Source: an optimization exercise on an open RTL-to-GDS flow (aim: small area and a short achievable clock period). Production flows keep margins and buffers that such runs may drop. The RTL was checked by simulation tests, not by an equivalence proof against the original design. Some runs may be left out. An edit can pass the tests and still lose a function that they never use.

Fig. 1: run 1, floorplan with the power grid
Pins as bars on the die edge.
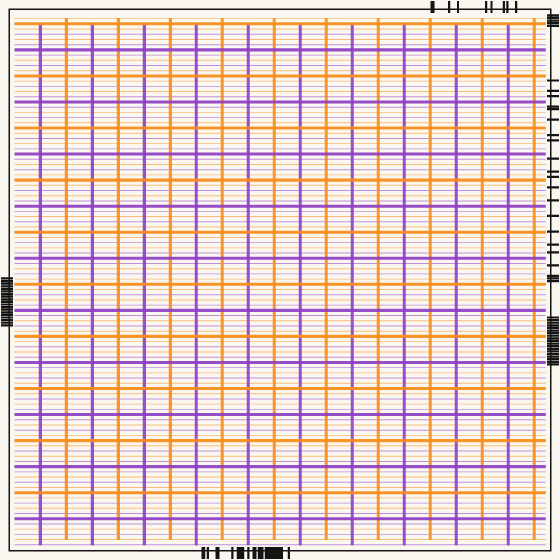
Fig. 2: run 1, cells coloured by class
The bar under the picture is 100 µm long.
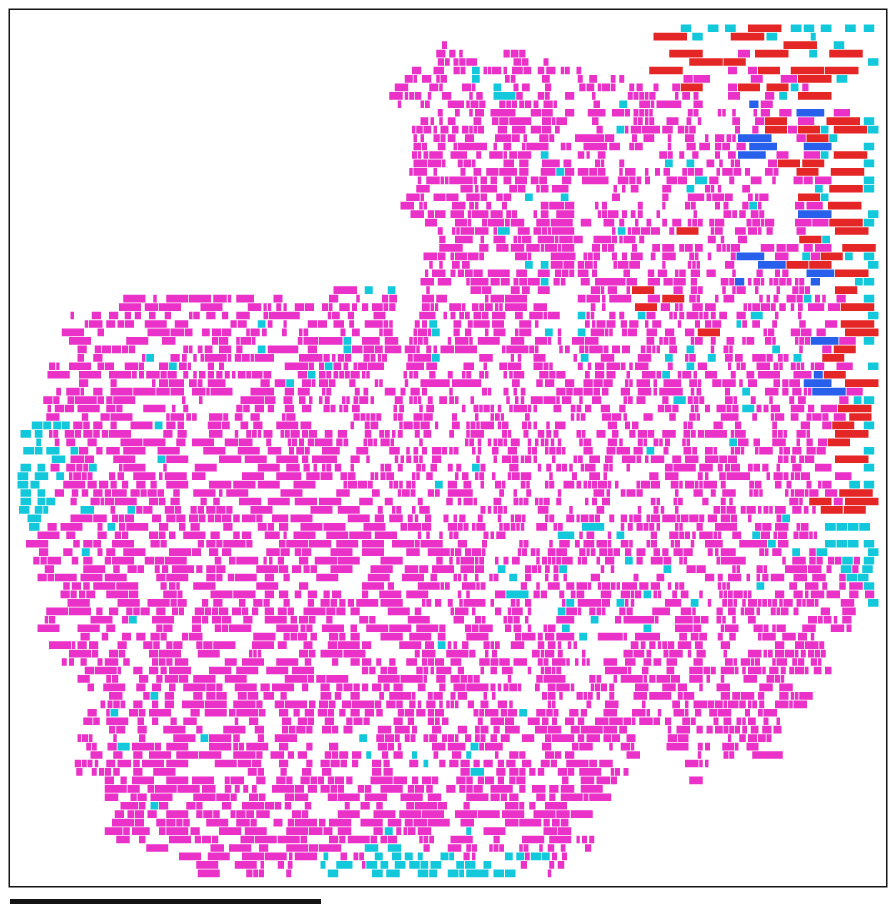
Fig. 3: run 1, clock network drawn from the DEF
The bar under the picture is 100 µm long.
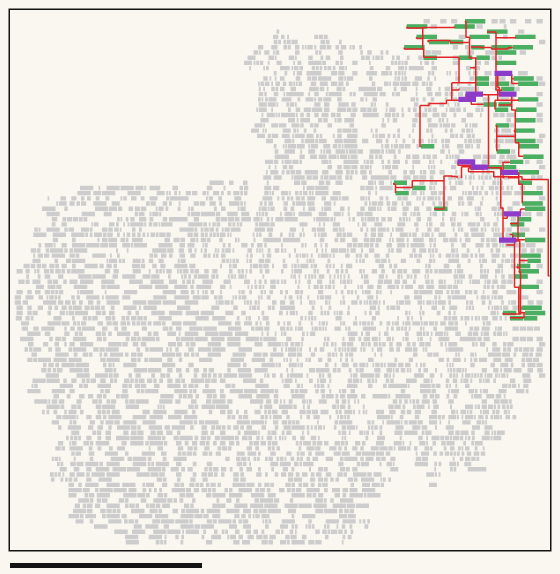
## flow/design.v in outline (module list and top-level ports)
// module mul_round: 400 lines
// module booth_csa: 1261 lines
// module mul_fa: 4 lines
// module mul_ha: 4 lines
// module fp_mac: 24 lines
// module fp_mac_core: 126 lines
module fp_mac (
    input  wire        clk,
    input  wire [31:0] a,
    input  wire [31:0] b,
    input  wire        en_mult,
    input  wire        en_accuml,
    input  wire        rst_accuml,
    output reg  [31:0] acc_out
);
  // ...
==> flow/run.sh <==
#!/bin/bash
# synth_recipe.tcl (not shown) runs the flow's synth.tcl, then flattens the netlist and writes it again
# the make line also repeats each setting of config.mk as NAME=value (left out here)
make -C /OpenROAD-flow-scripts/flow DESIGN_CONFIG=/design/flow/config.mk WORK_HOME=/design/flow/orfs CLKGATE_MAP_FILE= SYNTH_SCRIPT=/design/flow/synth_recipe.tcl finish
==> flow/config.mk <==
export PLATFORM = sky130hd
export DESIGN_NAME = fp_mac
export DESIGN_NICKNAME = fp_mac
export VERILOG_FILES = /design/flow/design.v
export SDC_FILE = /design/flow/constraint.sdc
export NUM_CORES = 4
export LEC_CHECK = 0
export CAP_MARGIN = 20
export CORE_MARGIN = 2
export CORE_UTILIZATION = 40
export PLACE_DENSITY = 0.6
export SETUP_SLACK_MARGIN = 5
export SLEW_MARGIN = 20
export SYNTH_HIERARCHICAL = 1
==> flow/constraint.sdc <==
create_clock -name core_clock -period 25.0 [get_ports {clk}]
set_input_delay 5.0000 -clock core_clock [delete_from_list [all_inputs] [get_ports {clk}]]
set_output_delay 5.0000 -clock core_clock [all_outputs]
set_load 0.01 [all_outputs]
==> flow_summary.yaml, run 1 <==
status:
  status: "timing/DRC/antenna clean"
drt:
  routed-wl-met2_um: 49700
  ant_nets: 0
synthesis:
  netlist_instances: 3827
  ys_warn_count: 8
  netlist_area_um2: 30900
  ys_seq_area_frac: 0.0518
placed_design:
  dpl_cell_area_um2: 31800
  dp_cells: 4687
timing:
  finalCritPeriodShare: 0.779
  slew_headroom: 0.215
setup_path:
  path_buf_inv: 4
  cp_common_cell: "fa_1"
  path_class: "in2reg"
  critPathTopFamily: "compound AO/OA/AOI/OAI gates"
  critical-path-max-stage-delay_ns: 0.52
cells_and_area:
  seqCellArea_um2: 1600
  area_delta_synth_final_pct: 7.75
  n_all_inverters: 184
  largest_class: "multi-input gates"
  seq_cell_count: 64
clocking:
  clock_sinks: 64
global_routing:
  grt_max_degree: 66
  grt_overflow_total: 0
floorplan:
  n_tap_cell: 1030
Notes on Fig. 1 above:
- orange: VDD
- purple: VSS
- rows: 101
- signal pins: 100
- met4 straps: 20
Die Width: 282 µm

Notes on Fig. 2 above:
- cyan: other buffers and delay cells (cells 232)
- magenta: combinational and other logic (cells 3429)
- red: flops (cells 64)
- blue: clock drivers and dummy loads (cells 16)
Final Util: 0.437
cell row count: 101
sequential share of cell area: 0.0481
total core area: 76200 µm²

Notes on Fig. 3 above:
- purple: clock drivers (count 9)
- red: clock wires (length 943 µm)
- green: flip-flops (count 64)
- routed clock nets: 10
worst clock skew: 0.0189 ns
worst skew pair latency: 0.34 ns

==> run 2, diff against run 1 <==
--- a/flow/design.v
+++ b/flow/design.v
@@ -1803,15 +1803,36 @@
 wire        f_sign = eswap ? sy : sx;
 wire [23:0] na = (ad1 & eswap)  ? {1'b0, xm[23:1]} : xm;
 wire [23:0] nb = (ad1 & ~eswap) ? {1'b0, ymf[23:1]} : ymf;
-wire [25:0] d1a = add25({1'b0, na}, ~{1'b0, nb}, 1'b1);
-wire [25:0] d2a = add25({1'b0, nb}, ~{1'b0, na}, 1'b1);
-wire        d1neg = d1a[24];
-wire [23:0] nd = d1neg ? d2a[23:0] : d1a[23:0];
+function [24:0] eacsub24;
+    input [23:0] a;
+    input [23:0] b;
+    reg   [23:0] g, p, t, gg;
+    reg          co;
+    integer l, k, j;
+    begin
+        g = a & ~b;
+        p = a ^ ~b;
+        t = p;
+        gg = g;
+        for (l = 1; l < 32; l = l * 2)
+            for (k = 0; k < 24; k = k + 1)
+                if ((k / l) % 2 == 1) begin
+                    j = (k / l) * l - 1;
+                    gg[k] = gg[k] | (t[k] & gg[j]);
+                    t[k] = t[k] & t[j];
+                end
+        co = gg[23];
+        eacsub24 = {co, (p ^ ({gg[22:0], 1'b0} | ({t[22:0], 1'b1} & {24{co}}))) ^ {24{~co}}};
+    end
+endfunction
+wire [24:0] nda = eacsub24(na, nb);
+wire        d1neg = ~nda[24];         
+wire [23:0] nd = nda[23:0];
 wire [4:0]  nlz = lzc32({nd, 8'hFF});
 wire [23:0] nsh = nd << nlz;
 wire [22:0] n_man = nsh[22:0];
 wire [7:0]  n_exp = equal ? 8'd0 : le - {3'd0, nlz};
-wire        n_sign = d1neg ? sy : (equal ? 1'b0 : sx);
+wire        n_sign = equal ? 1'b0 : d1neg ? sy : sx;
 wire        near = eop & (ad0 | ad1);
 assign res = bothzero ? {sx & sy, 31'd0}
            : near     ? {n_sign, n_exp, n_man}
==> run 2 against run 1 <==
Net effect: still clean; fmax down 0.20%; final cell count shrank 5.2%; critical path depth shrank 8; sequential cell count did not move; clock-buffer cell count unchanged; synthesized cell count is 5.4% lower; global-route usage down 0.88 points; first-iteration DRC count down 19%; routed wire length decreased by 3.3%.
==> flow_summary.yaml, run 2 <==
status:
  status: "timing/DRC/antenna clean"
cells_and_area:
  area_delta_synth_final_pct: 7.54
  seqCellArea_um2: 1600
  multi_input_area_um2: 26900
  fillers: 7587
  nMultiInputCombCells: 3110
  fin_nets: 4084
  multi_input_area_share: 0.823
  largest_class: "multi-input gates"
  layout_common_cells: "359 x xnor2_1, 281 x o22ai_1, 281 x fa_1, 277 x nor2_1, 217 x nand2_1"
  n_all_inverters: 126
  drive_above_1_share: 0.130
synthesis:
  async_flop_share: 0
  yosys.area_share.xor_xnor: 0.129
  netlist_area_um2: 30400
  ys_seq_area_frac: 0.0527
  synth-main-ff-cell: "edfxtp_1"
  synth-compound-area-share: 0.206
  yosysMostFrequentCell: "xnor2_1"
  netlist_instances: 3620
  synth_edf_count: 32
  ys_warn_count: 8
setup_path:
  path_buf_inv: 6
  critPathTopFamily: "compound AO/OA/AOI/OAI gates"
  path_max_fanout: 15
  path_class: "in2reg"
  regToRegSetupSlack_ns: 14.53
  worstPathRequired_ns: 25.19
  critical-path-max-stage-delay_ns: 0.66
  cp_common_cell: "fa_1"
timing:
  worst_pin_slew_ns: 1.11
  finalCritPeriodShare: 0.781
  clock-skew-final_ns: 0.00628
  slew_headroom: 0.257
  finalWorstSetupSlack_ns: 5.48
floorplan:
  std_cell_rows: 101
  n_tap_cell: 978
clocking:
  cts_tree: "yes"
  insertion_delay_ns: 0.32
placed_design:
  dp_cells: 4444
  dpl_cell_area_um2: 31200
drt:
  routed-wl-met2_um: 49300
  routed-wl-met3_um: 9180
  ant_nets: 0
  highest_layer: "met5"
global_routing:
  grt_overflow_total: 0
  grt_max_degree: 66
  met2_usage: 0.436
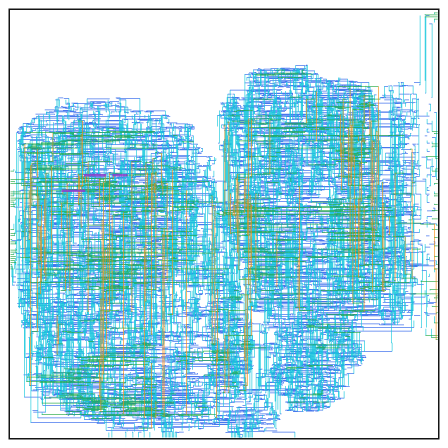
Fig. 4. Metal layers overlaid (run 2).
- cyan: metal 2 (wire length 49.3 mm)
- green: metal 3 (wire length 9180 µm)
- blue: metal 1 (wire length 45.4 mm)
- orange: metal 4 (wire length 5910 µm)
- purple: metal 5 (wire length 35.0 µm)
gr usage total: 0.273
DR WL/cell: 24.3 µm
drt total wl: 110000 µm

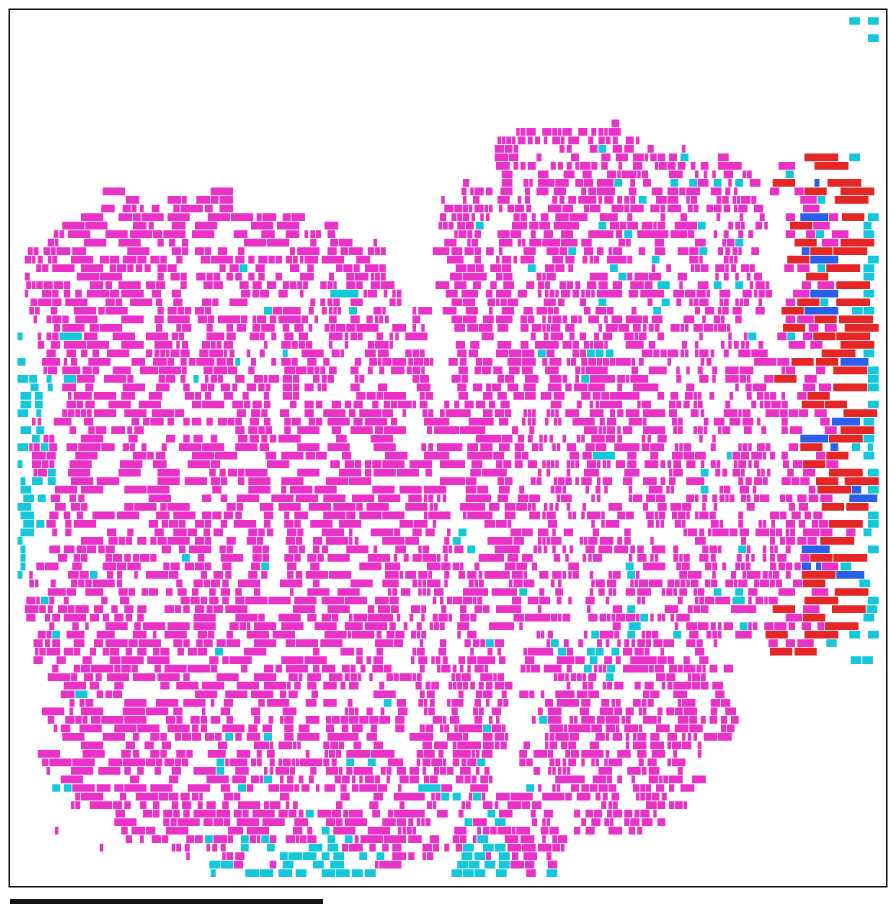
Fig. 5. Cells coloured by class (run 2).
The bar under the picture is 100 µm long.
- blue: clock drivers and dummy loads (cells 16)
- cyan: other buffers and delay cells (cells 229)
- magenta: combinational and other logic (cells 3236)
- red: flops (cells 64)
fin area: 32700 µm²
total core area: 75600 µm²
sequential share of cell area: 0.0490
Final Util: 0.432

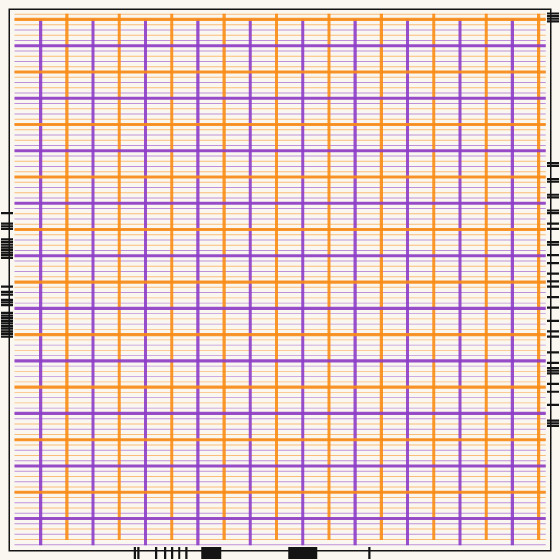
Fig. 6. Floorplan with the power grid (run 2).
Pins as bars on the die edge.
- orange: VDD
- purple: VSS
- met5 straps: 20
- met1 rails: 102
- rows: 101
- met4 straps: 20
Die Width: 280 µm
Die H: 280 µm

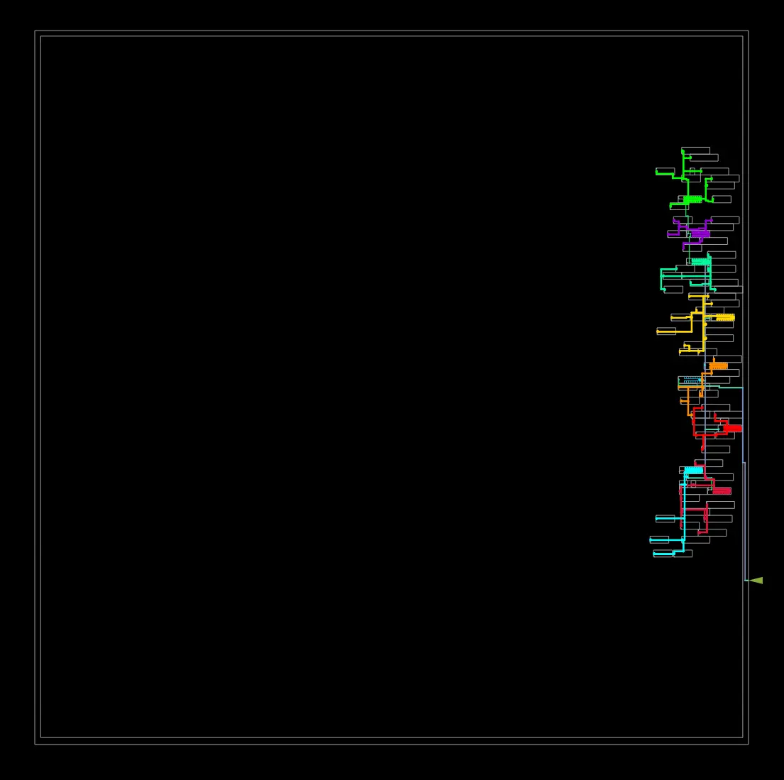
Fig. 7. Clock tree branches (run 2).
CTS Buf Count: 9
H-tree levels: 3
clock sink total: 64
sequential cells: 64
root buf cell: clkbuf_16

==> run 3, diff against run 2 <==
--- a/flow/config.mk
+++ b/flow/config.mk
@@ -7,8 +7,8 @@
 export LEC_CHECK = 0
 export CAP_MARGIN = 20
 export CORE_MARGIN = 2
-export CORE_UTILIZATION = 40
-export PLACE_DENSITY = 0.6
+export CORE_UTILIZATION = 60
+export PLACE_DENSITY = 0.75
 export SETUP_SLACK_MARGIN = 5
 export SLEW_MARGIN = 20
 export SYNTH_HIERARCHICAL = 1
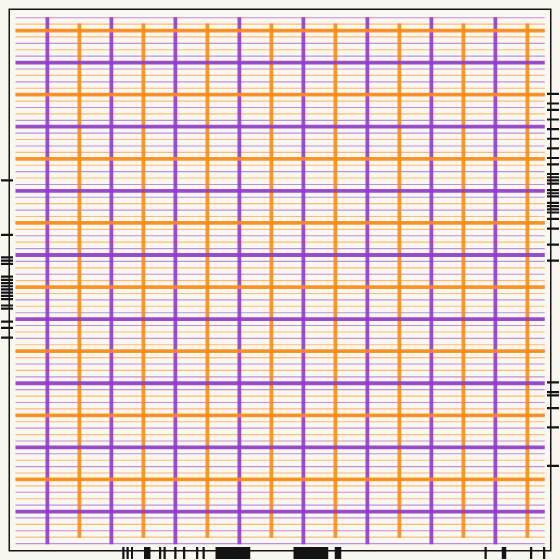
Fig. 8. Floorplan with the power grid (run 3).
Pins as bars on the die edge.
- purple: VSS
- orange: VDD
- signal pins: 100
- met4 straps: 16
- rows: 82
total core area: 50100 µm²
Die Width: 229 µm
Die H: 229 µm

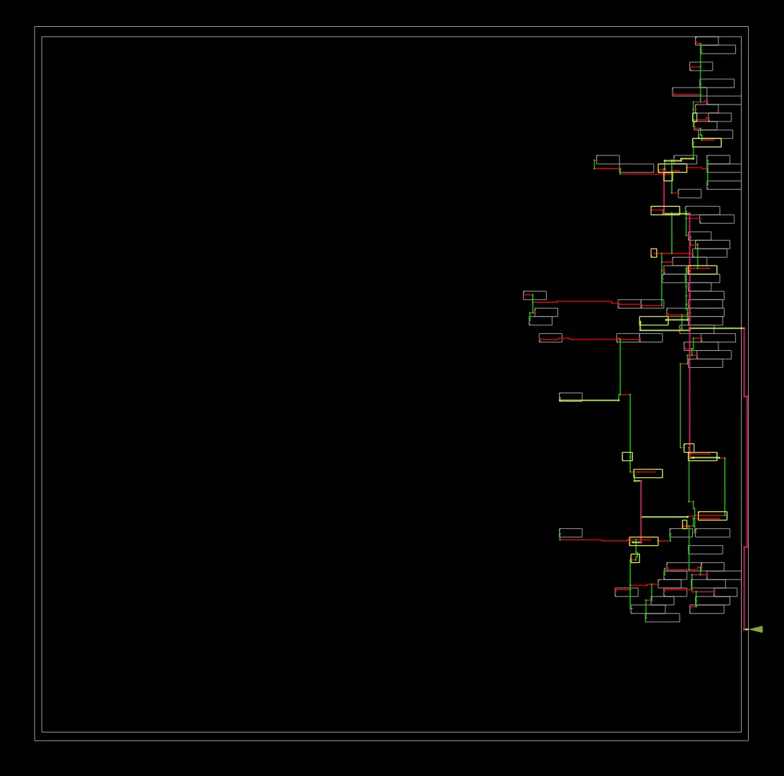
Fig. 9. The clock network (run 3).
clock buffers: 9
worst clock skew: 0.0105 ns
worst skew pair latency: 0.35 ns

==> run 3 against run 2 <==
Net effect: still clean on timing, DRC and antenna; routed wire length rose by 0.96%; utilization rose by 22 points; design area fell by 0.67%; sequential cell count did not move; sequential share of layout area barely moved; synthesized cell count did not move; non-clock buffer count rose by 2; critical path depth rose by 10; register-to-register slack improved by 0.05 ns; critical path type unchanged; highest routed layer unchanged.
==> flow_summary.yaml, run 3 <==
synthesis:
  synth-main-ff-cell: "edfxtp_1"
  synth-compound-area-share: 0.206
  netlist_instances: 3620
  yosys.area_share.xor_xnor: 0.129
  ys_seq_area_frac: 0.0527
  netlist_area_um2: 30400
  async_flop_share: 0
global_routing:
  met2_usage: 0.668
  grt_overflow_total: 0
  gr-usage-all-layers: 0.410
timing:
  finalWorstSetupSlack_ns: 5.37
  slew_headroom: 0.186
  finalCritPeriodShare: 0.785
setup_path:
  path_max_fanout: 26
  critPathTopFamily: "adder cells"
  path_buf_inv: 7
  path_class: "in2reg"
  critical-path-max-stage-delay_ns: 0.51
floorplan:
  n_tap_cell: 672
  std_cell_rows: 82
cells_and_area:
  finalInstanceArea_um2: 32500
  nMultiInputCombCells: 3106
  fin_nets: 4089
  utilization: 0.648
  multi_input_area_share: 0.834
  seq_cell_count: 64
  fillers: 4330
  largest_class: "multi-input gates"
  seq_area_frac: 0.0493
  drive_above_1_share: 0.135
clocking:
  cts_made_buffers: 9
  cts-root-buf: "clkbuf_16"
  htree_levels: 3
  clock_sinks: 64
  cts_tree: "yes"
placed_design:
  dp_cells: 4134
drt:
  highest_layer: "met5"
  ant_nets: 0
status:
  status: "timing/DRC/antenna clean"
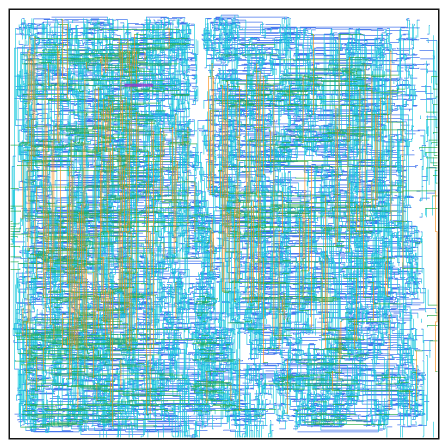
Fig. 10. Metal layers overlaid (run 3).
- orange: metal 4 (wire length 8660 µm)
- blue: metal 1 (wire length 41.3 mm)
- cyan: metal 2 (wire length 50.1 mm)
- purple: metal 5 (wire length 13.8 µm)
- green: metal 3 (wire length 10900 µm)
drt total wl: 111000 µm
via count: 29100
DR WL/cell: 26.3 µm

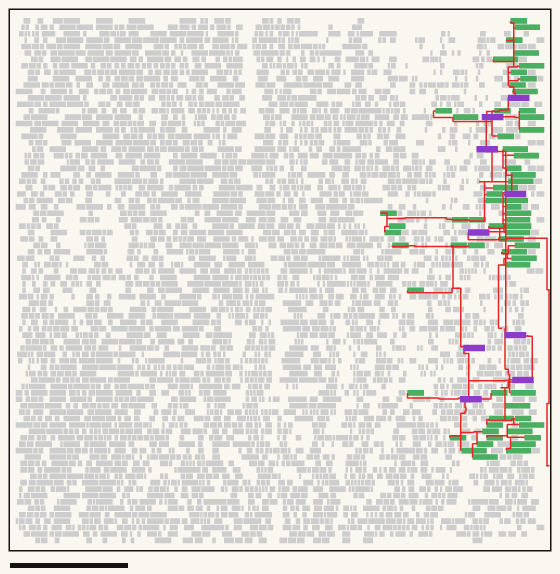
Fig. 11. Clock network drawn from the DEF (run 3).
The bar under the picture is 50 µm long.
- green: flip-flops (count 64)
- purple: clock drivers (count 9)
- red: clock wires (length 1020 µm)
- routed clock nets: 10
- flops lie: a column on the right

==> run 4, diff against run 3 <==
--- a/flow/design.v
+++ b/flow/design.v
@@ -1,102 +1,102 @@
 module mul_round (input wire [47:0] ps, input wire [47:0] pc,
                   input wire st1, input wire st0,
                   output wire m47, output wire [22:0] man);
-wire g0 = ps[0] & pc[0];
-wire p0 = ps[0] ^ pc[0];
-wire g1 = ps[1] & pc[1];
-wire p1 = ps[1] ^ pc[1];
-wire g2 = ps[2] & pc[2];
-wire p2 = ps[2] ^ pc[2];
-wire g3 = ps[3] & pc[3];
-wire p3 = ps[3] ^ pc[3];
-wire g4 = ps[4] & pc[4];
-wire p4 = ps[4] ^ pc[4];
-wire g5 = ps[5] & pc[5];
-wire p5 = ps[5] ^ pc[5];
-wire g6 = ps[6] & pc[6];
-wire p6 = ps[6] ^ pc[6];
-wire g7 = ps[7] & pc[7];
-wire p7 = ps[7] ^ pc[7];
-wire g8 = ps[8] & pc[8];
-wire p8 = ps[8] ^ pc[8];
-wire g9 = ps[9] & pc[9];
-wire p9 = ps[9] ^ pc[9];
-wire g10 = ps[10] & pc[10];
-wire p10 = ps[10] ^ pc[10];
-wire g11 = ps[11] & pc[11];
-wire p11 = ps[11] ^ pc[11];
-wire g12 = ps[12] & pc[12];
-wire p12 = ps[12] ^ pc[12];
-wire g13 = ps[13] & pc[13];
-wire p13 = ps[13] ^ pc[13];
-wire g14 = ps[14] & pc[14];
-wire p14 = ps[14] ^ pc[14];
-wire g15 = ps[15] & pc[15];
-wire p15 = ps[15] ^ pc[15];
-wire g16 = ps[16] & pc[16];
-wire p16 = ps[16] ^ pc[16];
-wire g17 = ps[17] & pc[17];
-wire p17 = ps[17] ^ pc[17];
-wire g18 = ps[18] & pc[18];
-wire p18 = ps[18] ^ pc[18];
-wire g19 = ps[19] & pc[19];
-wire p19 = ps[19] ^ pc[19];
-wire g20 = ps[20] & pc[20];
-wire p20 = ps[20] ^ pc[20];
-wire g21 = ps[21] & pc[21];
-wire p21 = ps[21] ^ pc[21];
-wire g22 = ps[22] & pc[22];
-wire p22 = ps[22] ^ pc[22];
-wire g23 = ps[23] & pc[23];
-wire p23 = ps[23] ^ pc[23];
-wire g24 = ps[24] & pc[24];
-wire p24 = ps[24] ^ pc[24];
-wire g25 = ps[25] & pc[25];
-wire p25 = ps[25] ^ pc[25];
-wire g26 = ps[26] & pc[26];
-wire p26 = ps[26] ^ pc[26];
-wire g27 = ps[27] & pc[27];
-wire p27 = ps[27] ^ pc[27];
-wire g28 = ps[28] & pc[28];
-wire p28 = ps[28] ^ pc[28];
-wire g29 = ps[29] & pc[29];
-wire p29 = ps[29] ^ pc[29];
-wire g30 = ps[30] & pc[30];
-wire p30 = ps[30] ^ pc[30];
-wire g31 = ps[31] & pc[31];
-wire p31 = ps[31] ^ pc[31];
-wire g32 = ps[32] & pc[32];
-wire p32 = ps[32] ^ pc[32];
-wire g33 = ps[33] & pc[33];
-wire p33 = ps[33] ^ pc[33];
-wire g34 = ps[34] & pc[34];
-wire p34 = ps[34] ^ pc[34];
-wire g35 = ps[35] & pc[35];
-wire p35 = ps[35] ^ pc[35];
-wire g36 = ps[36] & pc[36];
-wire p36 = ps[36] ^ pc[36];
-wire g37 = ps[37] & pc[37];
-wire p37 = ps[37] ^ pc[37];
-wire g38 = ps[38] & pc[38];
-wire p38 = ps[38] ^ pc[38];
-wire g39 = ps[39] & pc[39];
-wire p39 = ps[39] ^ pc[39];
-wire g40 = ps[40] & pc[40];
-wire p40 = ps[40] ^ pc[40];
-wire g41 = ps[41] & pc[41];
-wire p41 = ps[41] ^ pc[41];
-wire g42 = ps[42] & pc[42];
-wire p42 = ps[42] ^ pc[42];
-wire g43 = ps[43] & pc[43];
-wire p43 = ps[43] ^ pc[43];
-wire g44 = ps[44] & pc[44];
-wire p44 = ps[44] ^ pc[44];
-wire g45 = ps[45] & pc[45];
-wire p45 = ps[45] ^ pc[45];
-wire g46 = ps[46] & pc[46];
-wire p46 = ps[46] ^ pc[46];
-wire g47 = ps[47] & pc[47];
-wire p47 = ps[47] ^ pc[47];
+wire g0, p0;
+mul_ha hpg0 (.a(ps[0]), .b(pc[0]), .s(p0), .co(g0));
+wire g1, p1;
+mul_ha hpg1 (.a(ps[1]), .b(pc[1]), .s(p1), .co(g1));
+wire g2, p2;
+mul_ha hpg2 (.a(ps[2]), .b(pc[2]), .s(p2), .co(g2));
+wire g3, p3;
+mul_ha hpg3 (.a(ps[3]), .b(pc[3]), .s(p3), .co(g3));
+wire g4, p4;
+mul_ha hpg4 (.a(ps[4]), .b(pc[4]), .s(p4), .co(g4));
+wire g5, p5;
+mul_ha hpg5 (.a(ps[5]), .b(pc[5]), .s(p5), .co(g5));
+wire g6, p6;
+mul_ha hpg6 (.a(ps[6]), .b(pc[6]), .s(p6), .co(g6));
+wire g7, p7;
+mul_ha hpg7 (.a(ps[7]), .b(pc[7]), .s(p7), .co(g7));
+wire g8, p8;
+mul_ha hpg8 (.a(ps[8]), .b(pc[8]), .s(p8), .co(g8));
+wire g9, p9;
+mul_ha hpg9 (.a(ps[9]), .b(pc[9]), .s(p9), .co(g9));
+wire g10, p10;
+mul_ha hpg10 (.a(ps[10]), .b(pc[10]), .s(p10), .co(g10));
+wire g11, p11;
+mul_ha hpg11 (.a(ps[11]), .b(pc[11]), .s(p11), .co(g11));
+wire g12, p12;
+mul_ha hpg12 (.a(ps[12]), .b(pc[12]), .s(p12), .co(g12));
+wire g13, p13;
+mul_ha hpg13 (.a(ps[13]), .b(pc[13]), .s(p13), .co(g13));
+wire g14, p14;
+mul_ha hpg14 (.a(ps[14]), .b(pc[14]), .s(p14), .co(g14));
+wire g15, p15;
+mul_ha hpg15 (.a(ps[15]), .b(pc[15]), .s(p15), .co(g15));
+wire g16, p16;
+mul_ha hpg16 (.a(ps[16]), .b(pc[16]), .s(p16), .co(g16));
+wire g17, p17;
+mul_ha hpg17 (.a(ps[17]), .b(pc[17]), .s(p17), .co(g17));
+wire g18, p18;
+mul_ha hpg18 (.a(ps[18]), .b(pc[18]), .s(p18), .co(g18));
+wire g19, p19;
+mul_ha hpg19 (.a(ps[19]), .b(pc[19]), .s(p19), .co(g19));
+wire g20, p20;
+mul_ha hpg20 (.a(ps[20]), .b(pc[20]), .s(p20), .co(g20));
+wire g21, p21;
+mul_ha hpg21 (.a(ps[21]), .b(pc[21]), .s(p21), .co(g21));
+wire g22, p22;
+mul_ha hpg22 (.a(ps[22]), .b(pc[22]), .s(p22), .co(g22));
+wire g23, p23;
+mul_ha hpg23 (.a(ps[23]), .b(pc[23]), .s(p23), .co(g23));
+wire g24, p24;
+mul_ha hpg24 (.a(ps[24]), .b(pc[24]), .s(p24), .co(g24));
+wire g25, p25;
+mul_ha hpg25 (.a(ps[25]), .b(pc[25]), .s(p25), .co(g25));
+wire g26, p26;
+mul_ha hpg26 (.a(ps[26]), .b(pc[26]), .s(p26), .co(g26));
+wire g27, p27;
+mul_ha hpg27 (.a(ps[27]), .b(pc[27]), .s(p27), .co(g27));
+wire g28, p28;
+mul_ha hpg28 (.a(ps[28]), .b(pc[28]), .s(p28), .co(g28));
+wire g29, p29;
+mul_ha hpg29 (.a(ps[29]), .b(pc[29]), .s(p29), .co(g29));
+wire g30, p30;
+mul_ha hpg30 (.a(ps[30]), .b(pc[30]), .s(p30), .co(g30));
+wire g31, p31;
+mul_ha hpg31 (.a(ps[31]), .b(pc[31]), .s(p31), .co(g31));
+wire g32, p32;
+mul_ha hpg32 (.a(ps[32]), .b(pc[32]), .s(p32), .co(g32));
+wire g33, p33;
+mul_ha hpg33 (.a(ps[33]), .b(pc[33]), .s(p33), .co(g33));
+wire g34, p34;
+mul_ha hpg34 (.a(ps[34]), .b(pc[34]), .s(p34), .co(g34));
+wire g35, p35;
+mul_ha hpg35 (.a(ps[35]), .b(pc[35]), .s(p35), .co(g35));
+wire g36, p36;
+mul_ha hpg36 (.a(ps[36]), .b(pc[36]), .s(p36), .co(g36));
+wire g37, p37;
+mul_ha hpg37 (.a(ps[37]), .b(pc[37]), .s(p37), .co(g37));
+wire g38, p38;
+mul_ha hpg38 (.a(ps[38]), .b(pc[38]), .s(p38), .co(g38));
+wire g39, p39;
+mul_ha hpg39 (.a(ps[39]), .b(pc[39]), .s(p39), .co(g39));
+wire g40, p40;
+mul_ha hpg40 (.a(ps[40]), .b(pc[40]), .s(p40), .co(g40));
+wire g41, p41;
+mul_ha hpg41 (.a(ps[41]), .b(pc[41]), .s(p41), .co(g41));
+wire g42, p42;
+mul_ha hpg42 (.a(ps[42]), .b(pc[42]), .s(p42), .co(g42));
+wire g43, p43;
+mul_ha hpg43 (.a(ps[43]), .b(pc[43]), .s(p43), .co(g43));
+wire g44, p44;
+mul_ha hpg44 (.a(ps[44]), .b(pc[44]), .s(p44), .co(g44));
+wire g45, p45;
+mul_ha hpg45 (.a(ps[45]), .b(pc[45]), .s(p45), .co(g45));
+wire g46, p46;
+mul_ha hpg46 (.a(ps[46]), .b(pc[46]), .s(p46), .co(g46));
+wire g47, p47;
+mul_ha hpg47 (.a(ps[47]), .b(pc[47]), .s(p47), .co(g47));
 wire lg0_1 = g1 | (p1 & g0);
 wire lp0_1 = p1 & p0;
 wire lg0_3 = g3 | (p3 & g2);
@@ -1743,29 +1743,32 @@
 wire        ad1   = ad == 8'd1;
 wire [7:0]  le    = eswap ? ye : xe;
 wire [31:0] y = {sy, ye, ym};
-wire        equal    = s[30:0] == y[30:0];
 wire        bothzero = (~|s[30:0]) & (~|y[30:0]);
 wire [23:0] xm = {1'b1, s[22:0]};
 wire [23:0] ymf = {1'b1, ym};
-function [25:0] add25;
-    input [24:0] a;
-    input [24:0] b;
-    input        cin;
-    reg   [24:0] g, p, t;
+function [24:0] addsub24;
+    input [23:0] a;
+    input [23:0] b;
+    input        sub;
+    reg   [23:0] bb, g, p, t, gg;
+    reg          co, ci;
     integer l, k, j;
     begin
-        g = a & b;
-        p = a ^ b;
+        bb = b ^ {24{sub}};
+        g = a & bb;
+        p = a ^ bb;
         t = p;
-        g[0] = g[0] | (p[0] & cin);
+        gg = g;
         for (l = 1; l < 32; l = l * 2)
-            for (k = 0; k < 25; k = k + 1)
+            for (k = 0; k < 24; k = k + 1)
                 if ((k / l) % 2 == 1) begin
                     j = (k / l) * l - 1;
-                    g[k] = g[k] | (t[k] & g[j]);
+                    gg[k] = gg[k] | (t[k] & gg[j]);
                     t[k] = t[k] & t[j];
                 end
-        add25 = {g[24], p ^ {g[23:0], cin}};
+        co = gg[23];
+        ci = sub & co;
+        addsub24 = {co, (p ^ ({gg[22:0], 1'b0} | ({t[22:0], 1'b1} & {24{ci}}))) ^ {24{sub & ~co}}};
     end
 endfunction
 function [4:0] lzc32;
@@ -1796,43 +1799,18 @@
 wire [23:0] lm = eswap ? ymf : xm;
 wire [23:0] sm = eswap ? xm : ymf;
 wire [23:0] sr = (ad >= 8'd24) ? 24'd0 : (sm >> ad[4:0]);
-wire [25:0] fadd = add25({1'b0, lm}, {1'b0, sr} ^ {25{eop}}, eop);
-wire [24:0] fsum = fadd[24:0];
+wire [24:0] as = addsub24(lm, sr, eop);
+wire [24:0] fsum = {as[24] & ~eop, as[23:0]};
 wire [22:0] f_man = fsum[24] ? fsum[23:1] : fsum[23] ? fsum[22:0] : {fsum[21:0], 1'b0};
 wire [7:0]  f_exp = fsum[24] ? le + 8'd1 : fsum[23] ? le : le - 8'd1;
 wire        f_sign = eswap ? sy : sx;
-wire [23:0] na = (ad1 & eswap)  ? {1'b0, xm[23:1]} : xm;
-wire [23:0] nb = (ad1 & ~eswap) ? {1'b0, ymf[23:1]} : ymf;
-function [24:0] eacsub24;
-    input [23:0] a;
-    input [23:0] b;
-    reg   [23:0] g, p, t, gg;
-    reg          co;
-    integer l, k, j;
-    begin
-        g = a & ~b;
-        p = a ^ ~b;
-        t = p;
-        gg = g;
-        for (l = 1; l < 32; l = l * 2)
-            for (k = 0; k < 24; k = k + 1)
-                if ((k / l) % 2 == 1) begin
-                    j = (k / l) * l - 1;
-                    gg[k] = gg[k] | (t[k] & gg[j]);
-                    t[k] = t[k] & t[j];
-                end
-        co = gg[23];
-        eacsub24 = {co, (p ^ ({gg[22:0], 1'b0} | ({t[22:0], 1'b1} & {24{co}}))) ^ {24{~co}}};
-    end
-endfunction
-wire [24:0] nda = eacsub24(na, nb);
-wire        d1neg = ~nda[24];         
-wire [23:0] nd = nda[23:0];
+wire [23:0] nd = as[23:0];
 wire [4:0]  nlz = lzc32({nd, 8'hFF});
 wire [23:0] nsh = nd << nlz;
 wire [22:0] n_man = nsh[22:0];
-wire [7:0]  n_exp = equal ? 8'd0 : le - {3'd0, nlz};
-wire        n_sign = equal ? 1'b0 : d1neg ? sy : sx;
+wire        nzero = ~|nd;
+wire [7:0]  n_exp = nzero ? 8'd0 : le - {3'd0, nlz};
+wire        n_sign = nzero ? 1'b0 : as[24] ? f_sign : ~f_sign;
 wire        near = eop & (ad0 | ad1);
 assign res = bothzero ? {sx & sy, 31'd0}
            : near     ? {n_sign, n_exp, n_man}
==> flow/flow/run.sh (new file) <==
#!/bin/bash
set -euo pipefail
bash standard.sh synth > synth.log 2>&1
bash standard.sh SETUP_SLACK_MARGIN=8 finish > layout.log 2>&1
==> flow/standard.sh (new file) <==
#!/bin/bash
# synth_recipe.tcl (not shown) runs the flow's synth.tcl, then flattens the netlist and writes it again
# the make line also repeats each setting of config.mk as NAME=value (left out here)
make -C /OpenROAD-flow-scripts/flow DESIGN_CONFIG=/design/flow/config.mk WORK_HOME=/design/flow/orfs CLKGATE_MAP_FILE= SYNTH_SCRIPT=/design/flow/synth_recipe.tcl "${@:-finish}"
--- a/flow/config.mk
+++ b/flow/config.mk
@@ -7,8 +7,7 @@
 export LEC_CHECK = 0
 export CAP_MARGIN = 20
 export CORE_MARGIN = 2
-export CORE_UTILIZATION = 60
-export PLACE_DENSITY = 0.75
-export SETUP_SLACK_MARGIN = 5
+export CORE_UTILIZATION = 40
+export PLACE_DENSITY = 0.6
 export SLEW_MARGIN = 20
 export SYNTH_HIERARCHICAL = 1
removed: flow/run.sh
==> run 4 against run 3 <==
Net effect: still clean; synthesized area shrank 5.2%; die area grew 41%; critical path depth grew 5; highest routed layer unchanged; critical path type unchanged; register-to-register slack gained 0.44 ns.
==> flow_summary.yaml, run 4 <==
status:
  status: "timing/DRC/antenna clean"
setup_path:
  regToRegSetupSlack_ns: 15.02
  critical-path-max-stage-delay_ns: 0.58
  path_buf_inv: 10
  worstPathRequired_ns: 25.07
clocking:
  clock_sinks: 64
  htree_levels: 3
  cts-root-buf: "clkbuf_16"
  cts_tree: "yes"
timing:
  finalCritPeriodShare: 0.781
  slew_headroom: 0.281
  worst_pin_slew_ns: 1.07
cells_and_area:
  drive_above_1_share: 0.257
  seqCellArea_um2: 1600
  fin_nets: 4174
  seq_area_frac: 0.0447
  layout_common_cells: "317 x xnor2_1, 283 x buf_4, 258 x fa_1, 246 x o22ai_1, 223 x nand2_1"
  nClkBuffers: 9
  largest_class: "multi-input gates"
  nMultiInputCombCells: 3003
  fillers: 6625
  seq_cell_count: 64
global_routing:
  met2_usage: 0.459
  grt_overflow_total: 0
  gr-usage-all-layers: 0.307
floorplan:
  dieHeight_um: 272
  die_x_um: 272
  std_cell_rows: 98
  n_tap_cell: 950
synthesis:
  yosysMostFrequentCell: "xnor2_1"
  async_flop_share: 0
  netlist_instances: 3498
  synth_edf_count: 32
drt:
  num_vias: 29100
  routed-wl-met2_um: 50400
  highest_layer: "met5"
  routed-wl-met3_um: 13000
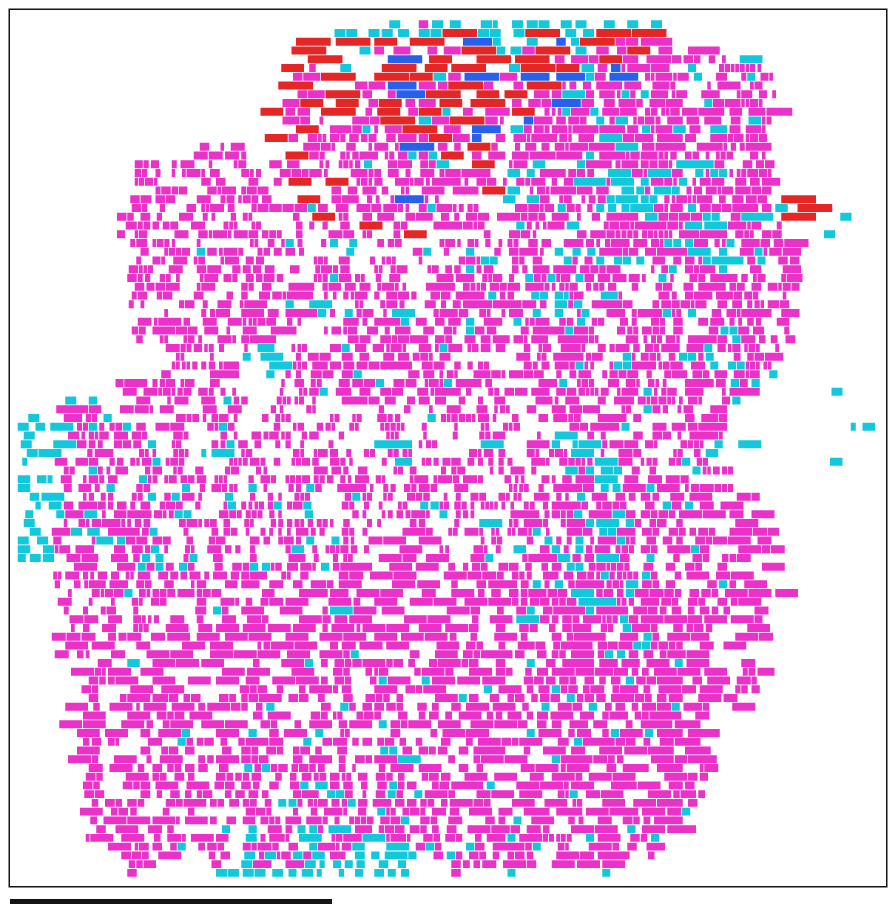
Fig. 12. Cells coloured by class (run 4).
The bar under the picture is 100 µm long.
- blue: clock drivers and dummy loads (cells 16)
- magenta: combinational and other logic (cells 3124)
- red: flops (cells 64)
- cyan: other buffers and delay cells (cells 453)
Final Util: 0.502
fin area: 35800 µm²

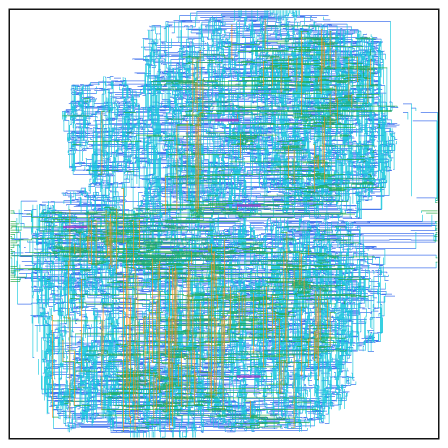
Fig. 13. Metal layers overlaid (run 4).
- blue: metal 1 (wire length 49.6 mm)
- cyan: metal 2 (wire length 50.4 mm)
- green: metal 3 (wire length 13000 µm)
- purple: metal 5 (wire length 55.2 µm)
- orange: metal 4 (wire length 5160 µm)
drt total wl: 118000 µm
DR WL/cell: 25.7 µm

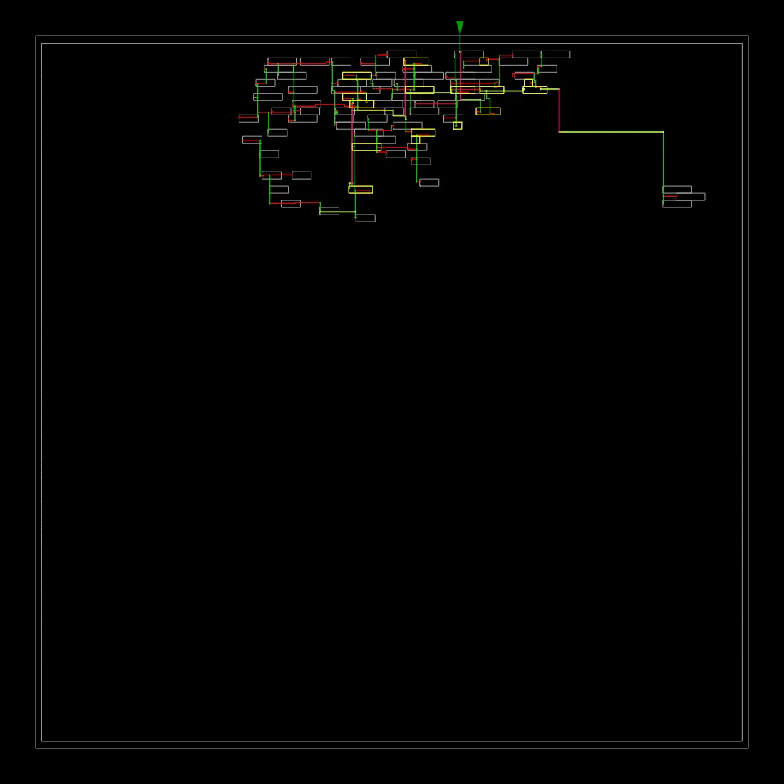
Fig. 14. The clock network (run 4).
worst skew pair latency: 0.33 ns
worst clock skew: 0.0134 ns

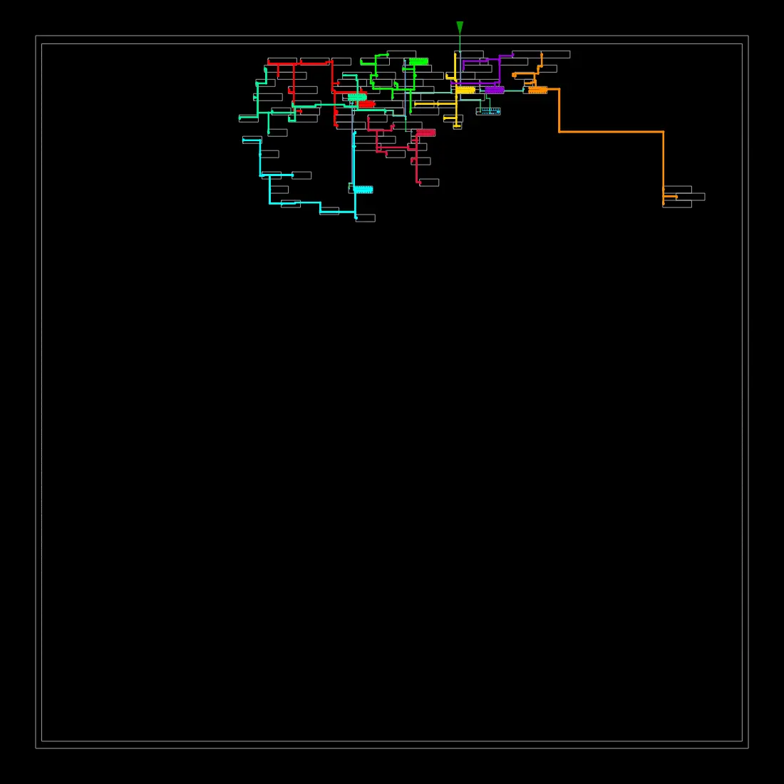
Fig. 15. Clock tree branches (run 4).

==> run 5, diff against run 4 <==
==> flow/run.sh (new file) <==
#!/bin/bash
# synth_recipe.tcl (not shown) runs the flow's synth.tcl, then flattens the netlist and writes it again
# the make line also repeats each setting of config.mk as NAME=value (left out here)
make -C /OpenROAD-flow-scripts/flow DESIGN_CONFIG=/design/flow/config.mk WORK_HOME=/design/flow/orfs CLKGATE_MAP_FILE= SYNTH_SCRIPT=/design/flow/synth_recipe.tcl finish
--- a/flow/config.mk
+++ b/flow/config.mk
@@ -9,5 +9,6 @@
 export CORE_MARGIN = 2
 export CORE_UTILIZATION = 40
 export PLACE_DENSITY = 0.6
+export SETUP_SLACK_MARGIN = 5
 export SLEW_MARGIN = 20
 export SYNTH_HIERARCHICAL = 1
removed: flow/flow/run.sh
removed: flow/standard.sh
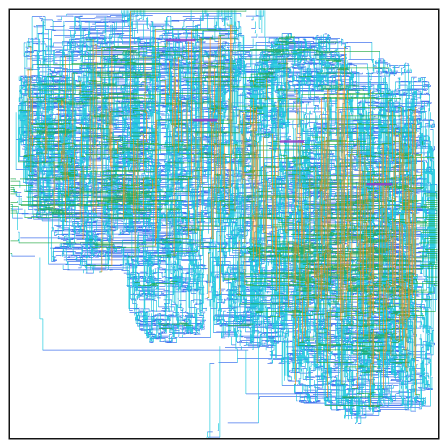
Fig. 16. Metal layers overlaid (run 5).
- green: metal 3 (wire length 11900 µm)
- orange: metal 4 (wire length 10600 µm)
- cyan: metal 2 (wire length 55.0 mm)
- blue: metal 1 (wire length 43.9 mm)
- purple: metal 5 (wire length 59.8 µm)
gr usage total: 0.308
drt total wl: 122000 µm

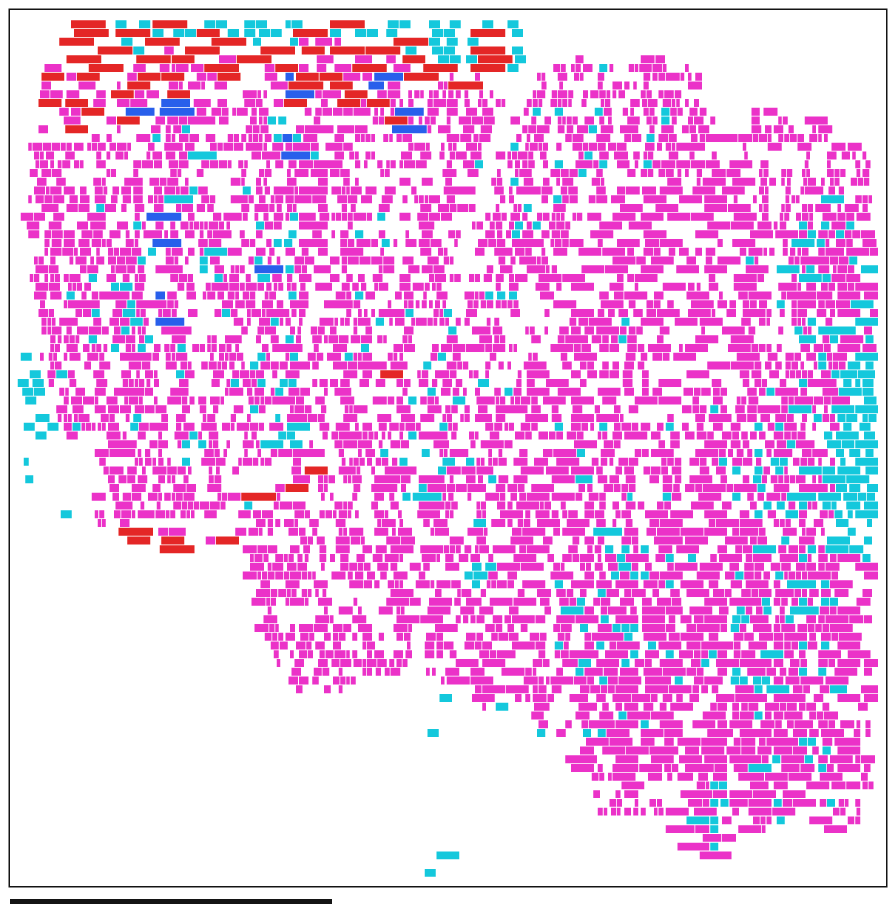
Fig. 17. Cells coloured by class (run 5).
The bar under the picture is 100 µm long.
- blue: clock drivers and dummy loads (cells 16)
- magenta: combinational and other logic (cells 3121)
- red: flops (cells 64)
- cyan: other buffers and delay cells (cells 400)
cell row count: 98
fin area: 34200 µm²
total core area: 71400 µm²
Final Util: 0.479

==> run 5 against run 4 <==
Net effect: design area is 4.6% lower; largest cell class unchanged; highest routed layer unchanged; register-to-register slack got worse by 0.21 ns; still clean; clock skew decreased by 0.00083 ns; utilization is 2.3 points lower; critical path type unchanged; synthesized area did not move.
==> flow_summary.yaml, run 5 <==
status:
  status: "timing/DRC/antenna clean"
setup_path:
  critical-path-max-stage-delay_ns: 0.90
  path_buf_inv: 10
  critPathTopFamily: "compound AO/OA/AOI/OAI gates"
  worstPathRequired_ns: 25.22
  path_class: "in2reg"
  path_max_fanout: 17
  regToRegSetupSlack_ns: 14.81
clocking:
  clock_sinks: 64
  insertion_delay_ns: 0.36
  cts-root-buf: "clkbuf_16"
  htree_levels: 3
  cts_made_buffers: 9
  cts_tree: "yes"
cells_and_area:
  seqCellArea_um2: 1600
  drive_above_1_share: 0.207
  seq_area_frac: 0.0469
  multi_input_area_um2: 26500
  multi_input_area_share: 0.776
  nMultiInputCombCells: 2999
  seq_cell_count: 64
  n_all_inverters: 122
  fillers: 6871
floorplan:
  n_tap_cell: 950
synthesis:
  yosys.area_share.xor_xnor: 0.121
  synth-compound-area-share: 0.230
  ys_warn_count: 8
  netlist_instances: 3498
  yosysMostFrequentCell: "xnor2_1"
  synth_edf_count: 32
  synth-main-ff-cell: "edfxtp_1"
timing:
  finalWorstSetupSlack_ns: 5.28
  finalCritPeriodShare: 0.789
  clock-skew-final_ns: 0.0126
  slew_headroom: 0.214
drt:
  highest_layer: "met5"
  ant_nets: 0
  avgRoutedWirePerCell_um: 26.7
  routed-wl-met2_um: 55000
  num_vias: 29300
  routed-wl-met3_um: 11900
global_routing:
  grt_overflow_total: 0
placed_design:
  dpl_cell_area_um2: 29600
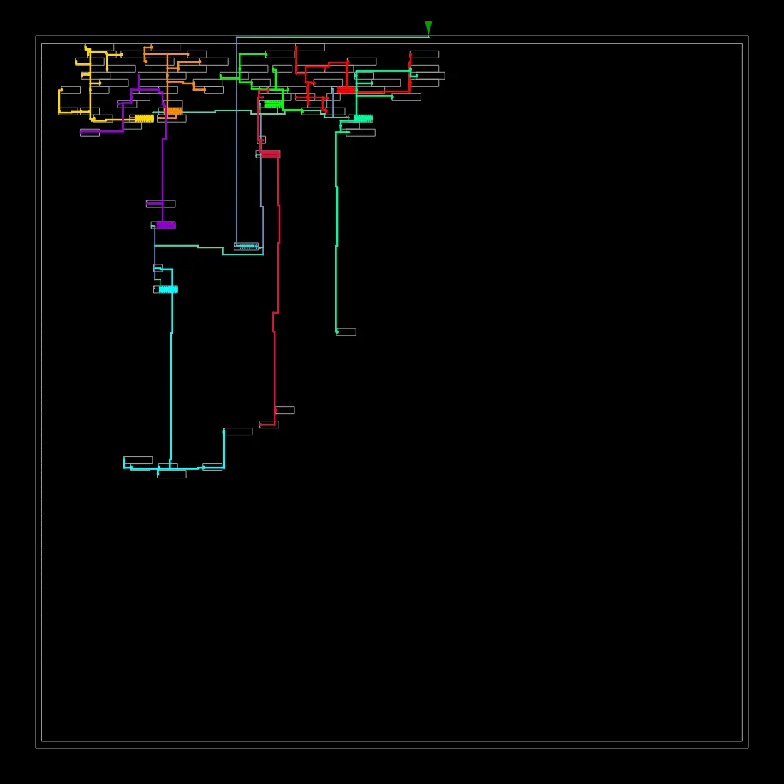
Fig. 18. Clock tree branches (run 5).

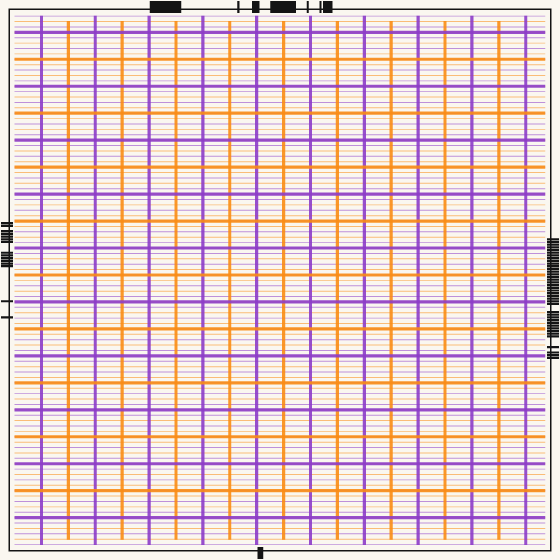
Fig. 19. Floorplan with the power grid (run 5).
Pins as bars on the die edge.
- orange: VDD
- purple: VSS
- met4 straps: 19
- met1 rails: 99
- met5 straps: 19
- rows: 98
Die Width: 272 µm
Die H: 272 µm

==> run 6, diff against run 5 <==
--- a/flow/design.v
+++ b/flow/design.v
@@ -188,8 +188,7 @@
 wire lg4_21 = lg2_21 | (lp2_21 & lg3_15);
 wire lp4_21 = lp2_21 & lp3_15;
 wire c22 = lg4_21;
-wire gg22 = g22 | (p22 & c22);
-wire hg0_1 = g23 | (p23 & gg22);
+wire hg0_1 = g23 | (p23 & g22);
 wire hp0_1 = p23 & p22;
 wire hg0_3 = g25 | (p25 & g24);
 wire hp0_3 = p25 & p24;
@@ -298,31 +297,31 @@
 wire hg4_24 = hg3_24 | (hp3_24 & hg3_15);
 wire hp4_24 = hp3_24 & hp3_15;
 wire h22 = p22 ^ c22;
-wire h23 = p23 ^ gg22;
-wire h24 = p24 ^ hg0_1;
-wire h25 = p25 ^ hg1_2;
-wire h26 = p26 ^ hg1_3;
-wire h27 = p27 ^ hg2_4;
-wire h28 = p28 ^ hg2_5;
-wire h29 = p29 ^ hg2_6;
-wire h30 = p30 ^ hg2_7;
-wire h31 = p31 ^ hg3_8;
-wire h32 = p32 ^ hg3_9;
-wire h33 = p33 ^ hg3_10;
-wire h34 = p34 ^ hg3_11;
-wire h35 = p35 ^ hg3_12;
-wire h36 = p36 ^ hg3_13;
-wire h37 = p37 ^ hg3_14;
-wire h38 = p38 ^ hg3_15;
-wire h39 = p39 ^ hg4_16;
-wire h40 = p40 ^ hg4_17;
-wire h41 = p41 ^ hg4_18;
-wire h42 = p42 ^ hg4_19;
-wire h43 = p43 ^ hg4_20;
-wire h44 = p44 ^ hg4_21;
-wire h45 = p45 ^ hg4_22;
-wire h46 = p46 ^ hg4_23;
-wire h47 = p47 ^ hg4_24;
+wire h23 = p23 ^ (g22 | (p22 & c22));
+wire h24 = p24 ^ (hg0_1 | (hp0_1 & c22));
+wire h25 = p25 ^ (hg1_2 | (hp1_2 & c22));
+wire h26 = p26 ^ (hg1_3 | (hp1_3 & c22));
+wire h27 = p27 ^ (hg2_4 | (hp2_4 & c22));
+wire h28 = p28 ^ (hg2_5 | (hp2_5 & c22));
+wire h29 = p29 ^ (hg2_6 | (hp2_6 & c22));
+wire h30 = p30 ^ (hg2_7 | (hp2_7 & c22));
+wire h31 = p31 ^ (hg3_8 | (hp3_8 & c22));
+wire h32 = p32 ^ (hg3_9 | (hp3_9 & c22));
+wire h33 = p33 ^ (hg3_10 | (hp3_10 & c22));
+wire h34 = p34 ^ (hg3_11 | (hp3_11 & c22));
+wire h35 = p35 ^ (hg3_12 | (hp3_12 & c22));
+wire h36 = p36 ^ (hg3_13 | (hp3_13 & c22));
+wire h37 = p37 ^ (hg3_14 | (hp3_14 & c22));
+wire h38 = p38 ^ (hg3_15 | (hp3_15 & c22));
+wire h39 = p39 ^ (hg4_16 | (hp4_16 & c22));
+wire h40 = p40 ^ (hg4_17 | (hp4_17 & c22));
+wire h41 = p41 ^ (hg4_18 | (hp4_18 & c22));
+wire h42 = p42 ^ (hg4_19 | (hp4_19 & c22));
+wire h43 = p43 ^ (hg4_20 | (hp4_20 & c22));
+wire h44 = p44 ^ (hg4_21 | (hp4_21 & c22));
+wire h45 = p45 ^ (hg4_22 | (hp4_22 & c22));
+wire h46 = p46 ^ (hg4_23 | (hp4_23 & c22));
+wire h47 = p47 ^ (hg4_24 | (hp4_24 & c22));
 wire m47w = h47;
 wire r1 = h23 & st1;
 wire r0 = h22 & st0;
@@ -1771,6 +1770,26 @@
         addsub24 = {co, (p ^ ({gg[22:0], 1'b0} | ({t[22:0], 1'b1} & {24{ci}}))) ^ {24{sub & ~co}}};
     end
 endfunction
+function [7:0] sub8;
+    input [7:0] a;
+    input [7:0] b;
+    reg   [7:0] g, p, t;
+    integer l, k, j;
+    begin
+        g = a & ~b;
+        p = a ^ ~b;
+        t = p;
+        g[0] = g[0] | p[0];           
+        for (l = 1; l < 8; l = l * 2)
+            for (k = 0; k < 8; k = k + 1)
+                if ((k / l) % 2 == 1) begin
+                    j = (k / l) * l - 1;
+                    g[k] = g[k] | (t[k] & g[j]);
+                    t[k] = t[k] & t[j];
+                end
+        sub8 = p ^ {g[6:0], 1'b1};
+    end
+endfunction
 function [4:0] lzc32;
     input [31:0] v;
     reg   [7:0]  z4;
@@ -1806,10 +1825,14 @@
 wire        f_sign = eswap ? sy : sx;
 wire [23:0] nd = as[23:0];
 wire [4:0]  nlz = lzc32({nd, 8'hFF});
-wire [23:0] nsh = nd << nlz;
+wire [23:0] nsh16 = nlz[4] ? {nd[7:0], 16'd0} : nd;
+wire [23:0] nsh8  = nlz[3] ? {nsh16[15:0], 8'd0} : nsh16;
+wire [23:0] nsh4  = nlz[2] ? {nsh8[19:0], 4'd0} : nsh8;
+wire [23:0] nsh2  = nlz[1] ? {nsh4[21:0], 2'd0} : nsh4;
+wire [23:0] nsh   = nlz[0] ? {nsh2[22:0], 1'd0} : nsh2;
 wire [22:0] n_man = nsh[22:0];
 wire        nzero = ~|nd;
-wire [7:0]  n_exp = nzero ? 8'd0 : le - {3'd0, nlz};
+wire [7:0]  n_exp = nzero ? 8'd0 : sub8(le, {3'd0, nlz});
 wire        n_sign = nzero ? 1'b0 : as[24] ? f_sign : ~f_sign;
 wire        near = eop & (ad0 | ad1);
 assign res = bothzero ? {sx & sy, 31'd0}
==> run 6 against run 5 <==
Net effect: clock-buffer cell count rose by 1; critical path type unchanged; via count fell by 1.9%; hold slack improved by 0.0040 ns; highest routed layer unchanged; still clean on timing, DRC and antenna; critical path depth rose by 3; design area fell by 5.7%; sequential share of layout area rose by 0.28 points.
==> flow_summary.yaml, run 6 <==
floorplan:
  std_cell_rows: 98
  dieHeight_um: 272
placed_design:
  dp_cells: 4261
  dpl_cell_area_um2: 29400
cells_and_area:
  nClkBuffers: 11
  fin_nets: 3988
  multi_input_area_um2: 25800
  seq_cell_count: 64
  fillers: 6917
  layout_common_cells: "325 x xnor2_1, 272 x fa_1, 257 x o22ai_1, 232 x nand2_1, 214 x nor2_1"
  seqCellArea_um2: 1600
  multi_input_area_share: 0.801
  seq_area_frac: 0.0497
  area_delta_synth_final_pct: 12.4
  nMultiInputCombCells: 2967
  n_all_inverters: 126
synthesis:
  synth_edf_count: 32
  synth-main-ff-cell: "edfxtp_1"
  netlist_instances: 3475
  synth-compound-area-share: 0.236
  yosys.area_share.xor_xnor: 0.125
  async_flop_share: 0
  netlist_area_um2: 28700
setup_path:
  path_max_fanout: 15
  path_class: "in2reg"
  regToRegSetupSlack_ns: 14.03
  critical-path-max-stage-delay_ns: 0.50
status:
  status: "timing/DRC/antenna clean"
global_routing:
  grt_overflow_total: 0
  met2_usage: 0.421
  grt_max_degree: 66
clocking:
  cts-root-buf: "clkbuf_16"
  cts_made_buffers: 9
  htree_levels: 3
drt:
  ant_nets: 0
  routed-wl-met2_um: 46300
timing:
  finalCritPeriodShare: 0.782
  finalWorstSetupSlack_ns: 5.46
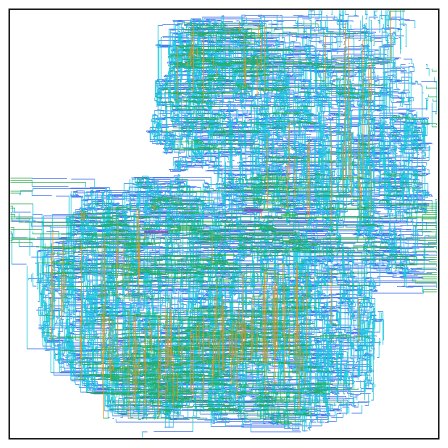
Fig. 20. Metal layers overlaid (run 6).
- orange: metal 4 (wire length 4470 µm)
- cyan: metal 2 (wire length 46.3 mm)
- purple: metal 5 (wire length 23.9 µm)
- blue: metal 1 (wire length 47.9 mm)
- green: metal 3 (wire length 15900 µm)
gr usage total: 0.296
via count: 28700
drt total wl: 115000 µm

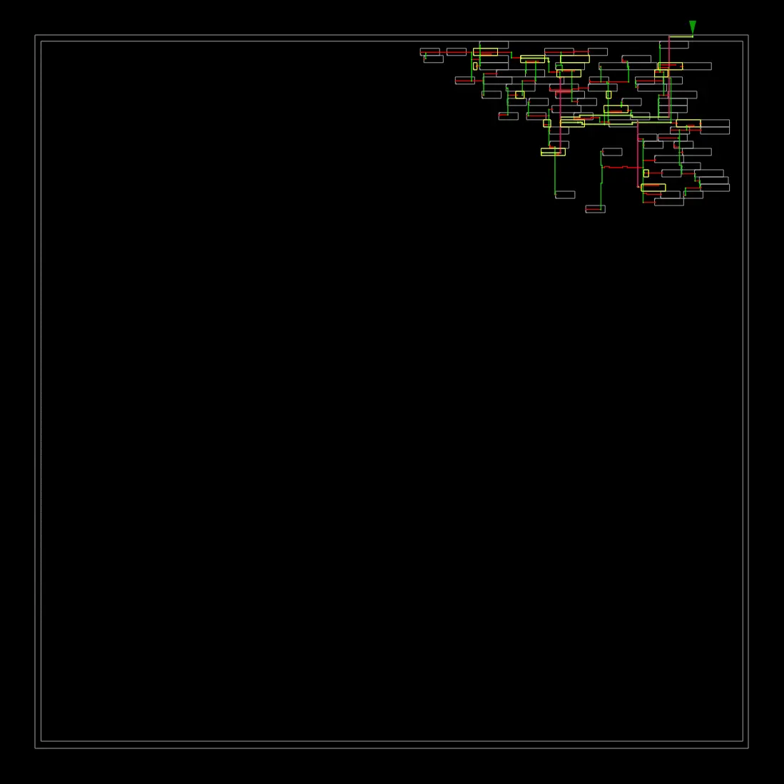
Fig. 21. The clock network (run 6).
worst clock skew: 0.00817 ns

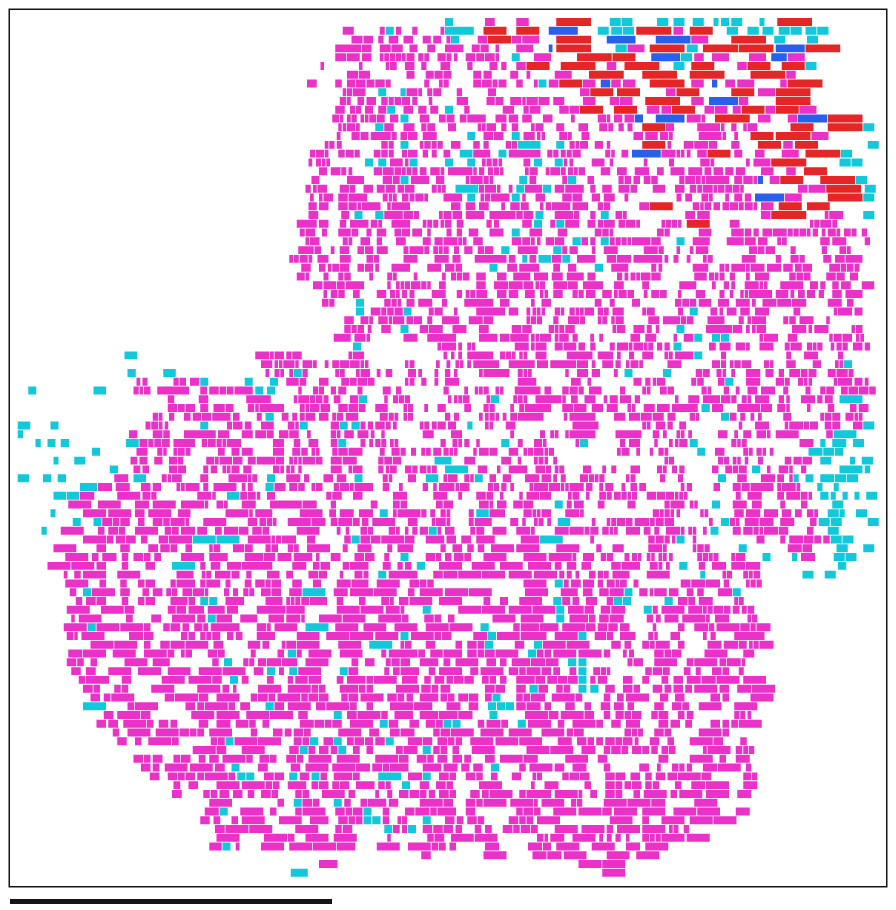
Fig. 22. Cells coloured by class (run 6).
The bar under the picture is 100 µm long.
- cyan: other buffers and delay cells (cells 303)
- blue: clock drivers and dummy loads (cells 16)
- red: flops (cells 64)
- magenta: combinational and other logic (cells 3093)
total core area: 71200 µm²
fin area: 32200 µm²
Final Util: 0.452

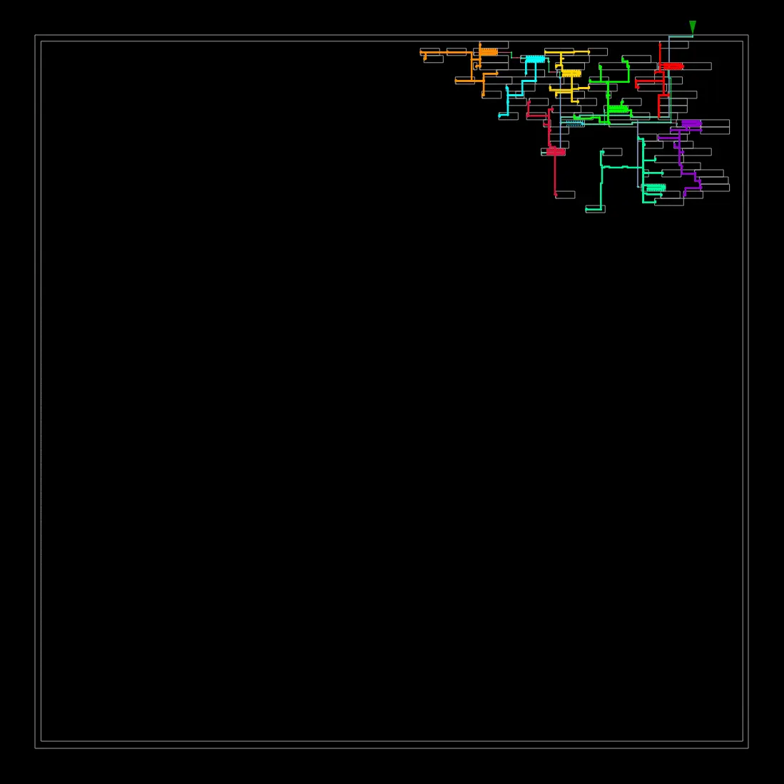
Fig. 23. Clock tree branches (run 6).

==> run 7, diff against run 6 <==
--- a/flow/config.mk
+++ b/flow/config.mk
@@ -9,6 +9,6 @@
 export CORE_MARGIN = 2
 export CORE_UTILIZATION = 40
 export PLACE_DENSITY = 0.6
-export SETUP_SLACK_MARGIN = 5
+export SETUP_SLACK_MARGIN = 4
 export SLEW_MARGIN = 20
 export SYNTH_HIERARCHICAL = 1
==> run 7 against run 6 <==
Net effect: still clean; via count down 2.9%; sequential cell count stayed put; design area shrank 4.6%; die area did not move; first-iteration DRC count decreased by 1.5%; global-route usage fell by 0.86 points; clock-buffer cell count did not move; clock skew up 0.00077 ns; largest cell class unchanged.
==> flow_summary.yaml, run 7 <==
timing:
  finalCritPeriodShare: 0.817
  slew_headroom: 0.167
  finalWorstSetupSlack_ns: 4.57
synthesis:
  yosysMostFrequentCell: "xnor2_1"
  netlist_area_um2: 28700
  netlist_instances: 3475
  ys_warn_count: 8
  ys_seq_area_frac: 0.0559
  synth_edf_count: 32
  yosys.area_share.xor_xnor: 0.125
clocking:
  htree_levels: 3
  insertion_delay_ns: 0.33
  cts_made_buffers: 9
  cts-root-buf: "clkbuf_16"
placed_design:
  dpl_cell_area_um2: 29400
  dp_cells: 4261
setup_path:
  path_max_fanout: 14
  path_buf_inv: 3
  critical-path-max-stage-delay_ns: 0.83
  regToRegSetupSlack_ns: 13.53
global_routing:
  met2_usage: 0.414
  grt_max_degree: 66
floorplan:
  std_cell_rows: 98
cells_and_area:
  largest_class: "multi-input gates"
  multi_input_area_um2: 25200
  fin_nets: 3887
  nMultiInputCombCells: 2968
  utilization: 0.432
  nClkBuffers: 11
  finalInstanceArea_um2: 30800
  seq_cell_count: 64
status:
  status: "timing/DRC/antenna clean"
drt:
  routed-wl-met2_um: 45400
  num_vias: 27900
  ant_nets: 0
  wl_um: 112000
  highest_layer: "met5"
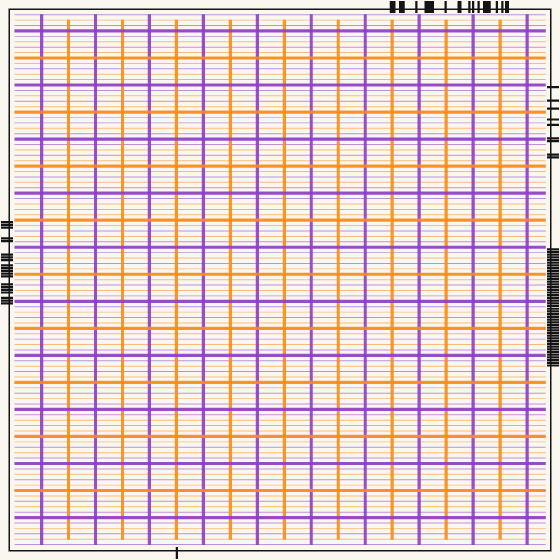
Fig. 24. Floorplan with the power grid (run 7).
Pins as bars on the die edge.
- purple: VSS
- orange: VDD
- rows: 98
- met5 straps: 19
- met1 rails: 99
- signal pins: 100
- met4 straps: 19
Die Width: 272 µm

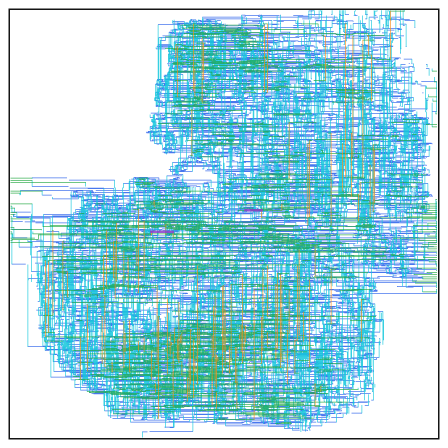
Fig. 25. Metal layers overlaid (run 7).
- purple: metal 5 (wire length 23.9 µm)
- blue: metal 1 (wire length 47.3 mm)
- green: metal 3 (wire length 15100 µm)
- cyan: metal 2 (wire length 45.4 mm)
- orange: metal 4 (wire length 3630 µm)
gr usage total: 0.288
DR WL/cell: 25.8 µm

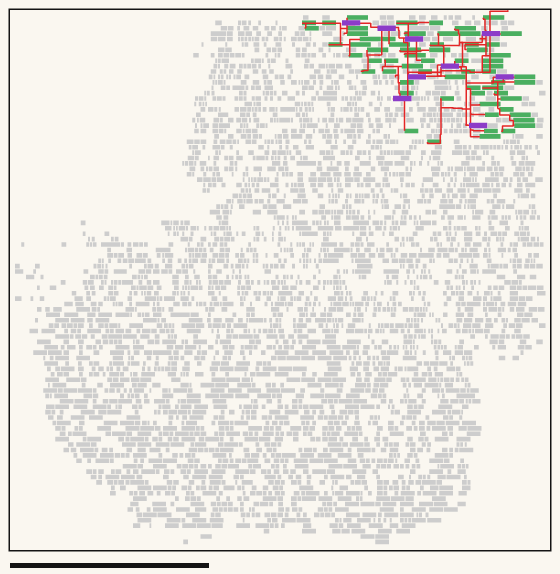
Fig. 26. Clock network drawn from the DEF (run 7).
The bar under the picture is 100 µm long.
- purple: clock drivers (count 9)
- red: clock wires (length 822 µm)
- green: flip-flops (count 64)
- routed clock nets: 10
- flops lie: upper right
worst clock skew: 0.00894 ns

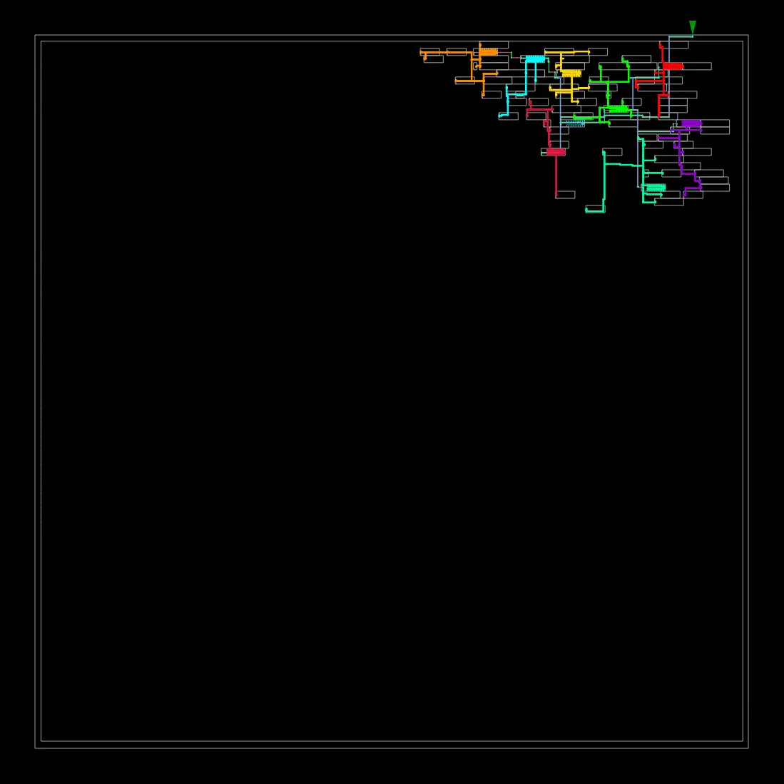
Fig. 27. Clock tree branches (run 7).

==> run 8, diff against run 7 <==
--- a/flow/design.v
+++ b/flow/design.v
@@ -1823,7 +1823,9 @@
 wire [22:0] f_man = fsum[24] ? fsum[23:1] : fsum[23] ? fsum[22:0] : {fsum[21:0], 1'b0};
 wire [7:0]  f_exp = fsum[24] ? le + 8'd1 : fsum[23] ? le : le - 8'd1;
 wire        f_sign = eswap ? sy : sx;
-wire [23:0] nd = as[23:0];
+wire [23:0] nb = ad0 ? sm : {1'b0, sm[23:1]};
+wire [24:0] nas = addsub24(lm, nb, 1'b1);
+wire [23:0] nd = nas[23:0];
 wire [4:0]  nlz = lzc32({nd, 8'hFF});
 wire [23:0] nsh16 = nlz[4] ? {nd[7:0], 16'd0} : nd;
 wire [23:0] nsh8  = nlz[3] ? {nsh16[15:0], 8'd0} : nsh16;
@@ -1833,7 +1835,7 @@
 wire [22:0] n_man = nsh[22:0];
 wire        nzero = ~|nd;
 wire [7:0]  n_exp = nzero ? 8'd0 : sub8(le, {3'd0, nlz});
-wire        n_sign = nzero ? 1'b0 : as[24] ? f_sign : ~f_sign;
+wire        n_sign = nzero ? 1'b0 : nas[24] ? f_sign : ~f_sign;
 wire        near = eop & (ad0 | ad1);
 assign res = bothzero ? {sx & sy, 31'd0}
            : near     ? {n_sign, n_exp, n_man}
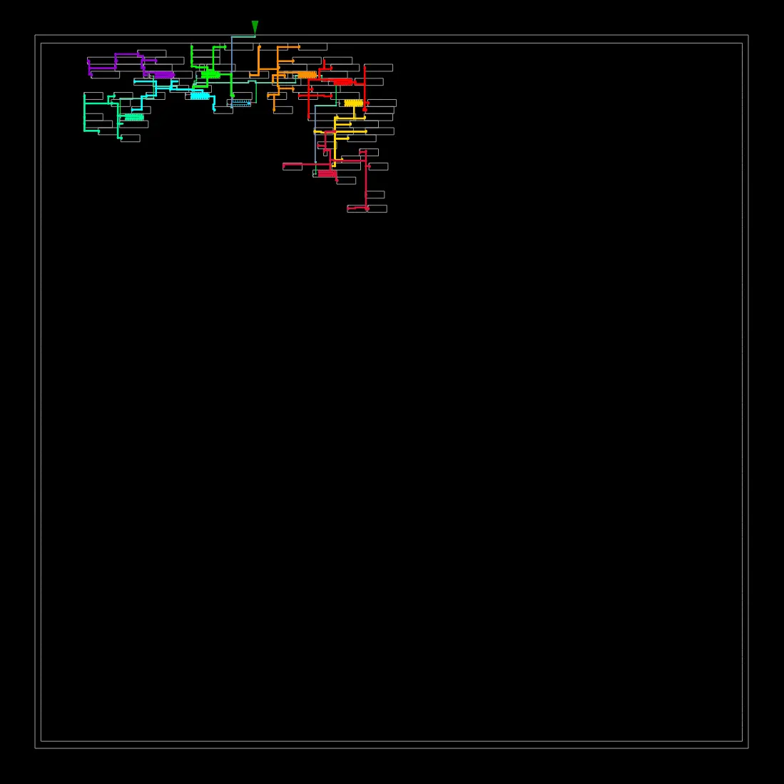
Fig. 28. Clock tree branches (run 8).

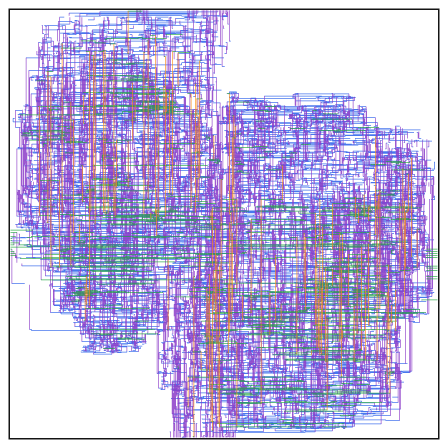
Fig. 29. Metal layers overlaid (run 8).
- blue: metal 1 (wire length 46.3 mm)
- green: metal 3 (wire length 9490 µm)
- orange: metal 4 (wire length 6280 µm)
- purple: metal 2 (wire length 50.0 mm)
via count: 27600
DR WL/cell: 25.3 µm

==> run 8 against run 7 <==
Net effect: still clean; synthesized cell count up 3.5%; final cell count up 2.3%; fmax up 0.55%; routed wire length up 0.52%.
==> flow_summary.yaml, run 8 <==
status:
  status: "timing/DRC/antenna clean"
clocking:
  cts-root-buf: "clkbuf_16"
  clock_sinks: 64
  insertion_delay_ns: 0.33
  cts_tree: "yes"
cells_and_area:
  seq_cell_count: 64
  fin_nets: 3994
  utilization: 0.422
  nMultiInputCombCells: 3095
  multi_input_area_um2: 25500
  multi_input_area_share: 0.830
  area_delta_synth_final_pct: 4.60
drt:
  wl_um: 112000
  routed-wl-met3_um: 9490
  routed-wl-met2_um: 50000
  highest_layer: "met4"
synthesis:
  ys_warn_count: 8
  synth_edf_count: 32
  synth-compound-area-share: 0.239
  yosysMostFrequentCell: "xnor2_1"
  yosys.area_share.xor_xnor: 0.131
  async_flop_share: 0
  netlist_instances: 3598
timing:
  worst_pin_slew_ns: 1.09
  clock-skew-final_ns: 0.00894
  finalCritPeriodShare: 0.813
  finalWorstSetupSlack_ns: 4.68
global_routing:
  grt_max_degree: 66
  met2_usage: 0.466
  grt_overflow_total: 0
  gr-usage-all-layers: 0.290
setup_path:
  path_max_fanout: 36
  regToRegSetupSlack_ns: 13.76
  path_buf_inv: 7
  cp_common_cell: "fa_1"
floorplan:
  std_cell_rows: 99
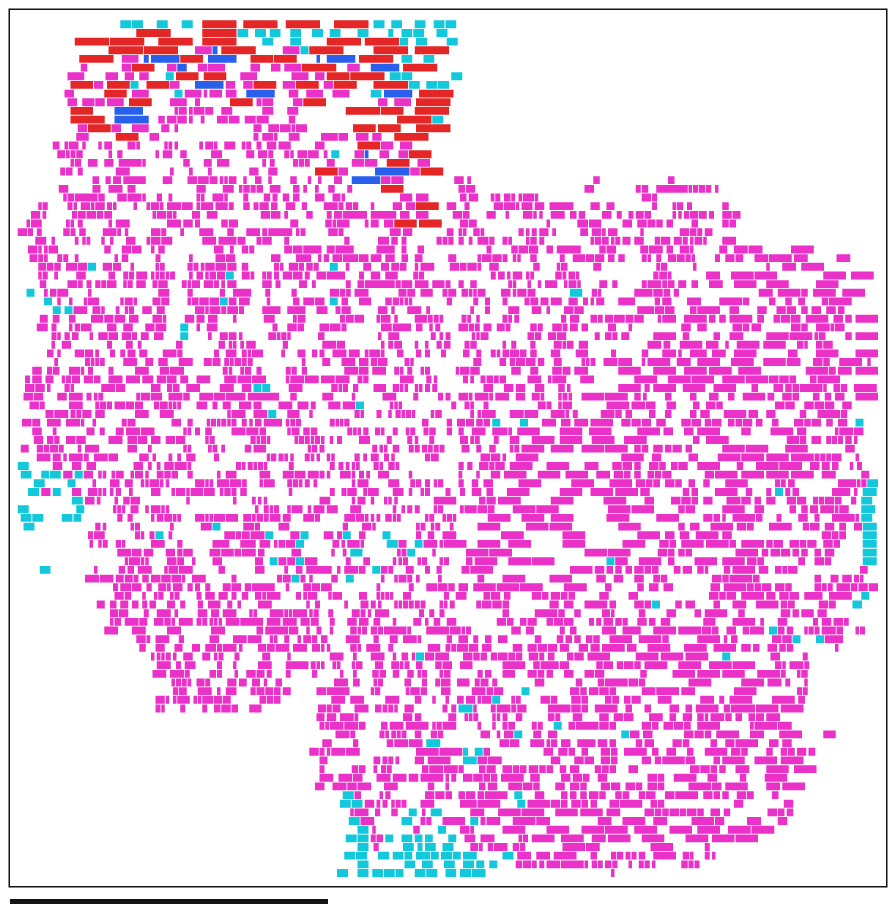
Fig. 30. Cells coloured by class (run 8).
The bar under the picture is 100 µm long.
- red: flops (cells 64)
- magenta: combinational and other logic (cells 3204)
- blue: clock drivers and dummy loads (cells 16)
- cyan: other buffers and delay cells (cells 175)
total core area: 72800 µm²
fin area: 30800 µm²

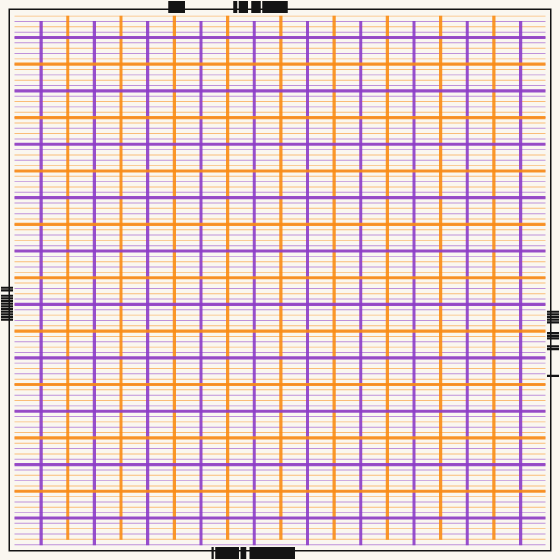
Fig. 31. Floorplan with the power grid (run 8).
Pins as bars on the die edge.
- purple: VSS
- orange: VDD
- rows: 99
- met1 rails: 100
- signal pins: 100
- met5 straps: 19
- met4 straps: 19
Die Width: 275 µm

==> run 9, diff against run 8 <==
--- a/flow/config.mk
+++ b/flow/config.mk
@@ -9,6 +9,6 @@
 export CORE_MARGIN = 2
 export CORE_UTILIZATION = 40
 export PLACE_DENSITY = 0.6
-export SETUP_SLACK_MARGIN = 4
+export SETUP_SLACK_MARGIN = 5
 export SLEW_MARGIN = 20
 export SYNTH_HIERARCHICAL = 1
==> run 9 against run 8 <==
Net effect: routed wire length rose by 1.5%; synthesized cell count stayed put; fmax rose by 3.3%; synthesized area unchanged; clock-buffer cell count stayed put; clock skew is 0.0035 ns lower.
==> flow_summary.yaml, run 9 <==
status:
  status: "timing/DRC/antenna clean"
cells_and_area:
  multi_input_area_share: 0.826
  n_all_inverters: 115
  seqCellArea_um2: 1600
  drive_above_1_share: 0.0973
  layout_common_cells: "363 x xnor2_1, 283 x o22ai_1, 273 x fa_1, 261 x nand2_1, 232 x nor2_1"
  area_delta_synth_final_pct: 5.80
  seq_cell_count: 64
  nClkBuffers: 9
synthesis:
  yosysMostFrequentCell: "xnor2_1"
  netlist_instances: 3598
  ys_seq_area_frac: 0.0545
  synth-main-ff-cell: "edfxtp_1"
  netlist_area_um2: 29400
drt:
  routed-wl-met2_um: 50700
  ant_nets: 0
  routed-wl-met3_um: 9840
setup_path:
  path_class: "in2reg"
  regToRegSetupSlack_ns: 14.03
  critical-path-max-stage-delay_ns: 0.76
  critPathTopFamily: "compound AO/OA/AOI/OAI gates"
placed_design:
  dpl_cell_area_um2: 30100
  dp_cells: 4396
floorplan:
  core_area_um2: 72800
  die_x_um: 275
  n_tap_cell: 959
global_routing:
  grt_overflow_total: 0
  met2_usage: 0.467
clocking:
  cts-root-buf: "clkbuf_16"
  clock_sinks: 64
  cts_tree: "yes"
timing:
  finalWorstSetupSlack_ns: 5.34
  worst_pin_slew_ns: 0.950
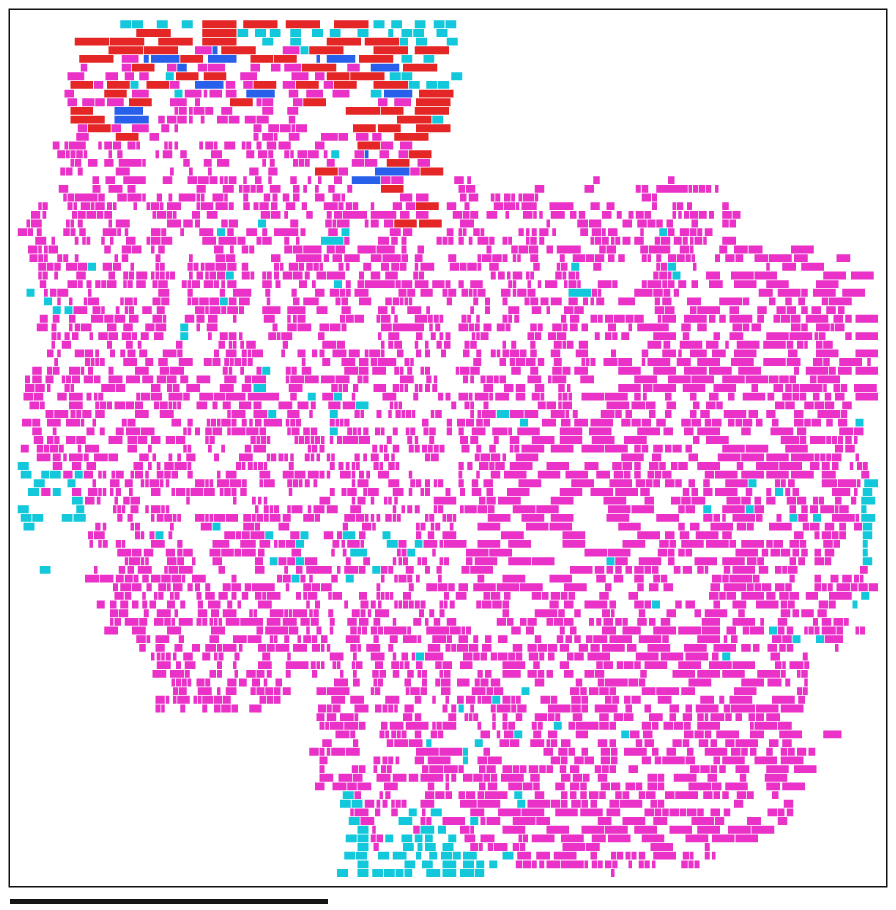
Fig. 32. Cells coloured by class (run 9).
The bar under the picture is 100 µm long.
- cyan: other buffers and delay cells (cells 191)
- red: flops (cells 64)
- blue: clock drivers and dummy loads (cells 16)
- magenta: combinational and other logic (cells 3213)
cell row count: 99
fin area: 31100 µm²
sequential share of cell area: 0.0515
Final Util: 0.427

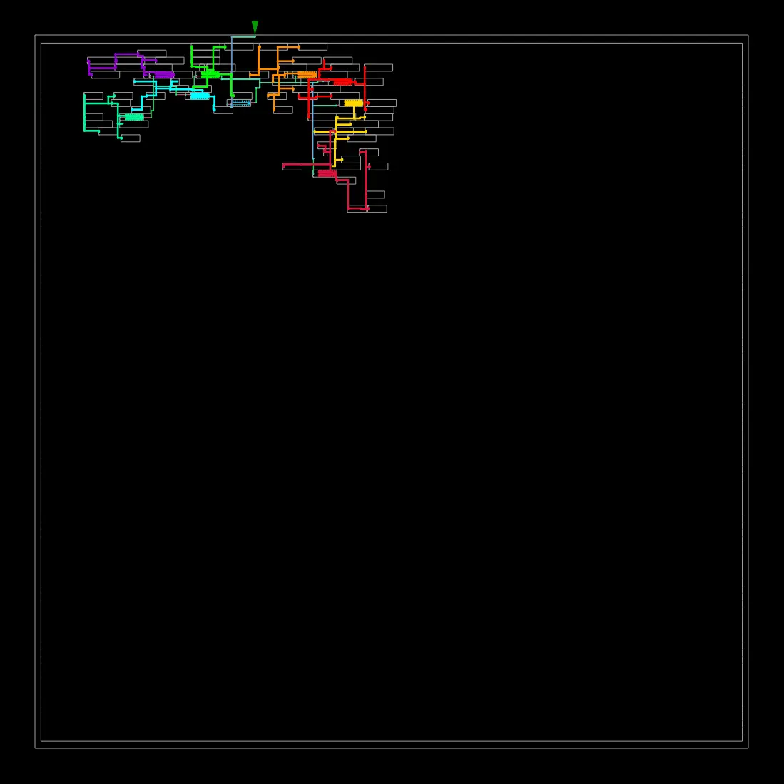
Fig. 33. Clock tree branches (run 9).

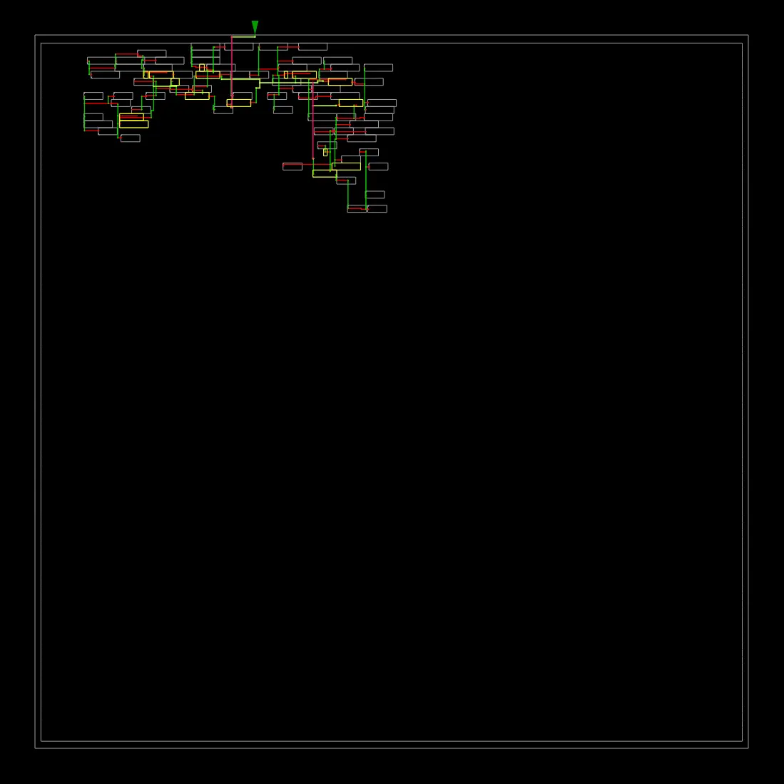
Fig. 34. The clock network (run 9).
worst skew pair latency: 0.32 ns
worst clock skew: 0.00544 ns

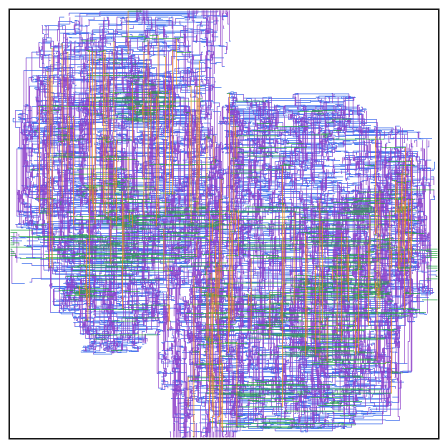
Fig. 35. Metal layers overlaid (run 9).
- orange: metal 4 (wire length 6560 µm)
- blue: metal 1 (wire length 46.7 mm)
- purple: metal 2 (wire length 50.7 mm)
- green: metal 3 (wire length 9840 µm)
via count: 27800
gr usage total: 0.291

==> run 10, diff against run 9 <==
--- a/flow/config.mk
+++ b/flow/config.mk
@@ -5,10 +5,10 @@
 export SDC_FILE = /design/flow/constraint.sdc
 export NUM_CORES = 4
 export LEC_CHECK = 0
-export CAP_MARGIN = 20
+export CAP_MARGIN = 5
 export CORE_MARGIN = 2
 export CORE_UTILIZATION = 40
 export PLACE_DENSITY = 0.6
 export SETUP_SLACK_MARGIN = 5
-export SLEW_MARGIN = 20
+export SLEW_MARGIN = 5
 export SYNTH_HIERARCHICAL = 1
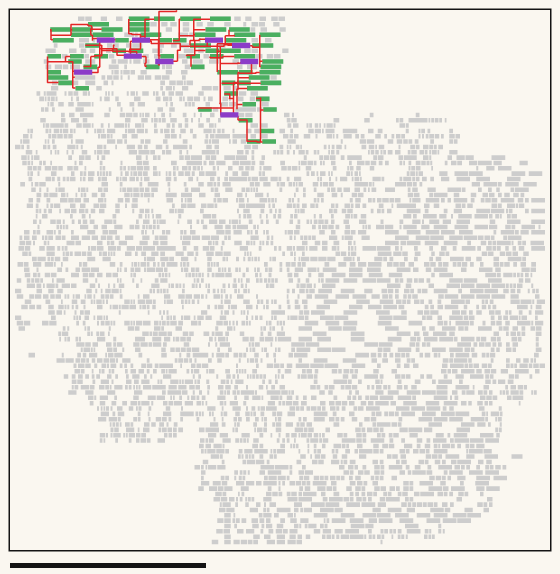
Fig. 36. Clock network drawn from the DEF (run 10).
The bar under the picture is 100 µm long.
- green: flip-flops (count 64)
- red: clock wires (length 781 µm)
- purple: clock drivers (count 9)
- routed clock nets: 10

==> run 10 against run 9 <==
Net effect: design area unchanged; hold slack unchanged; global-route usage unchanged; first-iteration DRC count unchanged; routed wire length unchanged; critical path type unchanged; largest cell class unchanged.
==> flow_summary.yaml, run 10 <==
status:
  status: "timing/DRC/antenna clean"
setup_path:
  regToRegSetupSlack_ns: 14.03
  critical-path-max-stage-delay_ns: 0.76
  cp_common_cell: "fa_1"
  worstPathRequired_ns: 25.19
  path_max_fanout: 26
  path_class: "in2reg"
  path_buf_inv: 9
synthesis:
  ys_seq_area_frac: 0.0545
  netlist_area_um2: 29400
  yosysMostFrequentCell: "xnor2_1"
  synth-main-ff-cell: "edfxtp_1"
  synth_edf_count: 32
global_routing:
  grt_overflow_total: 0
  gr-usage-all-layers: 0.291
  met2_usage: 0.467
clocking:
  cts-root-buf: "clkbuf_16"
  insertion_delay_ns: 0.32
  cts_made_buffers: 9
  clock_sinks: 64
cells_and_area:
  drive_above_1_share: 0.0973
  seq_area_frac: 0.0515
  fillers: 7365
  fin_nets: 4019
  layout_common_cells: "363 x xnor2_1, 283 x o22ai_1, 273 x fa_1, 261 x nand2_1, 232 x nor2_1"
  multi_input_area_um2: 25700
  seqCellArea_um2: 1600
  n_all_inverters: 115
  finalInstanceArea_um2: 31100
  area_delta_synth_final_pct: 5.80
  largest_class: "multi-input gates"
  multi_input_area_share: 0.826
drt:
  highest_layer: "met4"
  num_vias: 27800
  routed-wl-met3_um: 9840
floorplan:
  core_area_um2: 72800
  n_tap_cell: 959
  die_x_um: 275
  std_cell_rows: 99
placed_design:
  dp_cells: 4396
  dpl_cell_area_um2: 30100
timing:
  slew_headroom: 0.360
  clock-skew-final_ns: 0.00544
==> run 11, diff against run 10 <==
==> flow/flow/run.sh (new file) <==
#!/bin/bash
set -euo pipefail
bash standard.sh synth > synth.log 2>&1
bash standard.sh SETUP_SLACK_MARGIN=6.5 finish > layout.log 2>&1
==> flow/standard.sh (new file) <==
#!/bin/bash
# synth_recipe.tcl (not shown) runs the flow's synth.tcl, then flattens the netlist and writes it again
# the make line also repeats each setting of config.mk as NAME=value (left out here)
make -C /OpenROAD-flow-scripts/flow DESIGN_CONFIG=/design/flow/config.mk WORK_HOME=/design/flow/orfs CLKGATE_MAP_FILE= SYNTH_SCRIPT=/design/flow/synth_recipe.tcl "${@:-finish}"
==> flow/config.mk (replaced) <==
export PLATFORM = sky130hd
export DESIGN_NAME = fp_mac
export DESIGN_NICKNAME = fp_mac
export VERILOG_FILES = /design/flow/design.v
export SDC_FILE = /design/flow/constraint.sdc
export NUM_CORES = 4
export LEC_CHECK = 0
export CAP_MARGIN = 20
export CORE_MARGIN = 2
export CORE_UTILIZATION = 40
export PLACE_DENSITY = 0.6
export SLEW_MARGIN = 20
export SYNTH_HIERARCHICAL = 1
removed: flow/run.sh
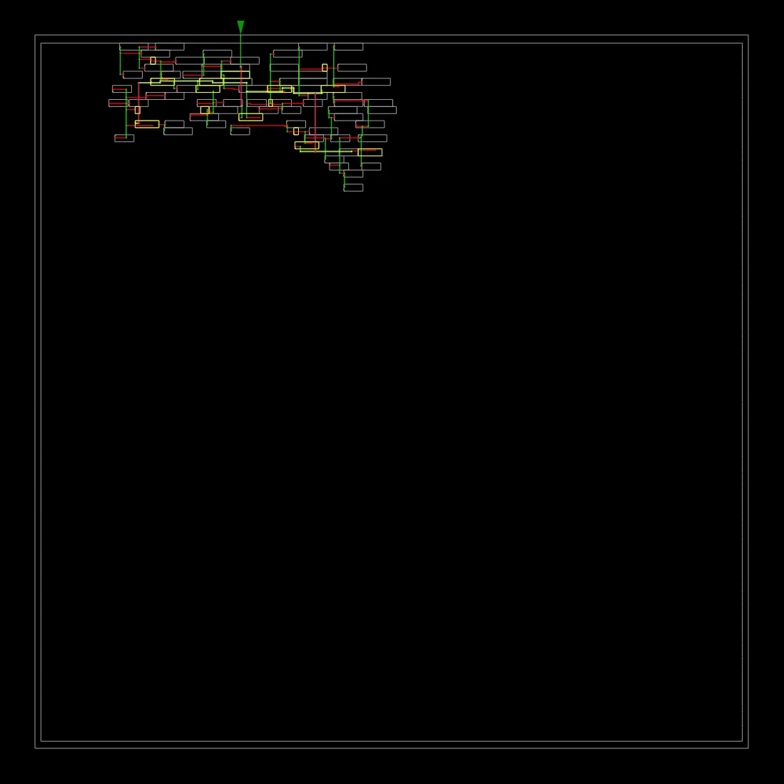
Fig. 37. The clock network (run 11).
worst clock skew: 0.00795 ns

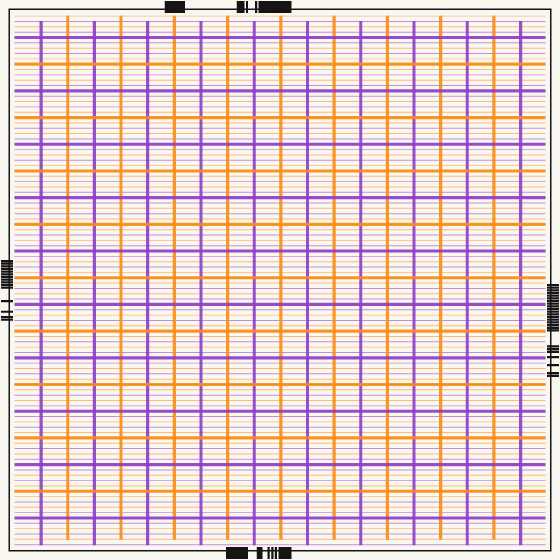
Fig. 38. Floorplan with the power grid (run 11).
Pins as bars on the die edge.
- purple: VSS
- orange: VDD
- rows: 99
- met1 rails: 100
- met4 straps: 19
Die H: 275 µm

==> run 11 against run 10 <==
Net effect: sequential cell count stayed put; synthesized cell count stayed put; hold slack better by 0.053 ns; highest routed layer is now met5; non-clock buffer count is 108 higher; design area is 9.7% higher; still clean on timing, DRC and antenna.
==> flow_summary.yaml, run 11 <==
timing:
  worst_pin_slew_ns: 1.16
  hold_viol: 0
  finalCritPeriodShare: 0.728
  slew_headroom: 0.220
  finalWorstSetupSlack_ns: 6.79
drt:
  highest_layer: "met5"
  avgRoutedWirePerCell_um: 26.1
  routed-wl-met3_um: 12300
  ant_nets: 0
synthesis:
  synth-main-ff-cell: "edfxtp_1"
  netlist_area_um2: 29400
  yosys.area_share.xor_xnor: 0.131
  ys_warn_count: 8
  yosysMostFrequentCell: "xnor2_1"
  ys_seq_area_frac: 0.0545
  synth-compound-area-share: 0.239
status:
  status: "timing/DRC/antenna clean"
setup_path:
  critPathTopFamily: "compound AO/OA/AOI/OAI gates"
  path_max_fanout: 11
  worstPathRequired_ns: 25.19
  path_buf_inv: 7
  regToRegSetupSlack_ns: 14.63
  cp_common_cell: "fa_1"
cells_and_area:
  nClkBuffers: 9
  drive_above_1_share: 0.200
  seq_cell_count: 64
  fin_nets: 4159
  nMultiInputCombCells: 3104
  fillers: 7041
  multi_input_area_share: 0.803
  seqCellArea_um2: 1600
  largest_class: "multi-input gates"
  area_delta_synth_final_pct: 16.1
  utilization: 0.469
  multi_input_area_um2: 27400
  layout_common_cells: "310 x xnor2_1, 257 x nand2_1, 255 x fa_1, 249 x o22ai_1, 226 x nor2_1"
  n_all_inverters: 141
placed_design:
  dp_cells: 4382
  dpl_cell_area_um2: 30000
floorplan:
  n_tap_cell: 959
  std_cell_rows: 99
  die_x_um: 275
clocking:
  cts-root-buf: "clkbuf_16"
  cts_tree: "yes"
  cts_made_buffers: 9
  insertion_delay_ns: 0.32
global_routing:
  grt_overflow_total: 0
  met2_usage: 0.474
  grt_max_degree: 66
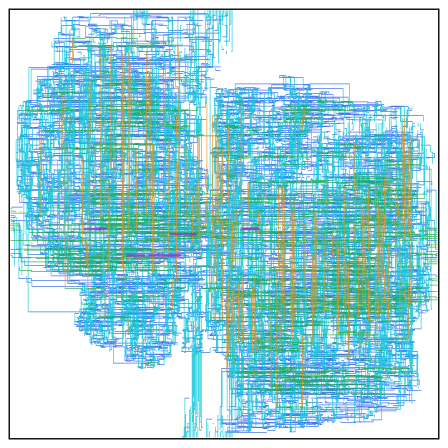
Fig. 39. Metal layers overlaid (run 11).
- cyan: metal 2 (wire length 52.3 mm)
- blue: metal 1 (wire length 46.3 mm)
- purple: metal 5 (wire length 68.1 µm)
- orange: metal 4 (wire length 8690 µm)
- green: metal 3 (wire length 12300 µm)
via count: 29200
drt total wl: 120000 µm

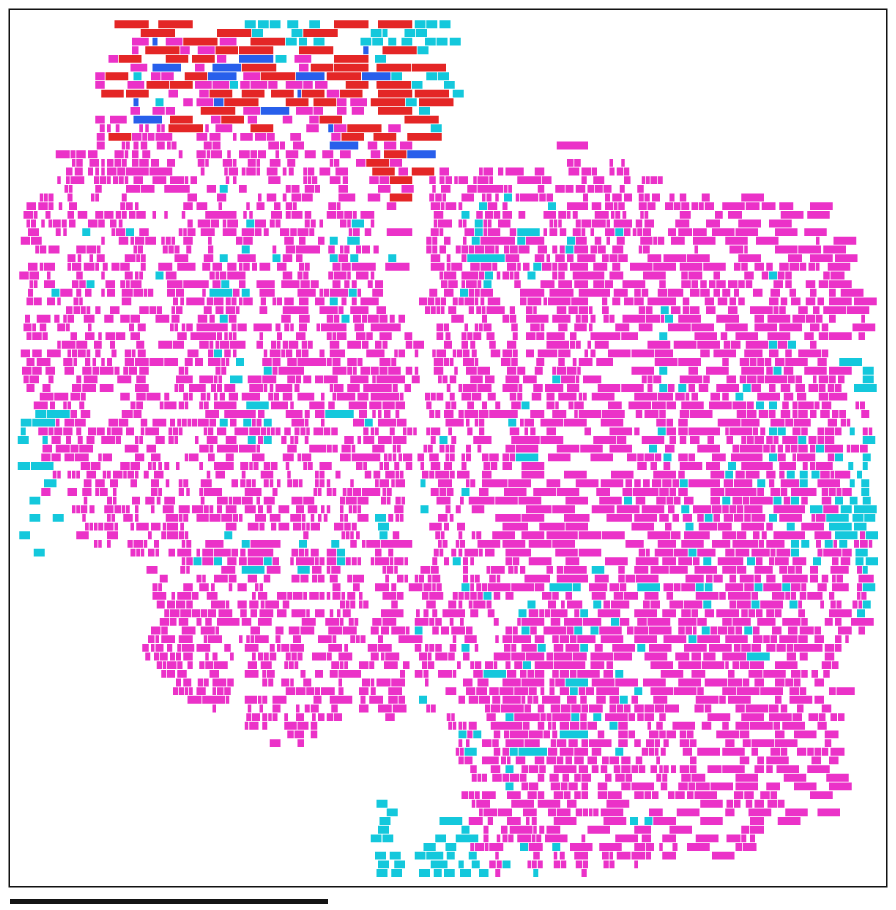
Fig. 40. Cells coloured by class (run 11).
The bar under the picture is 100 µm long.
- magenta: combinational and other logic (cells 3245)
- red: flops (cells 64)
- cyan: other buffers and delay cells (cells 299)
- blue: clock drivers and dummy loads (cells 16)
sequential share of cell area: 0.0469
fin area: 34100 µm²

==> run 12, diff against run 11 <==
--- a/flow/design.v
+++ b/flow/design.v
@@ -1745,6 +1745,27 @@
 wire        bothzero = (~|s[30:0]) & (~|y[30:0]);
 wire [23:0] xm = {1'b1, s[22:0]};
 wire [23:0] ymf = {1'b1, ym};
+function [24:0] add24;
+    input [23:0] a;
+    input [23:0] b;
+    input        cin;
+    reg   [23:0] g, p, t;
+    integer l, k, j;
+    begin
+        g = a & b;
+        p = a ^ b;
+        t = p;
+        g[0] = g[0] | (p[0] & cin);
+        for (l = 1; l < 32; l = l * 2)
+            for (k = 0; k < 24; k = k + 1)
+                if ((k / l) % 2 == 1) begin
+                    j = (k / l) * l - 1;
+                    g[k] = g[k] | (t[k] & g[j]);
+                    t[k] = t[k] & t[j];
+                end
+        add24 = {g[23], p ^ {g[22:0], cin}};
+    end
+endfunction
 function [24:0] addsub24;
     input [23:0] a;
     input [23:0] b;
@@ -1818,7 +1839,7 @@
 wire [23:0] lm = eswap ? ymf : xm;
 wire [23:0] sm = eswap ? xm : ymf;
 wire [23:0] sr = (ad >= 8'd24) ? 24'd0 : (sm >> ad[4:0]);
-wire [24:0] as = addsub24(lm, sr, eop);
+wire [24:0] as = add24(lm, sr ^ {24{eop}}, eop);
 wire [24:0] fsum = {as[24] & ~eop, as[23:0]};
 wire [22:0] f_man = fsum[24] ? fsum[23:1] : fsum[23] ? fsum[22:0] : {fsum[21:0], 1'b0};
 wire [7:0]  f_exp = fsum[24] ? le + 8'd1 : fsum[23] ? le : le - 8'd1;
==> flow/run.sh (new file) <==
#!/bin/bash
# synth_recipe.tcl (not shown) runs the flow's synth.tcl, then flattens the netlist and writes it again
# the make line also repeats each setting of config.mk as NAME=value (left out here)
make -C /OpenROAD-flow-scripts/flow DESIGN_CONFIG=/design/flow/config.mk WORK_HOME=/design/flow/orfs CLKGATE_MAP_FILE= SYNTH_SCRIPT=/design/flow/synth_recipe.tcl finish
--- a/flow/config.mk
+++ b/flow/config.mk
@@ -9,5 +9,6 @@
 export CORE_MARGIN = 2
 export CORE_UTILIZATION = 40
 export PLACE_DENSITY = 0.6
+export SETUP_SLACK_MARGIN = 5
 export SLEW_MARGIN = 20
 export SYNTH_HIERARCHICAL = 1
removed: flow/flow/run.sh
removed: flow/standard.sh
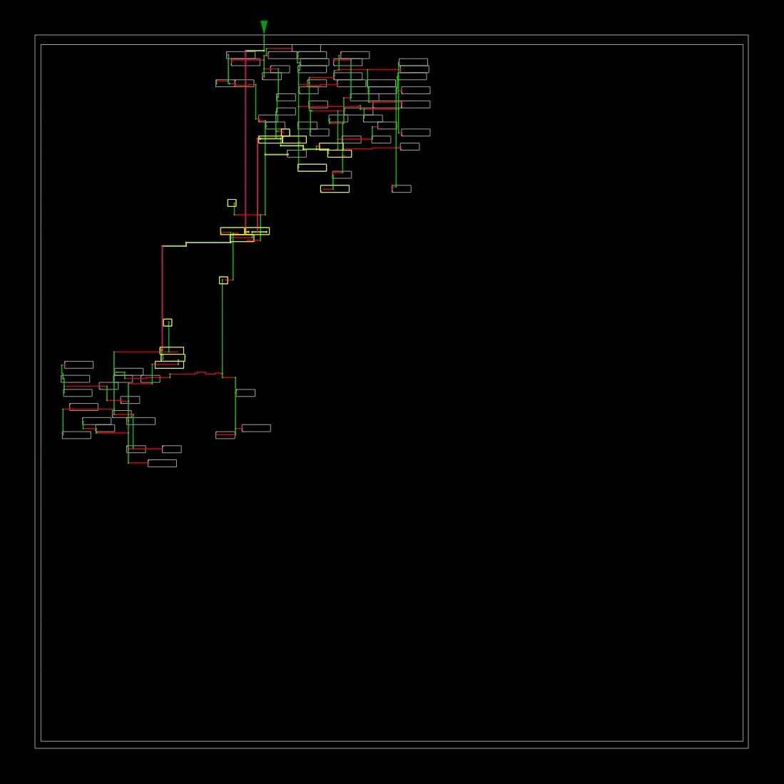
Fig. 41. The clock network (run 12).
worst skew pair latency: 0.34 ns
worst clock skew: 0.0128 ns

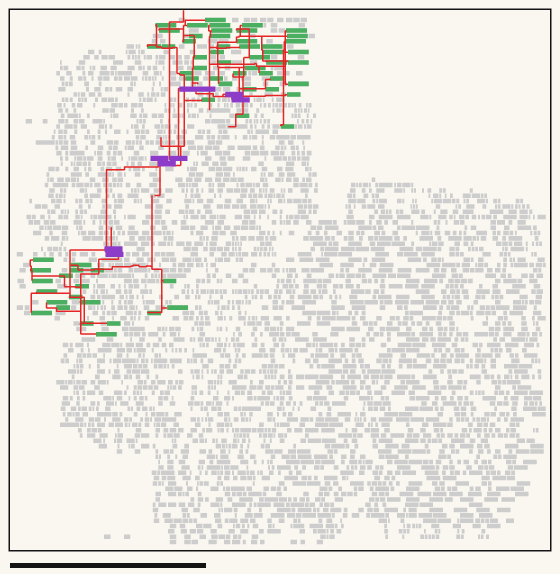
Fig. 42. Clock network drawn from the DEF (run 12).
The bar under the picture is 100 µm long.
- purple: clock drivers (count 9)
- green: flip-flops (count 64)
- red: clock wires (length 1280 µm)
- routed clock nets: 10

==> run 12 against run 11 <==
Net effect: register-to-register slack improved by 0.09 ns; utilization down 4.4 points; die area up 0.43%; still clean on timing, DRC and antenna; synthesized area increased by 0.44%; clock skew rose by 0.0048 ns; final cell count is 5.3% lower; hold slack worse by 0.089 ns; sequential cell count is the same; global-route usage shrank 1.5 points; worst setup slack got worse by 1.2 ns.
==> flow_summary.yaml, run 12 <==
status:
  status: "timing/DRC/antenna clean"
timing:
  worst_pin_slew_ns: 1.12
  finalCritPeriodShare: 0.776
  hold_viol: 0
  finalWorstSetupSlack_ns: 5.60
  slew_headroom: 0.247
synthesis:
  ys_warn_count: 8
  netlist_instances: 3503
  ys_seq_area_frac: 0.0542
  netlist_area_um2: 29500
  yosys.area_share.xor_xnor: 0.122
  syn_area_per_cell_um2: 8.43
  yosysMostFrequentCell: "xnor2_1"
  synth-main-ff-cell: "edfxtp_1"
  synth_edf_count: 32
  async_flop_share: 0
setup_path:
  path_buf_inv: 7
  critical-path-max-stage-delay_ns: 0.60
  worstPathRequired_ns: 25.09
  path_max_fanout: 39
  critPathTopFamily: "compound AO/OA/AOI/OAI gates"
  regToRegSetupSlack_ns: 14.72
clocking:
  cts_tree: "yes"
  cts-root-buf: "clkbuf_16"
  clock_sinks: 64
cells_and_area:
  largest_class: "multi-input gates"
  finalInstanceArea_um2: 31100
  layout_common_cells: "341 x xnor2_1, 278 x fa_1, 276 x o22ai_1, 218 x nand2_1, 197 x ha_1"
  seq_area_frac: 0.0516
  multi_input_area_share: 0.828
  utilization: 0.425
  area_delta_synth_final_pct: 5.19
  drive_above_1_share: 0.108
  nMultiInputCombCells: 2998
  seqCellArea_um2: 1600
  multi_input_area_um2: 25700
  fin_nets: 3916
  fillers: 7375
  seq_cell_count: 64
global_routing:
  met2_usage: 0.457
  gr-usage-all-layers: 0.285
  grt_max_degree: 56
  grt_overflow_total: 0
floorplan:
  die_area_um2: 76000
  n_tap_cell: 959
  std_cell_rows: 99
drt:
  routed-wl-met3_um: 9570
  avgRoutedWirePerCell_um: 25.4
  routed-wl-met2_um: 49500
  ant_nets: 0
  highest_layer: "met5"
placed_design:
  dpl_cell_area_um2: 30200
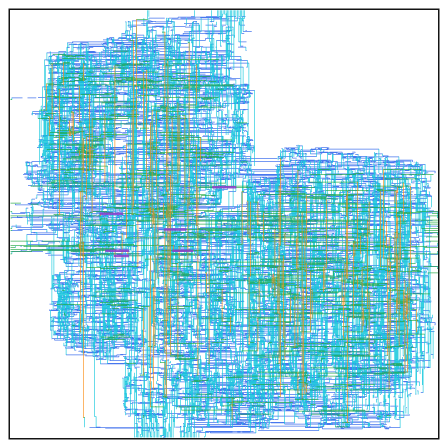
Fig. 43. Metal layers overlaid (run 12).
- cyan: metal 2 (wire length 49.5 mm)
- blue: metal 1 (wire length 45.2 mm)
- orange: metal 4 (wire length 5880 µm)
- purple: metal 5 (wire length 74.5 µm)
- green: metal 3 (wire length 9570 µm)
via count: 27500
drt total wl: 110000 µm

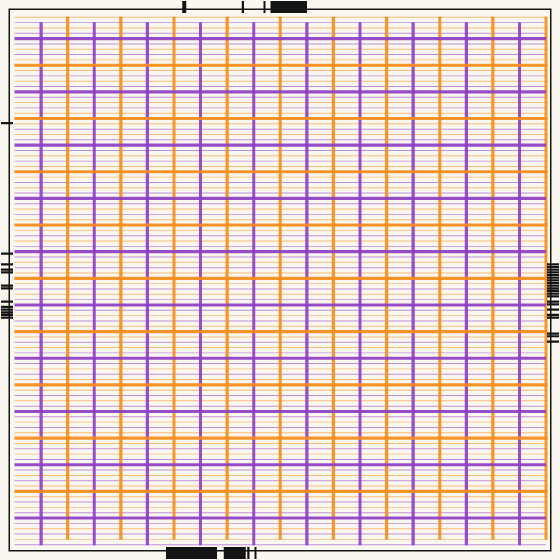
Fig. 44. Floorplan with the power grid (run 12).
Pins as bars on the die edge.
- orange: VDD
- purple: VSS
- rows: 99
- met1 rails: 100
Die Width: 276 µm
Die H: 276 µm
total core area: 73100 µm²

==> run 13, diff against run 12 <==
--- a/flow/config.mk
+++ b/flow/config.mk
@@ -12,3 +12,4 @@
 export SETUP_SLACK_MARGIN = 5
 export SLEW_MARGIN = 20
 export SYNTH_HIERARCHICAL = 1
+export TNS_END_PERCENT = 0
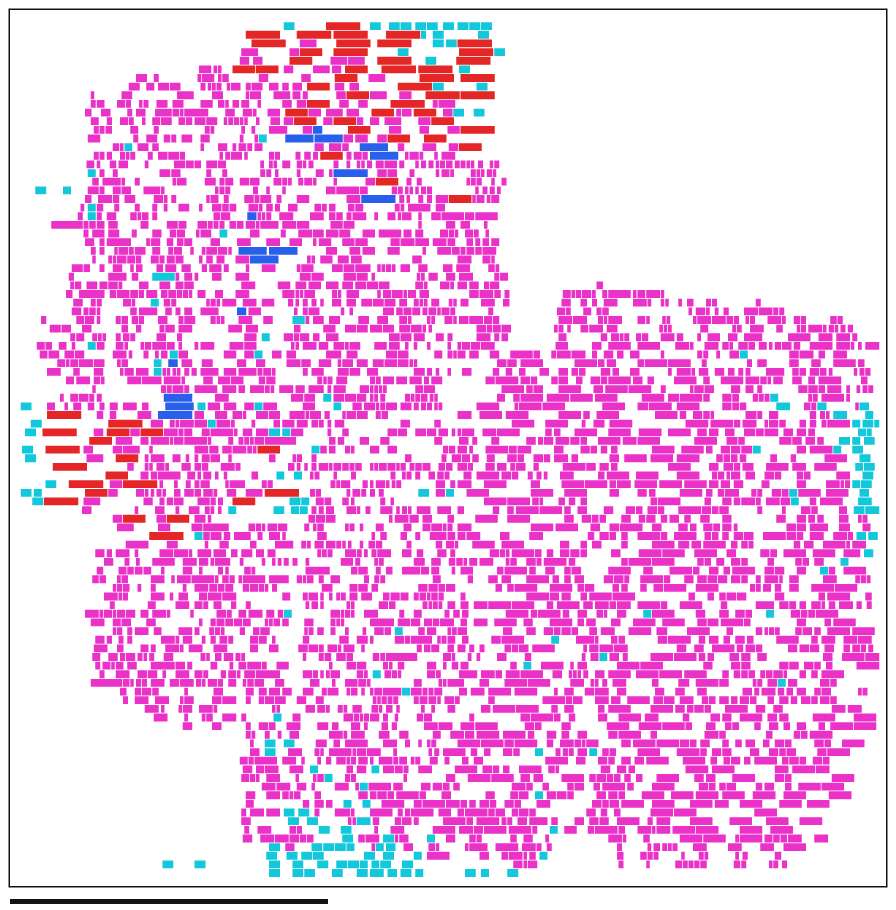
Fig. 45. Cells coloured by class (run 13).
The bar under the picture is 100 µm long.
- red: flops (cells 64)
- magenta: combinational and other logic (cells 3120)
- blue: clock drivers and dummy loads (cells 16)
- cyan: other buffers and delay cells (cells 175)
sequential share of cell area: 0.0516
Final Util: 0.425
fin area: 31000 µm²

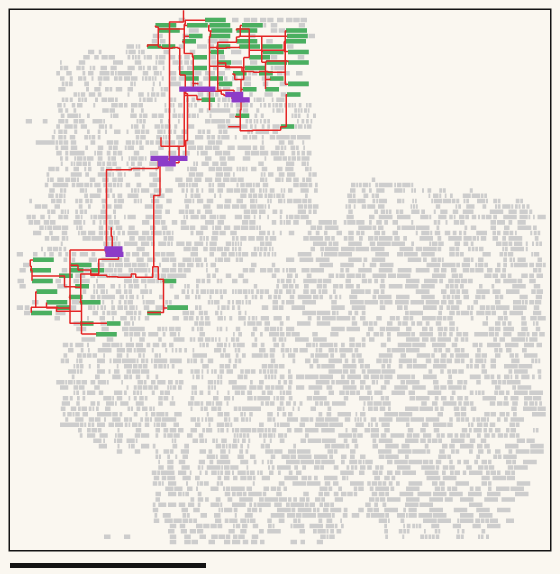
Fig. 46. Clock network drawn from the DEF (run 13).
The bar under the picture is 100 µm long.
- green: flip-flops (count 64)
- red: clock wires (length 1290 µm)
- purple: clock drivers (count 9)
- routed clock nets: 10
worst clock skew: 0.0132 ns

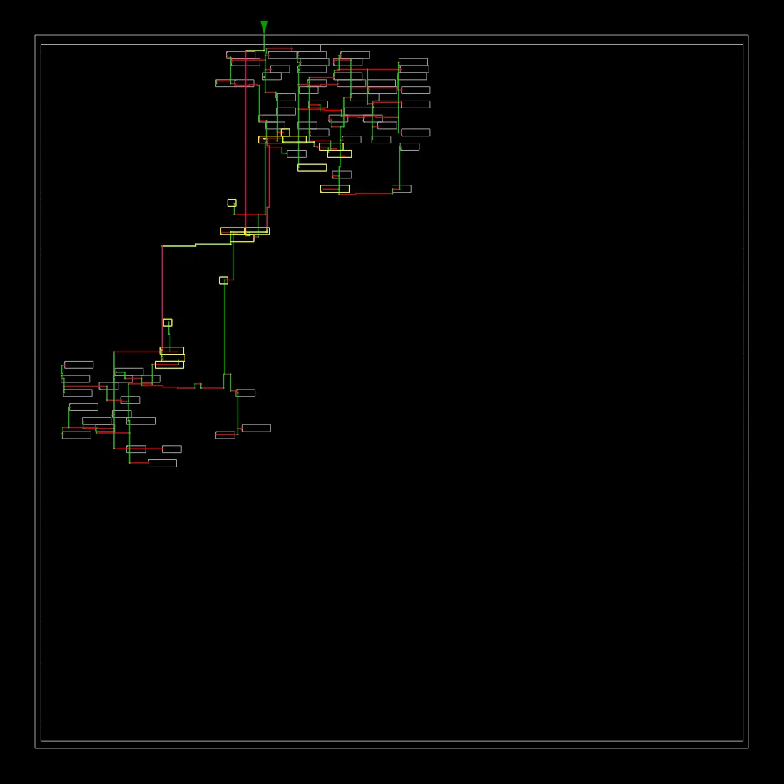
Fig. 47. The clock network (run 13).

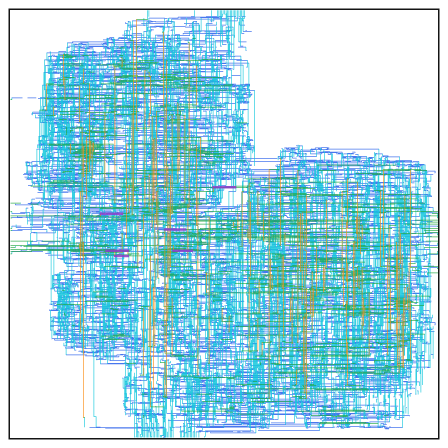
Fig. 48. Metal layers overlaid (run 13).
- purple: metal 5 (wire length 74.5 µm)
- green: metal 3 (wire length 9860 µm)
- orange: metal 4 (wire length 5760 µm)
- blue: metal 1 (wire length 44.8 mm)
- cyan: metal 2 (wire length 49.5 mm)
via count: 27500
gr usage total: 0.285
DR WL/cell: 25.4 µm

==> run 13 against run 12 <==
Net effect: still clean; sequential cell count unchanged; routed wire length down 0.21%; non-clock buffer count unchanged; worst setup slack worse by 0.23 ns; final cell count about the same; critical path type unchanged; largest cell class unchanged; highest routed layer unchanged.
==> flow_summary.yaml, run 13 <==
timing:
  hold_viol: 0
  finalWorstSetupSlack_ns: 5.37
floorplan:
  dieHeight_um: 276
  std_cell_rows: 99
  die_area_um2: 76000
global_routing:
  grt_overflow_total: 0
  grt_max_degree: 56
synthesis:
  synth_edf_count: 32
  netlist_area_um2: 29500
  ys_warn_count: 8
  netlist_instances: 3503
  syn_area_per_cell_um2: 8.43
  yosys.area_share.xor_xnor: 0.122
cells_and_area:
  multi_input_area_um2: 25700
  drive_above_1_share: 0.105
  seqCellArea_um2: 1600
  nClkBuffers: 9
  largest_class: "multi-input gates"
  seq_cell_count: 64
  area_delta_synth_final_pct: 5.09
  fillers: 7371
  nMultiInputCombCells: 2998
drt:
  highest_layer: "met5"
setup_path:
  path_buf_inv: 7
  critPathTopFamily: "compound AO/OA/AOI/OAI gates"
  path_class: "in2reg"
  critical-path-max-stage-delay_ns: 0.62
placed_design:
  dp_cells: 4302
clocking:
  clock_sinks: 64
status:
  status: "timing/DRC/antenna clean"
==> run 14, diff against run 13 <==
--- a/flow/config.mk
+++ b/flow/config.mk
@@ -9,7 +9,6 @@
 export CORE_MARGIN = 2
 export CORE_UTILIZATION = 40
 export PLACE_DENSITY = 0.6
-export SETUP_SLACK_MARGIN = 5
+export SETUP_SLACK_MARGIN = 4.5
 export SLEW_MARGIN = 20
 export SYNTH_HIERARCHICAL = 1
-export TNS_END_PERCENT = 0
==> run 14 against run 13 <==
Net effect: register-to-register slack got worse by 0.21 ns; first-iteration DRC count increased by 7.6%; hold slack got worse by 0.0075 ns; utilization decreased by 0.17 points; die area unchanged; routed wire length decreased by 0.56%; worst setup slack got worse by 0.24 ns; sequential cell count unchanged; largest cell class unchanged.
==> flow_summary.yaml, run 14 <==
synthesis:
  synth_edf_count: 32
  yosysMostFrequentCell: "xnor2_1"
  yosys.area_share.xor_xnor: 0.122
  netlist_area_um2: 29500
global_routing:
  met2_usage: 0.456
  grt_overflow_total: 0
placed_design:
  dp_cells: 4302
clocking:
  cts_tree: "yes"
  insertion_delay_ns: 0.34
  htree_levels: 3
  cts-root-buf: "clkbuf_16"
setup_path:
  path_buf_inv: 5
  worstPathRequired_ns: 25.09
  critical-path-max-stage-delay_ns: 0.74
  critPathTopFamily: "compound AO/OA/AOI/OAI gates"
floorplan:
  std_cell_rows: 99
status:
  status: "timing/DRC/antenna clean"
drt:
  routed-wl-met2_um: 49200
  ant_nets: 0
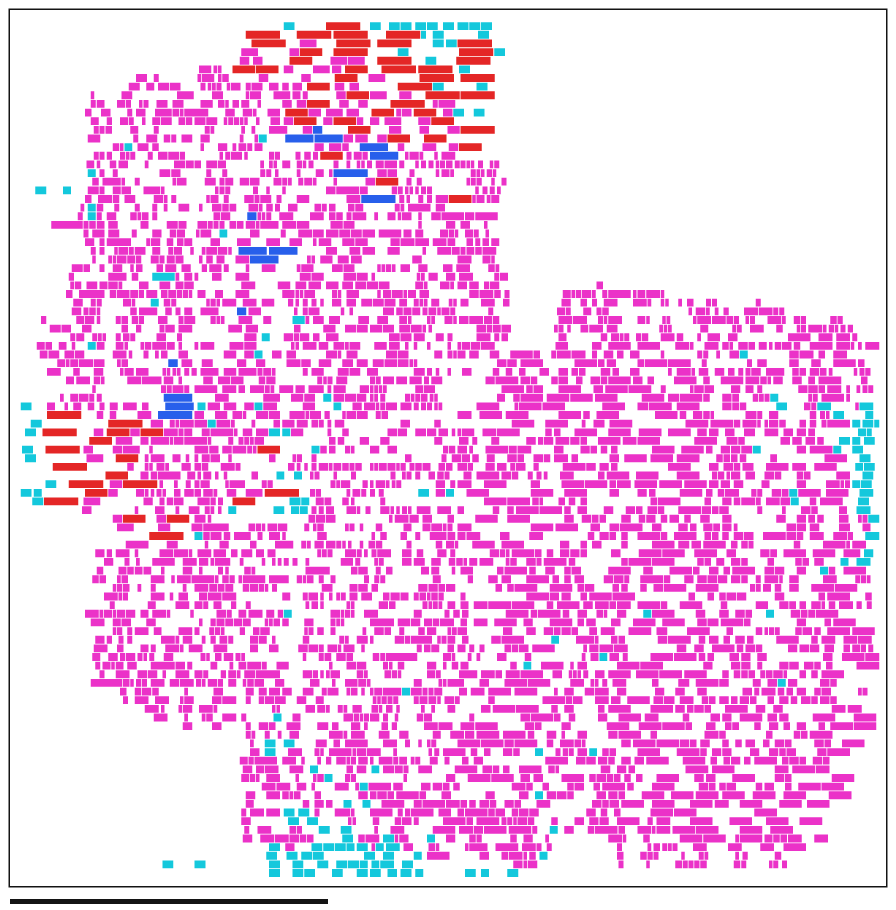
Fig. 49. Cells coloured by class (run 14).
The bar under the picture is 100 µm long.
- blue: clock drivers and dummy loads (cells 16)
- red: flops (cells 64)
- magenta: combinational and other logic (cells 3118)
- cyan: other buffers and delay cells (cells 170)
fin area: 30900 µm²
sequential share of cell area: 0.0518
Final Util: 0.423

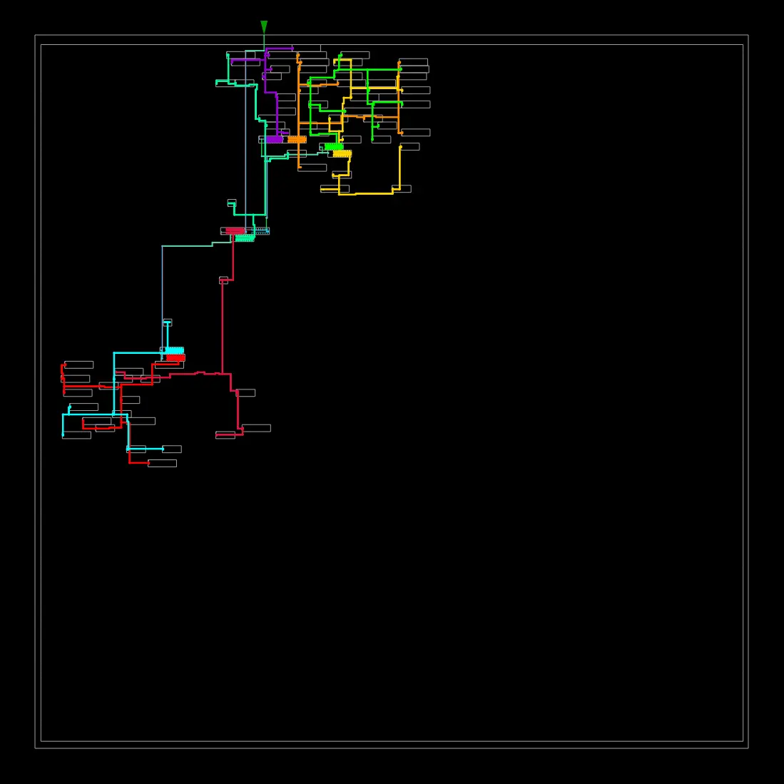
Fig. 50. Clock tree branches (run 14).

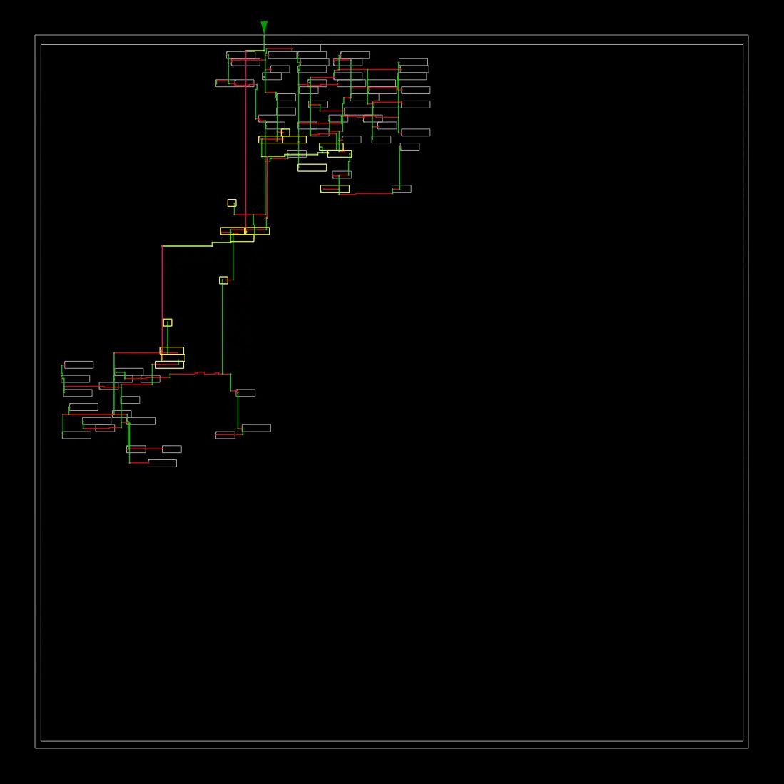
Fig. 51. The clock network (run 14).
worst clock skew: 0.0118 ns

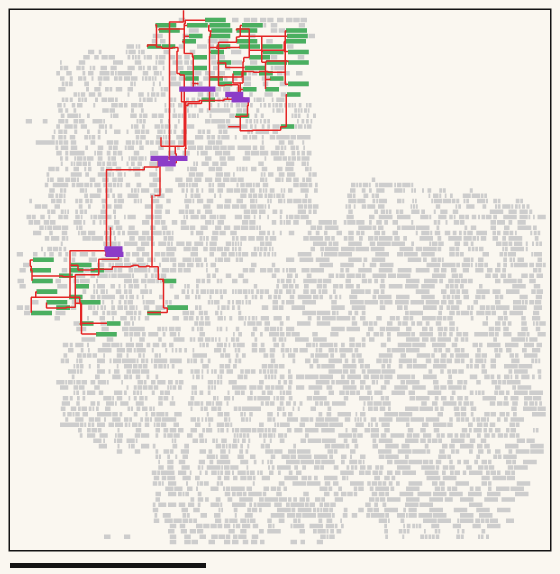
Fig. 52. Clock network drawn from the DEF (run 14).
The bar under the picture is 100 µm long.
- purple: clock drivers (count 9)
- red: clock wires (length 1290 µm)
- green: flip-flops (count 64)
- routed clock nets: 10

==> what the ideal ports hide <==
The flow's constraints put no driver on any port. The routed layouts listed below were extracted and timed again, unchanged, in two steps.
Step 1, drivers: a clkbuf_16 drives clk and a buf_2 each remaining input, both assumed.
Step 2 also shifts input and output timing later by t, the mid clock arrival at the registers, as if the neighbouring blocks saw the same clock.
Three values: ideal, step 1, step 2; two values: the first two.
| run | shift t [ns] | setup slack, ns | worst setup path after step 2 |
|---|---|---|---|
| run 1 | 0.364 | 5.515 / 5.524 / 5.160 | input to register |
| run 2 | 0.358 | 5.477 / 5.483 / 5.125 | input to register |
| run 3 | 0.382 | 5.367 / 5.384 / 5.003 | input to register |
| run 4 | 0.356 | 5.470 / 5.409 / 5.053 | input to register |
| run 5 | 0.400 | 5.281 / 5.251 / 4.851 | input to register |
| run 6 | 0.361 | 5.457 / 5.392 / 5.031 | input to register |
| run 7 | 0.363 | 4.566 / 4.485 / 4.122 | input to register |
| run 8 | 0.352 | 4.678 / 4.681 / 4.328 | input to register |
| run 9 | 0.349 | 5.336 / 5.330 / 4.980 | input to register |
| run 10 | 0.349 | 5.336 / 5.330 / 4.980 | input to register |
| run 11 | 0.346 | 6.788 / 6.666 / 6.320 | input to register |
| run 12 | 0.372 | 5.599 / 5.599 / 5.227 | input to register |
| run 13 | 0.371 | 5.373 / 5.389 / 5.017 | input to register |
| run 14 | 0.370 | 5.138 / 5.155 / 4.785 | input to register |
After both steps every run listed still meets setup and hold. For run 11, which loses most, drivers alone change the setup slack by -0.122 ns; drivers and shift together by -0.468 ns.
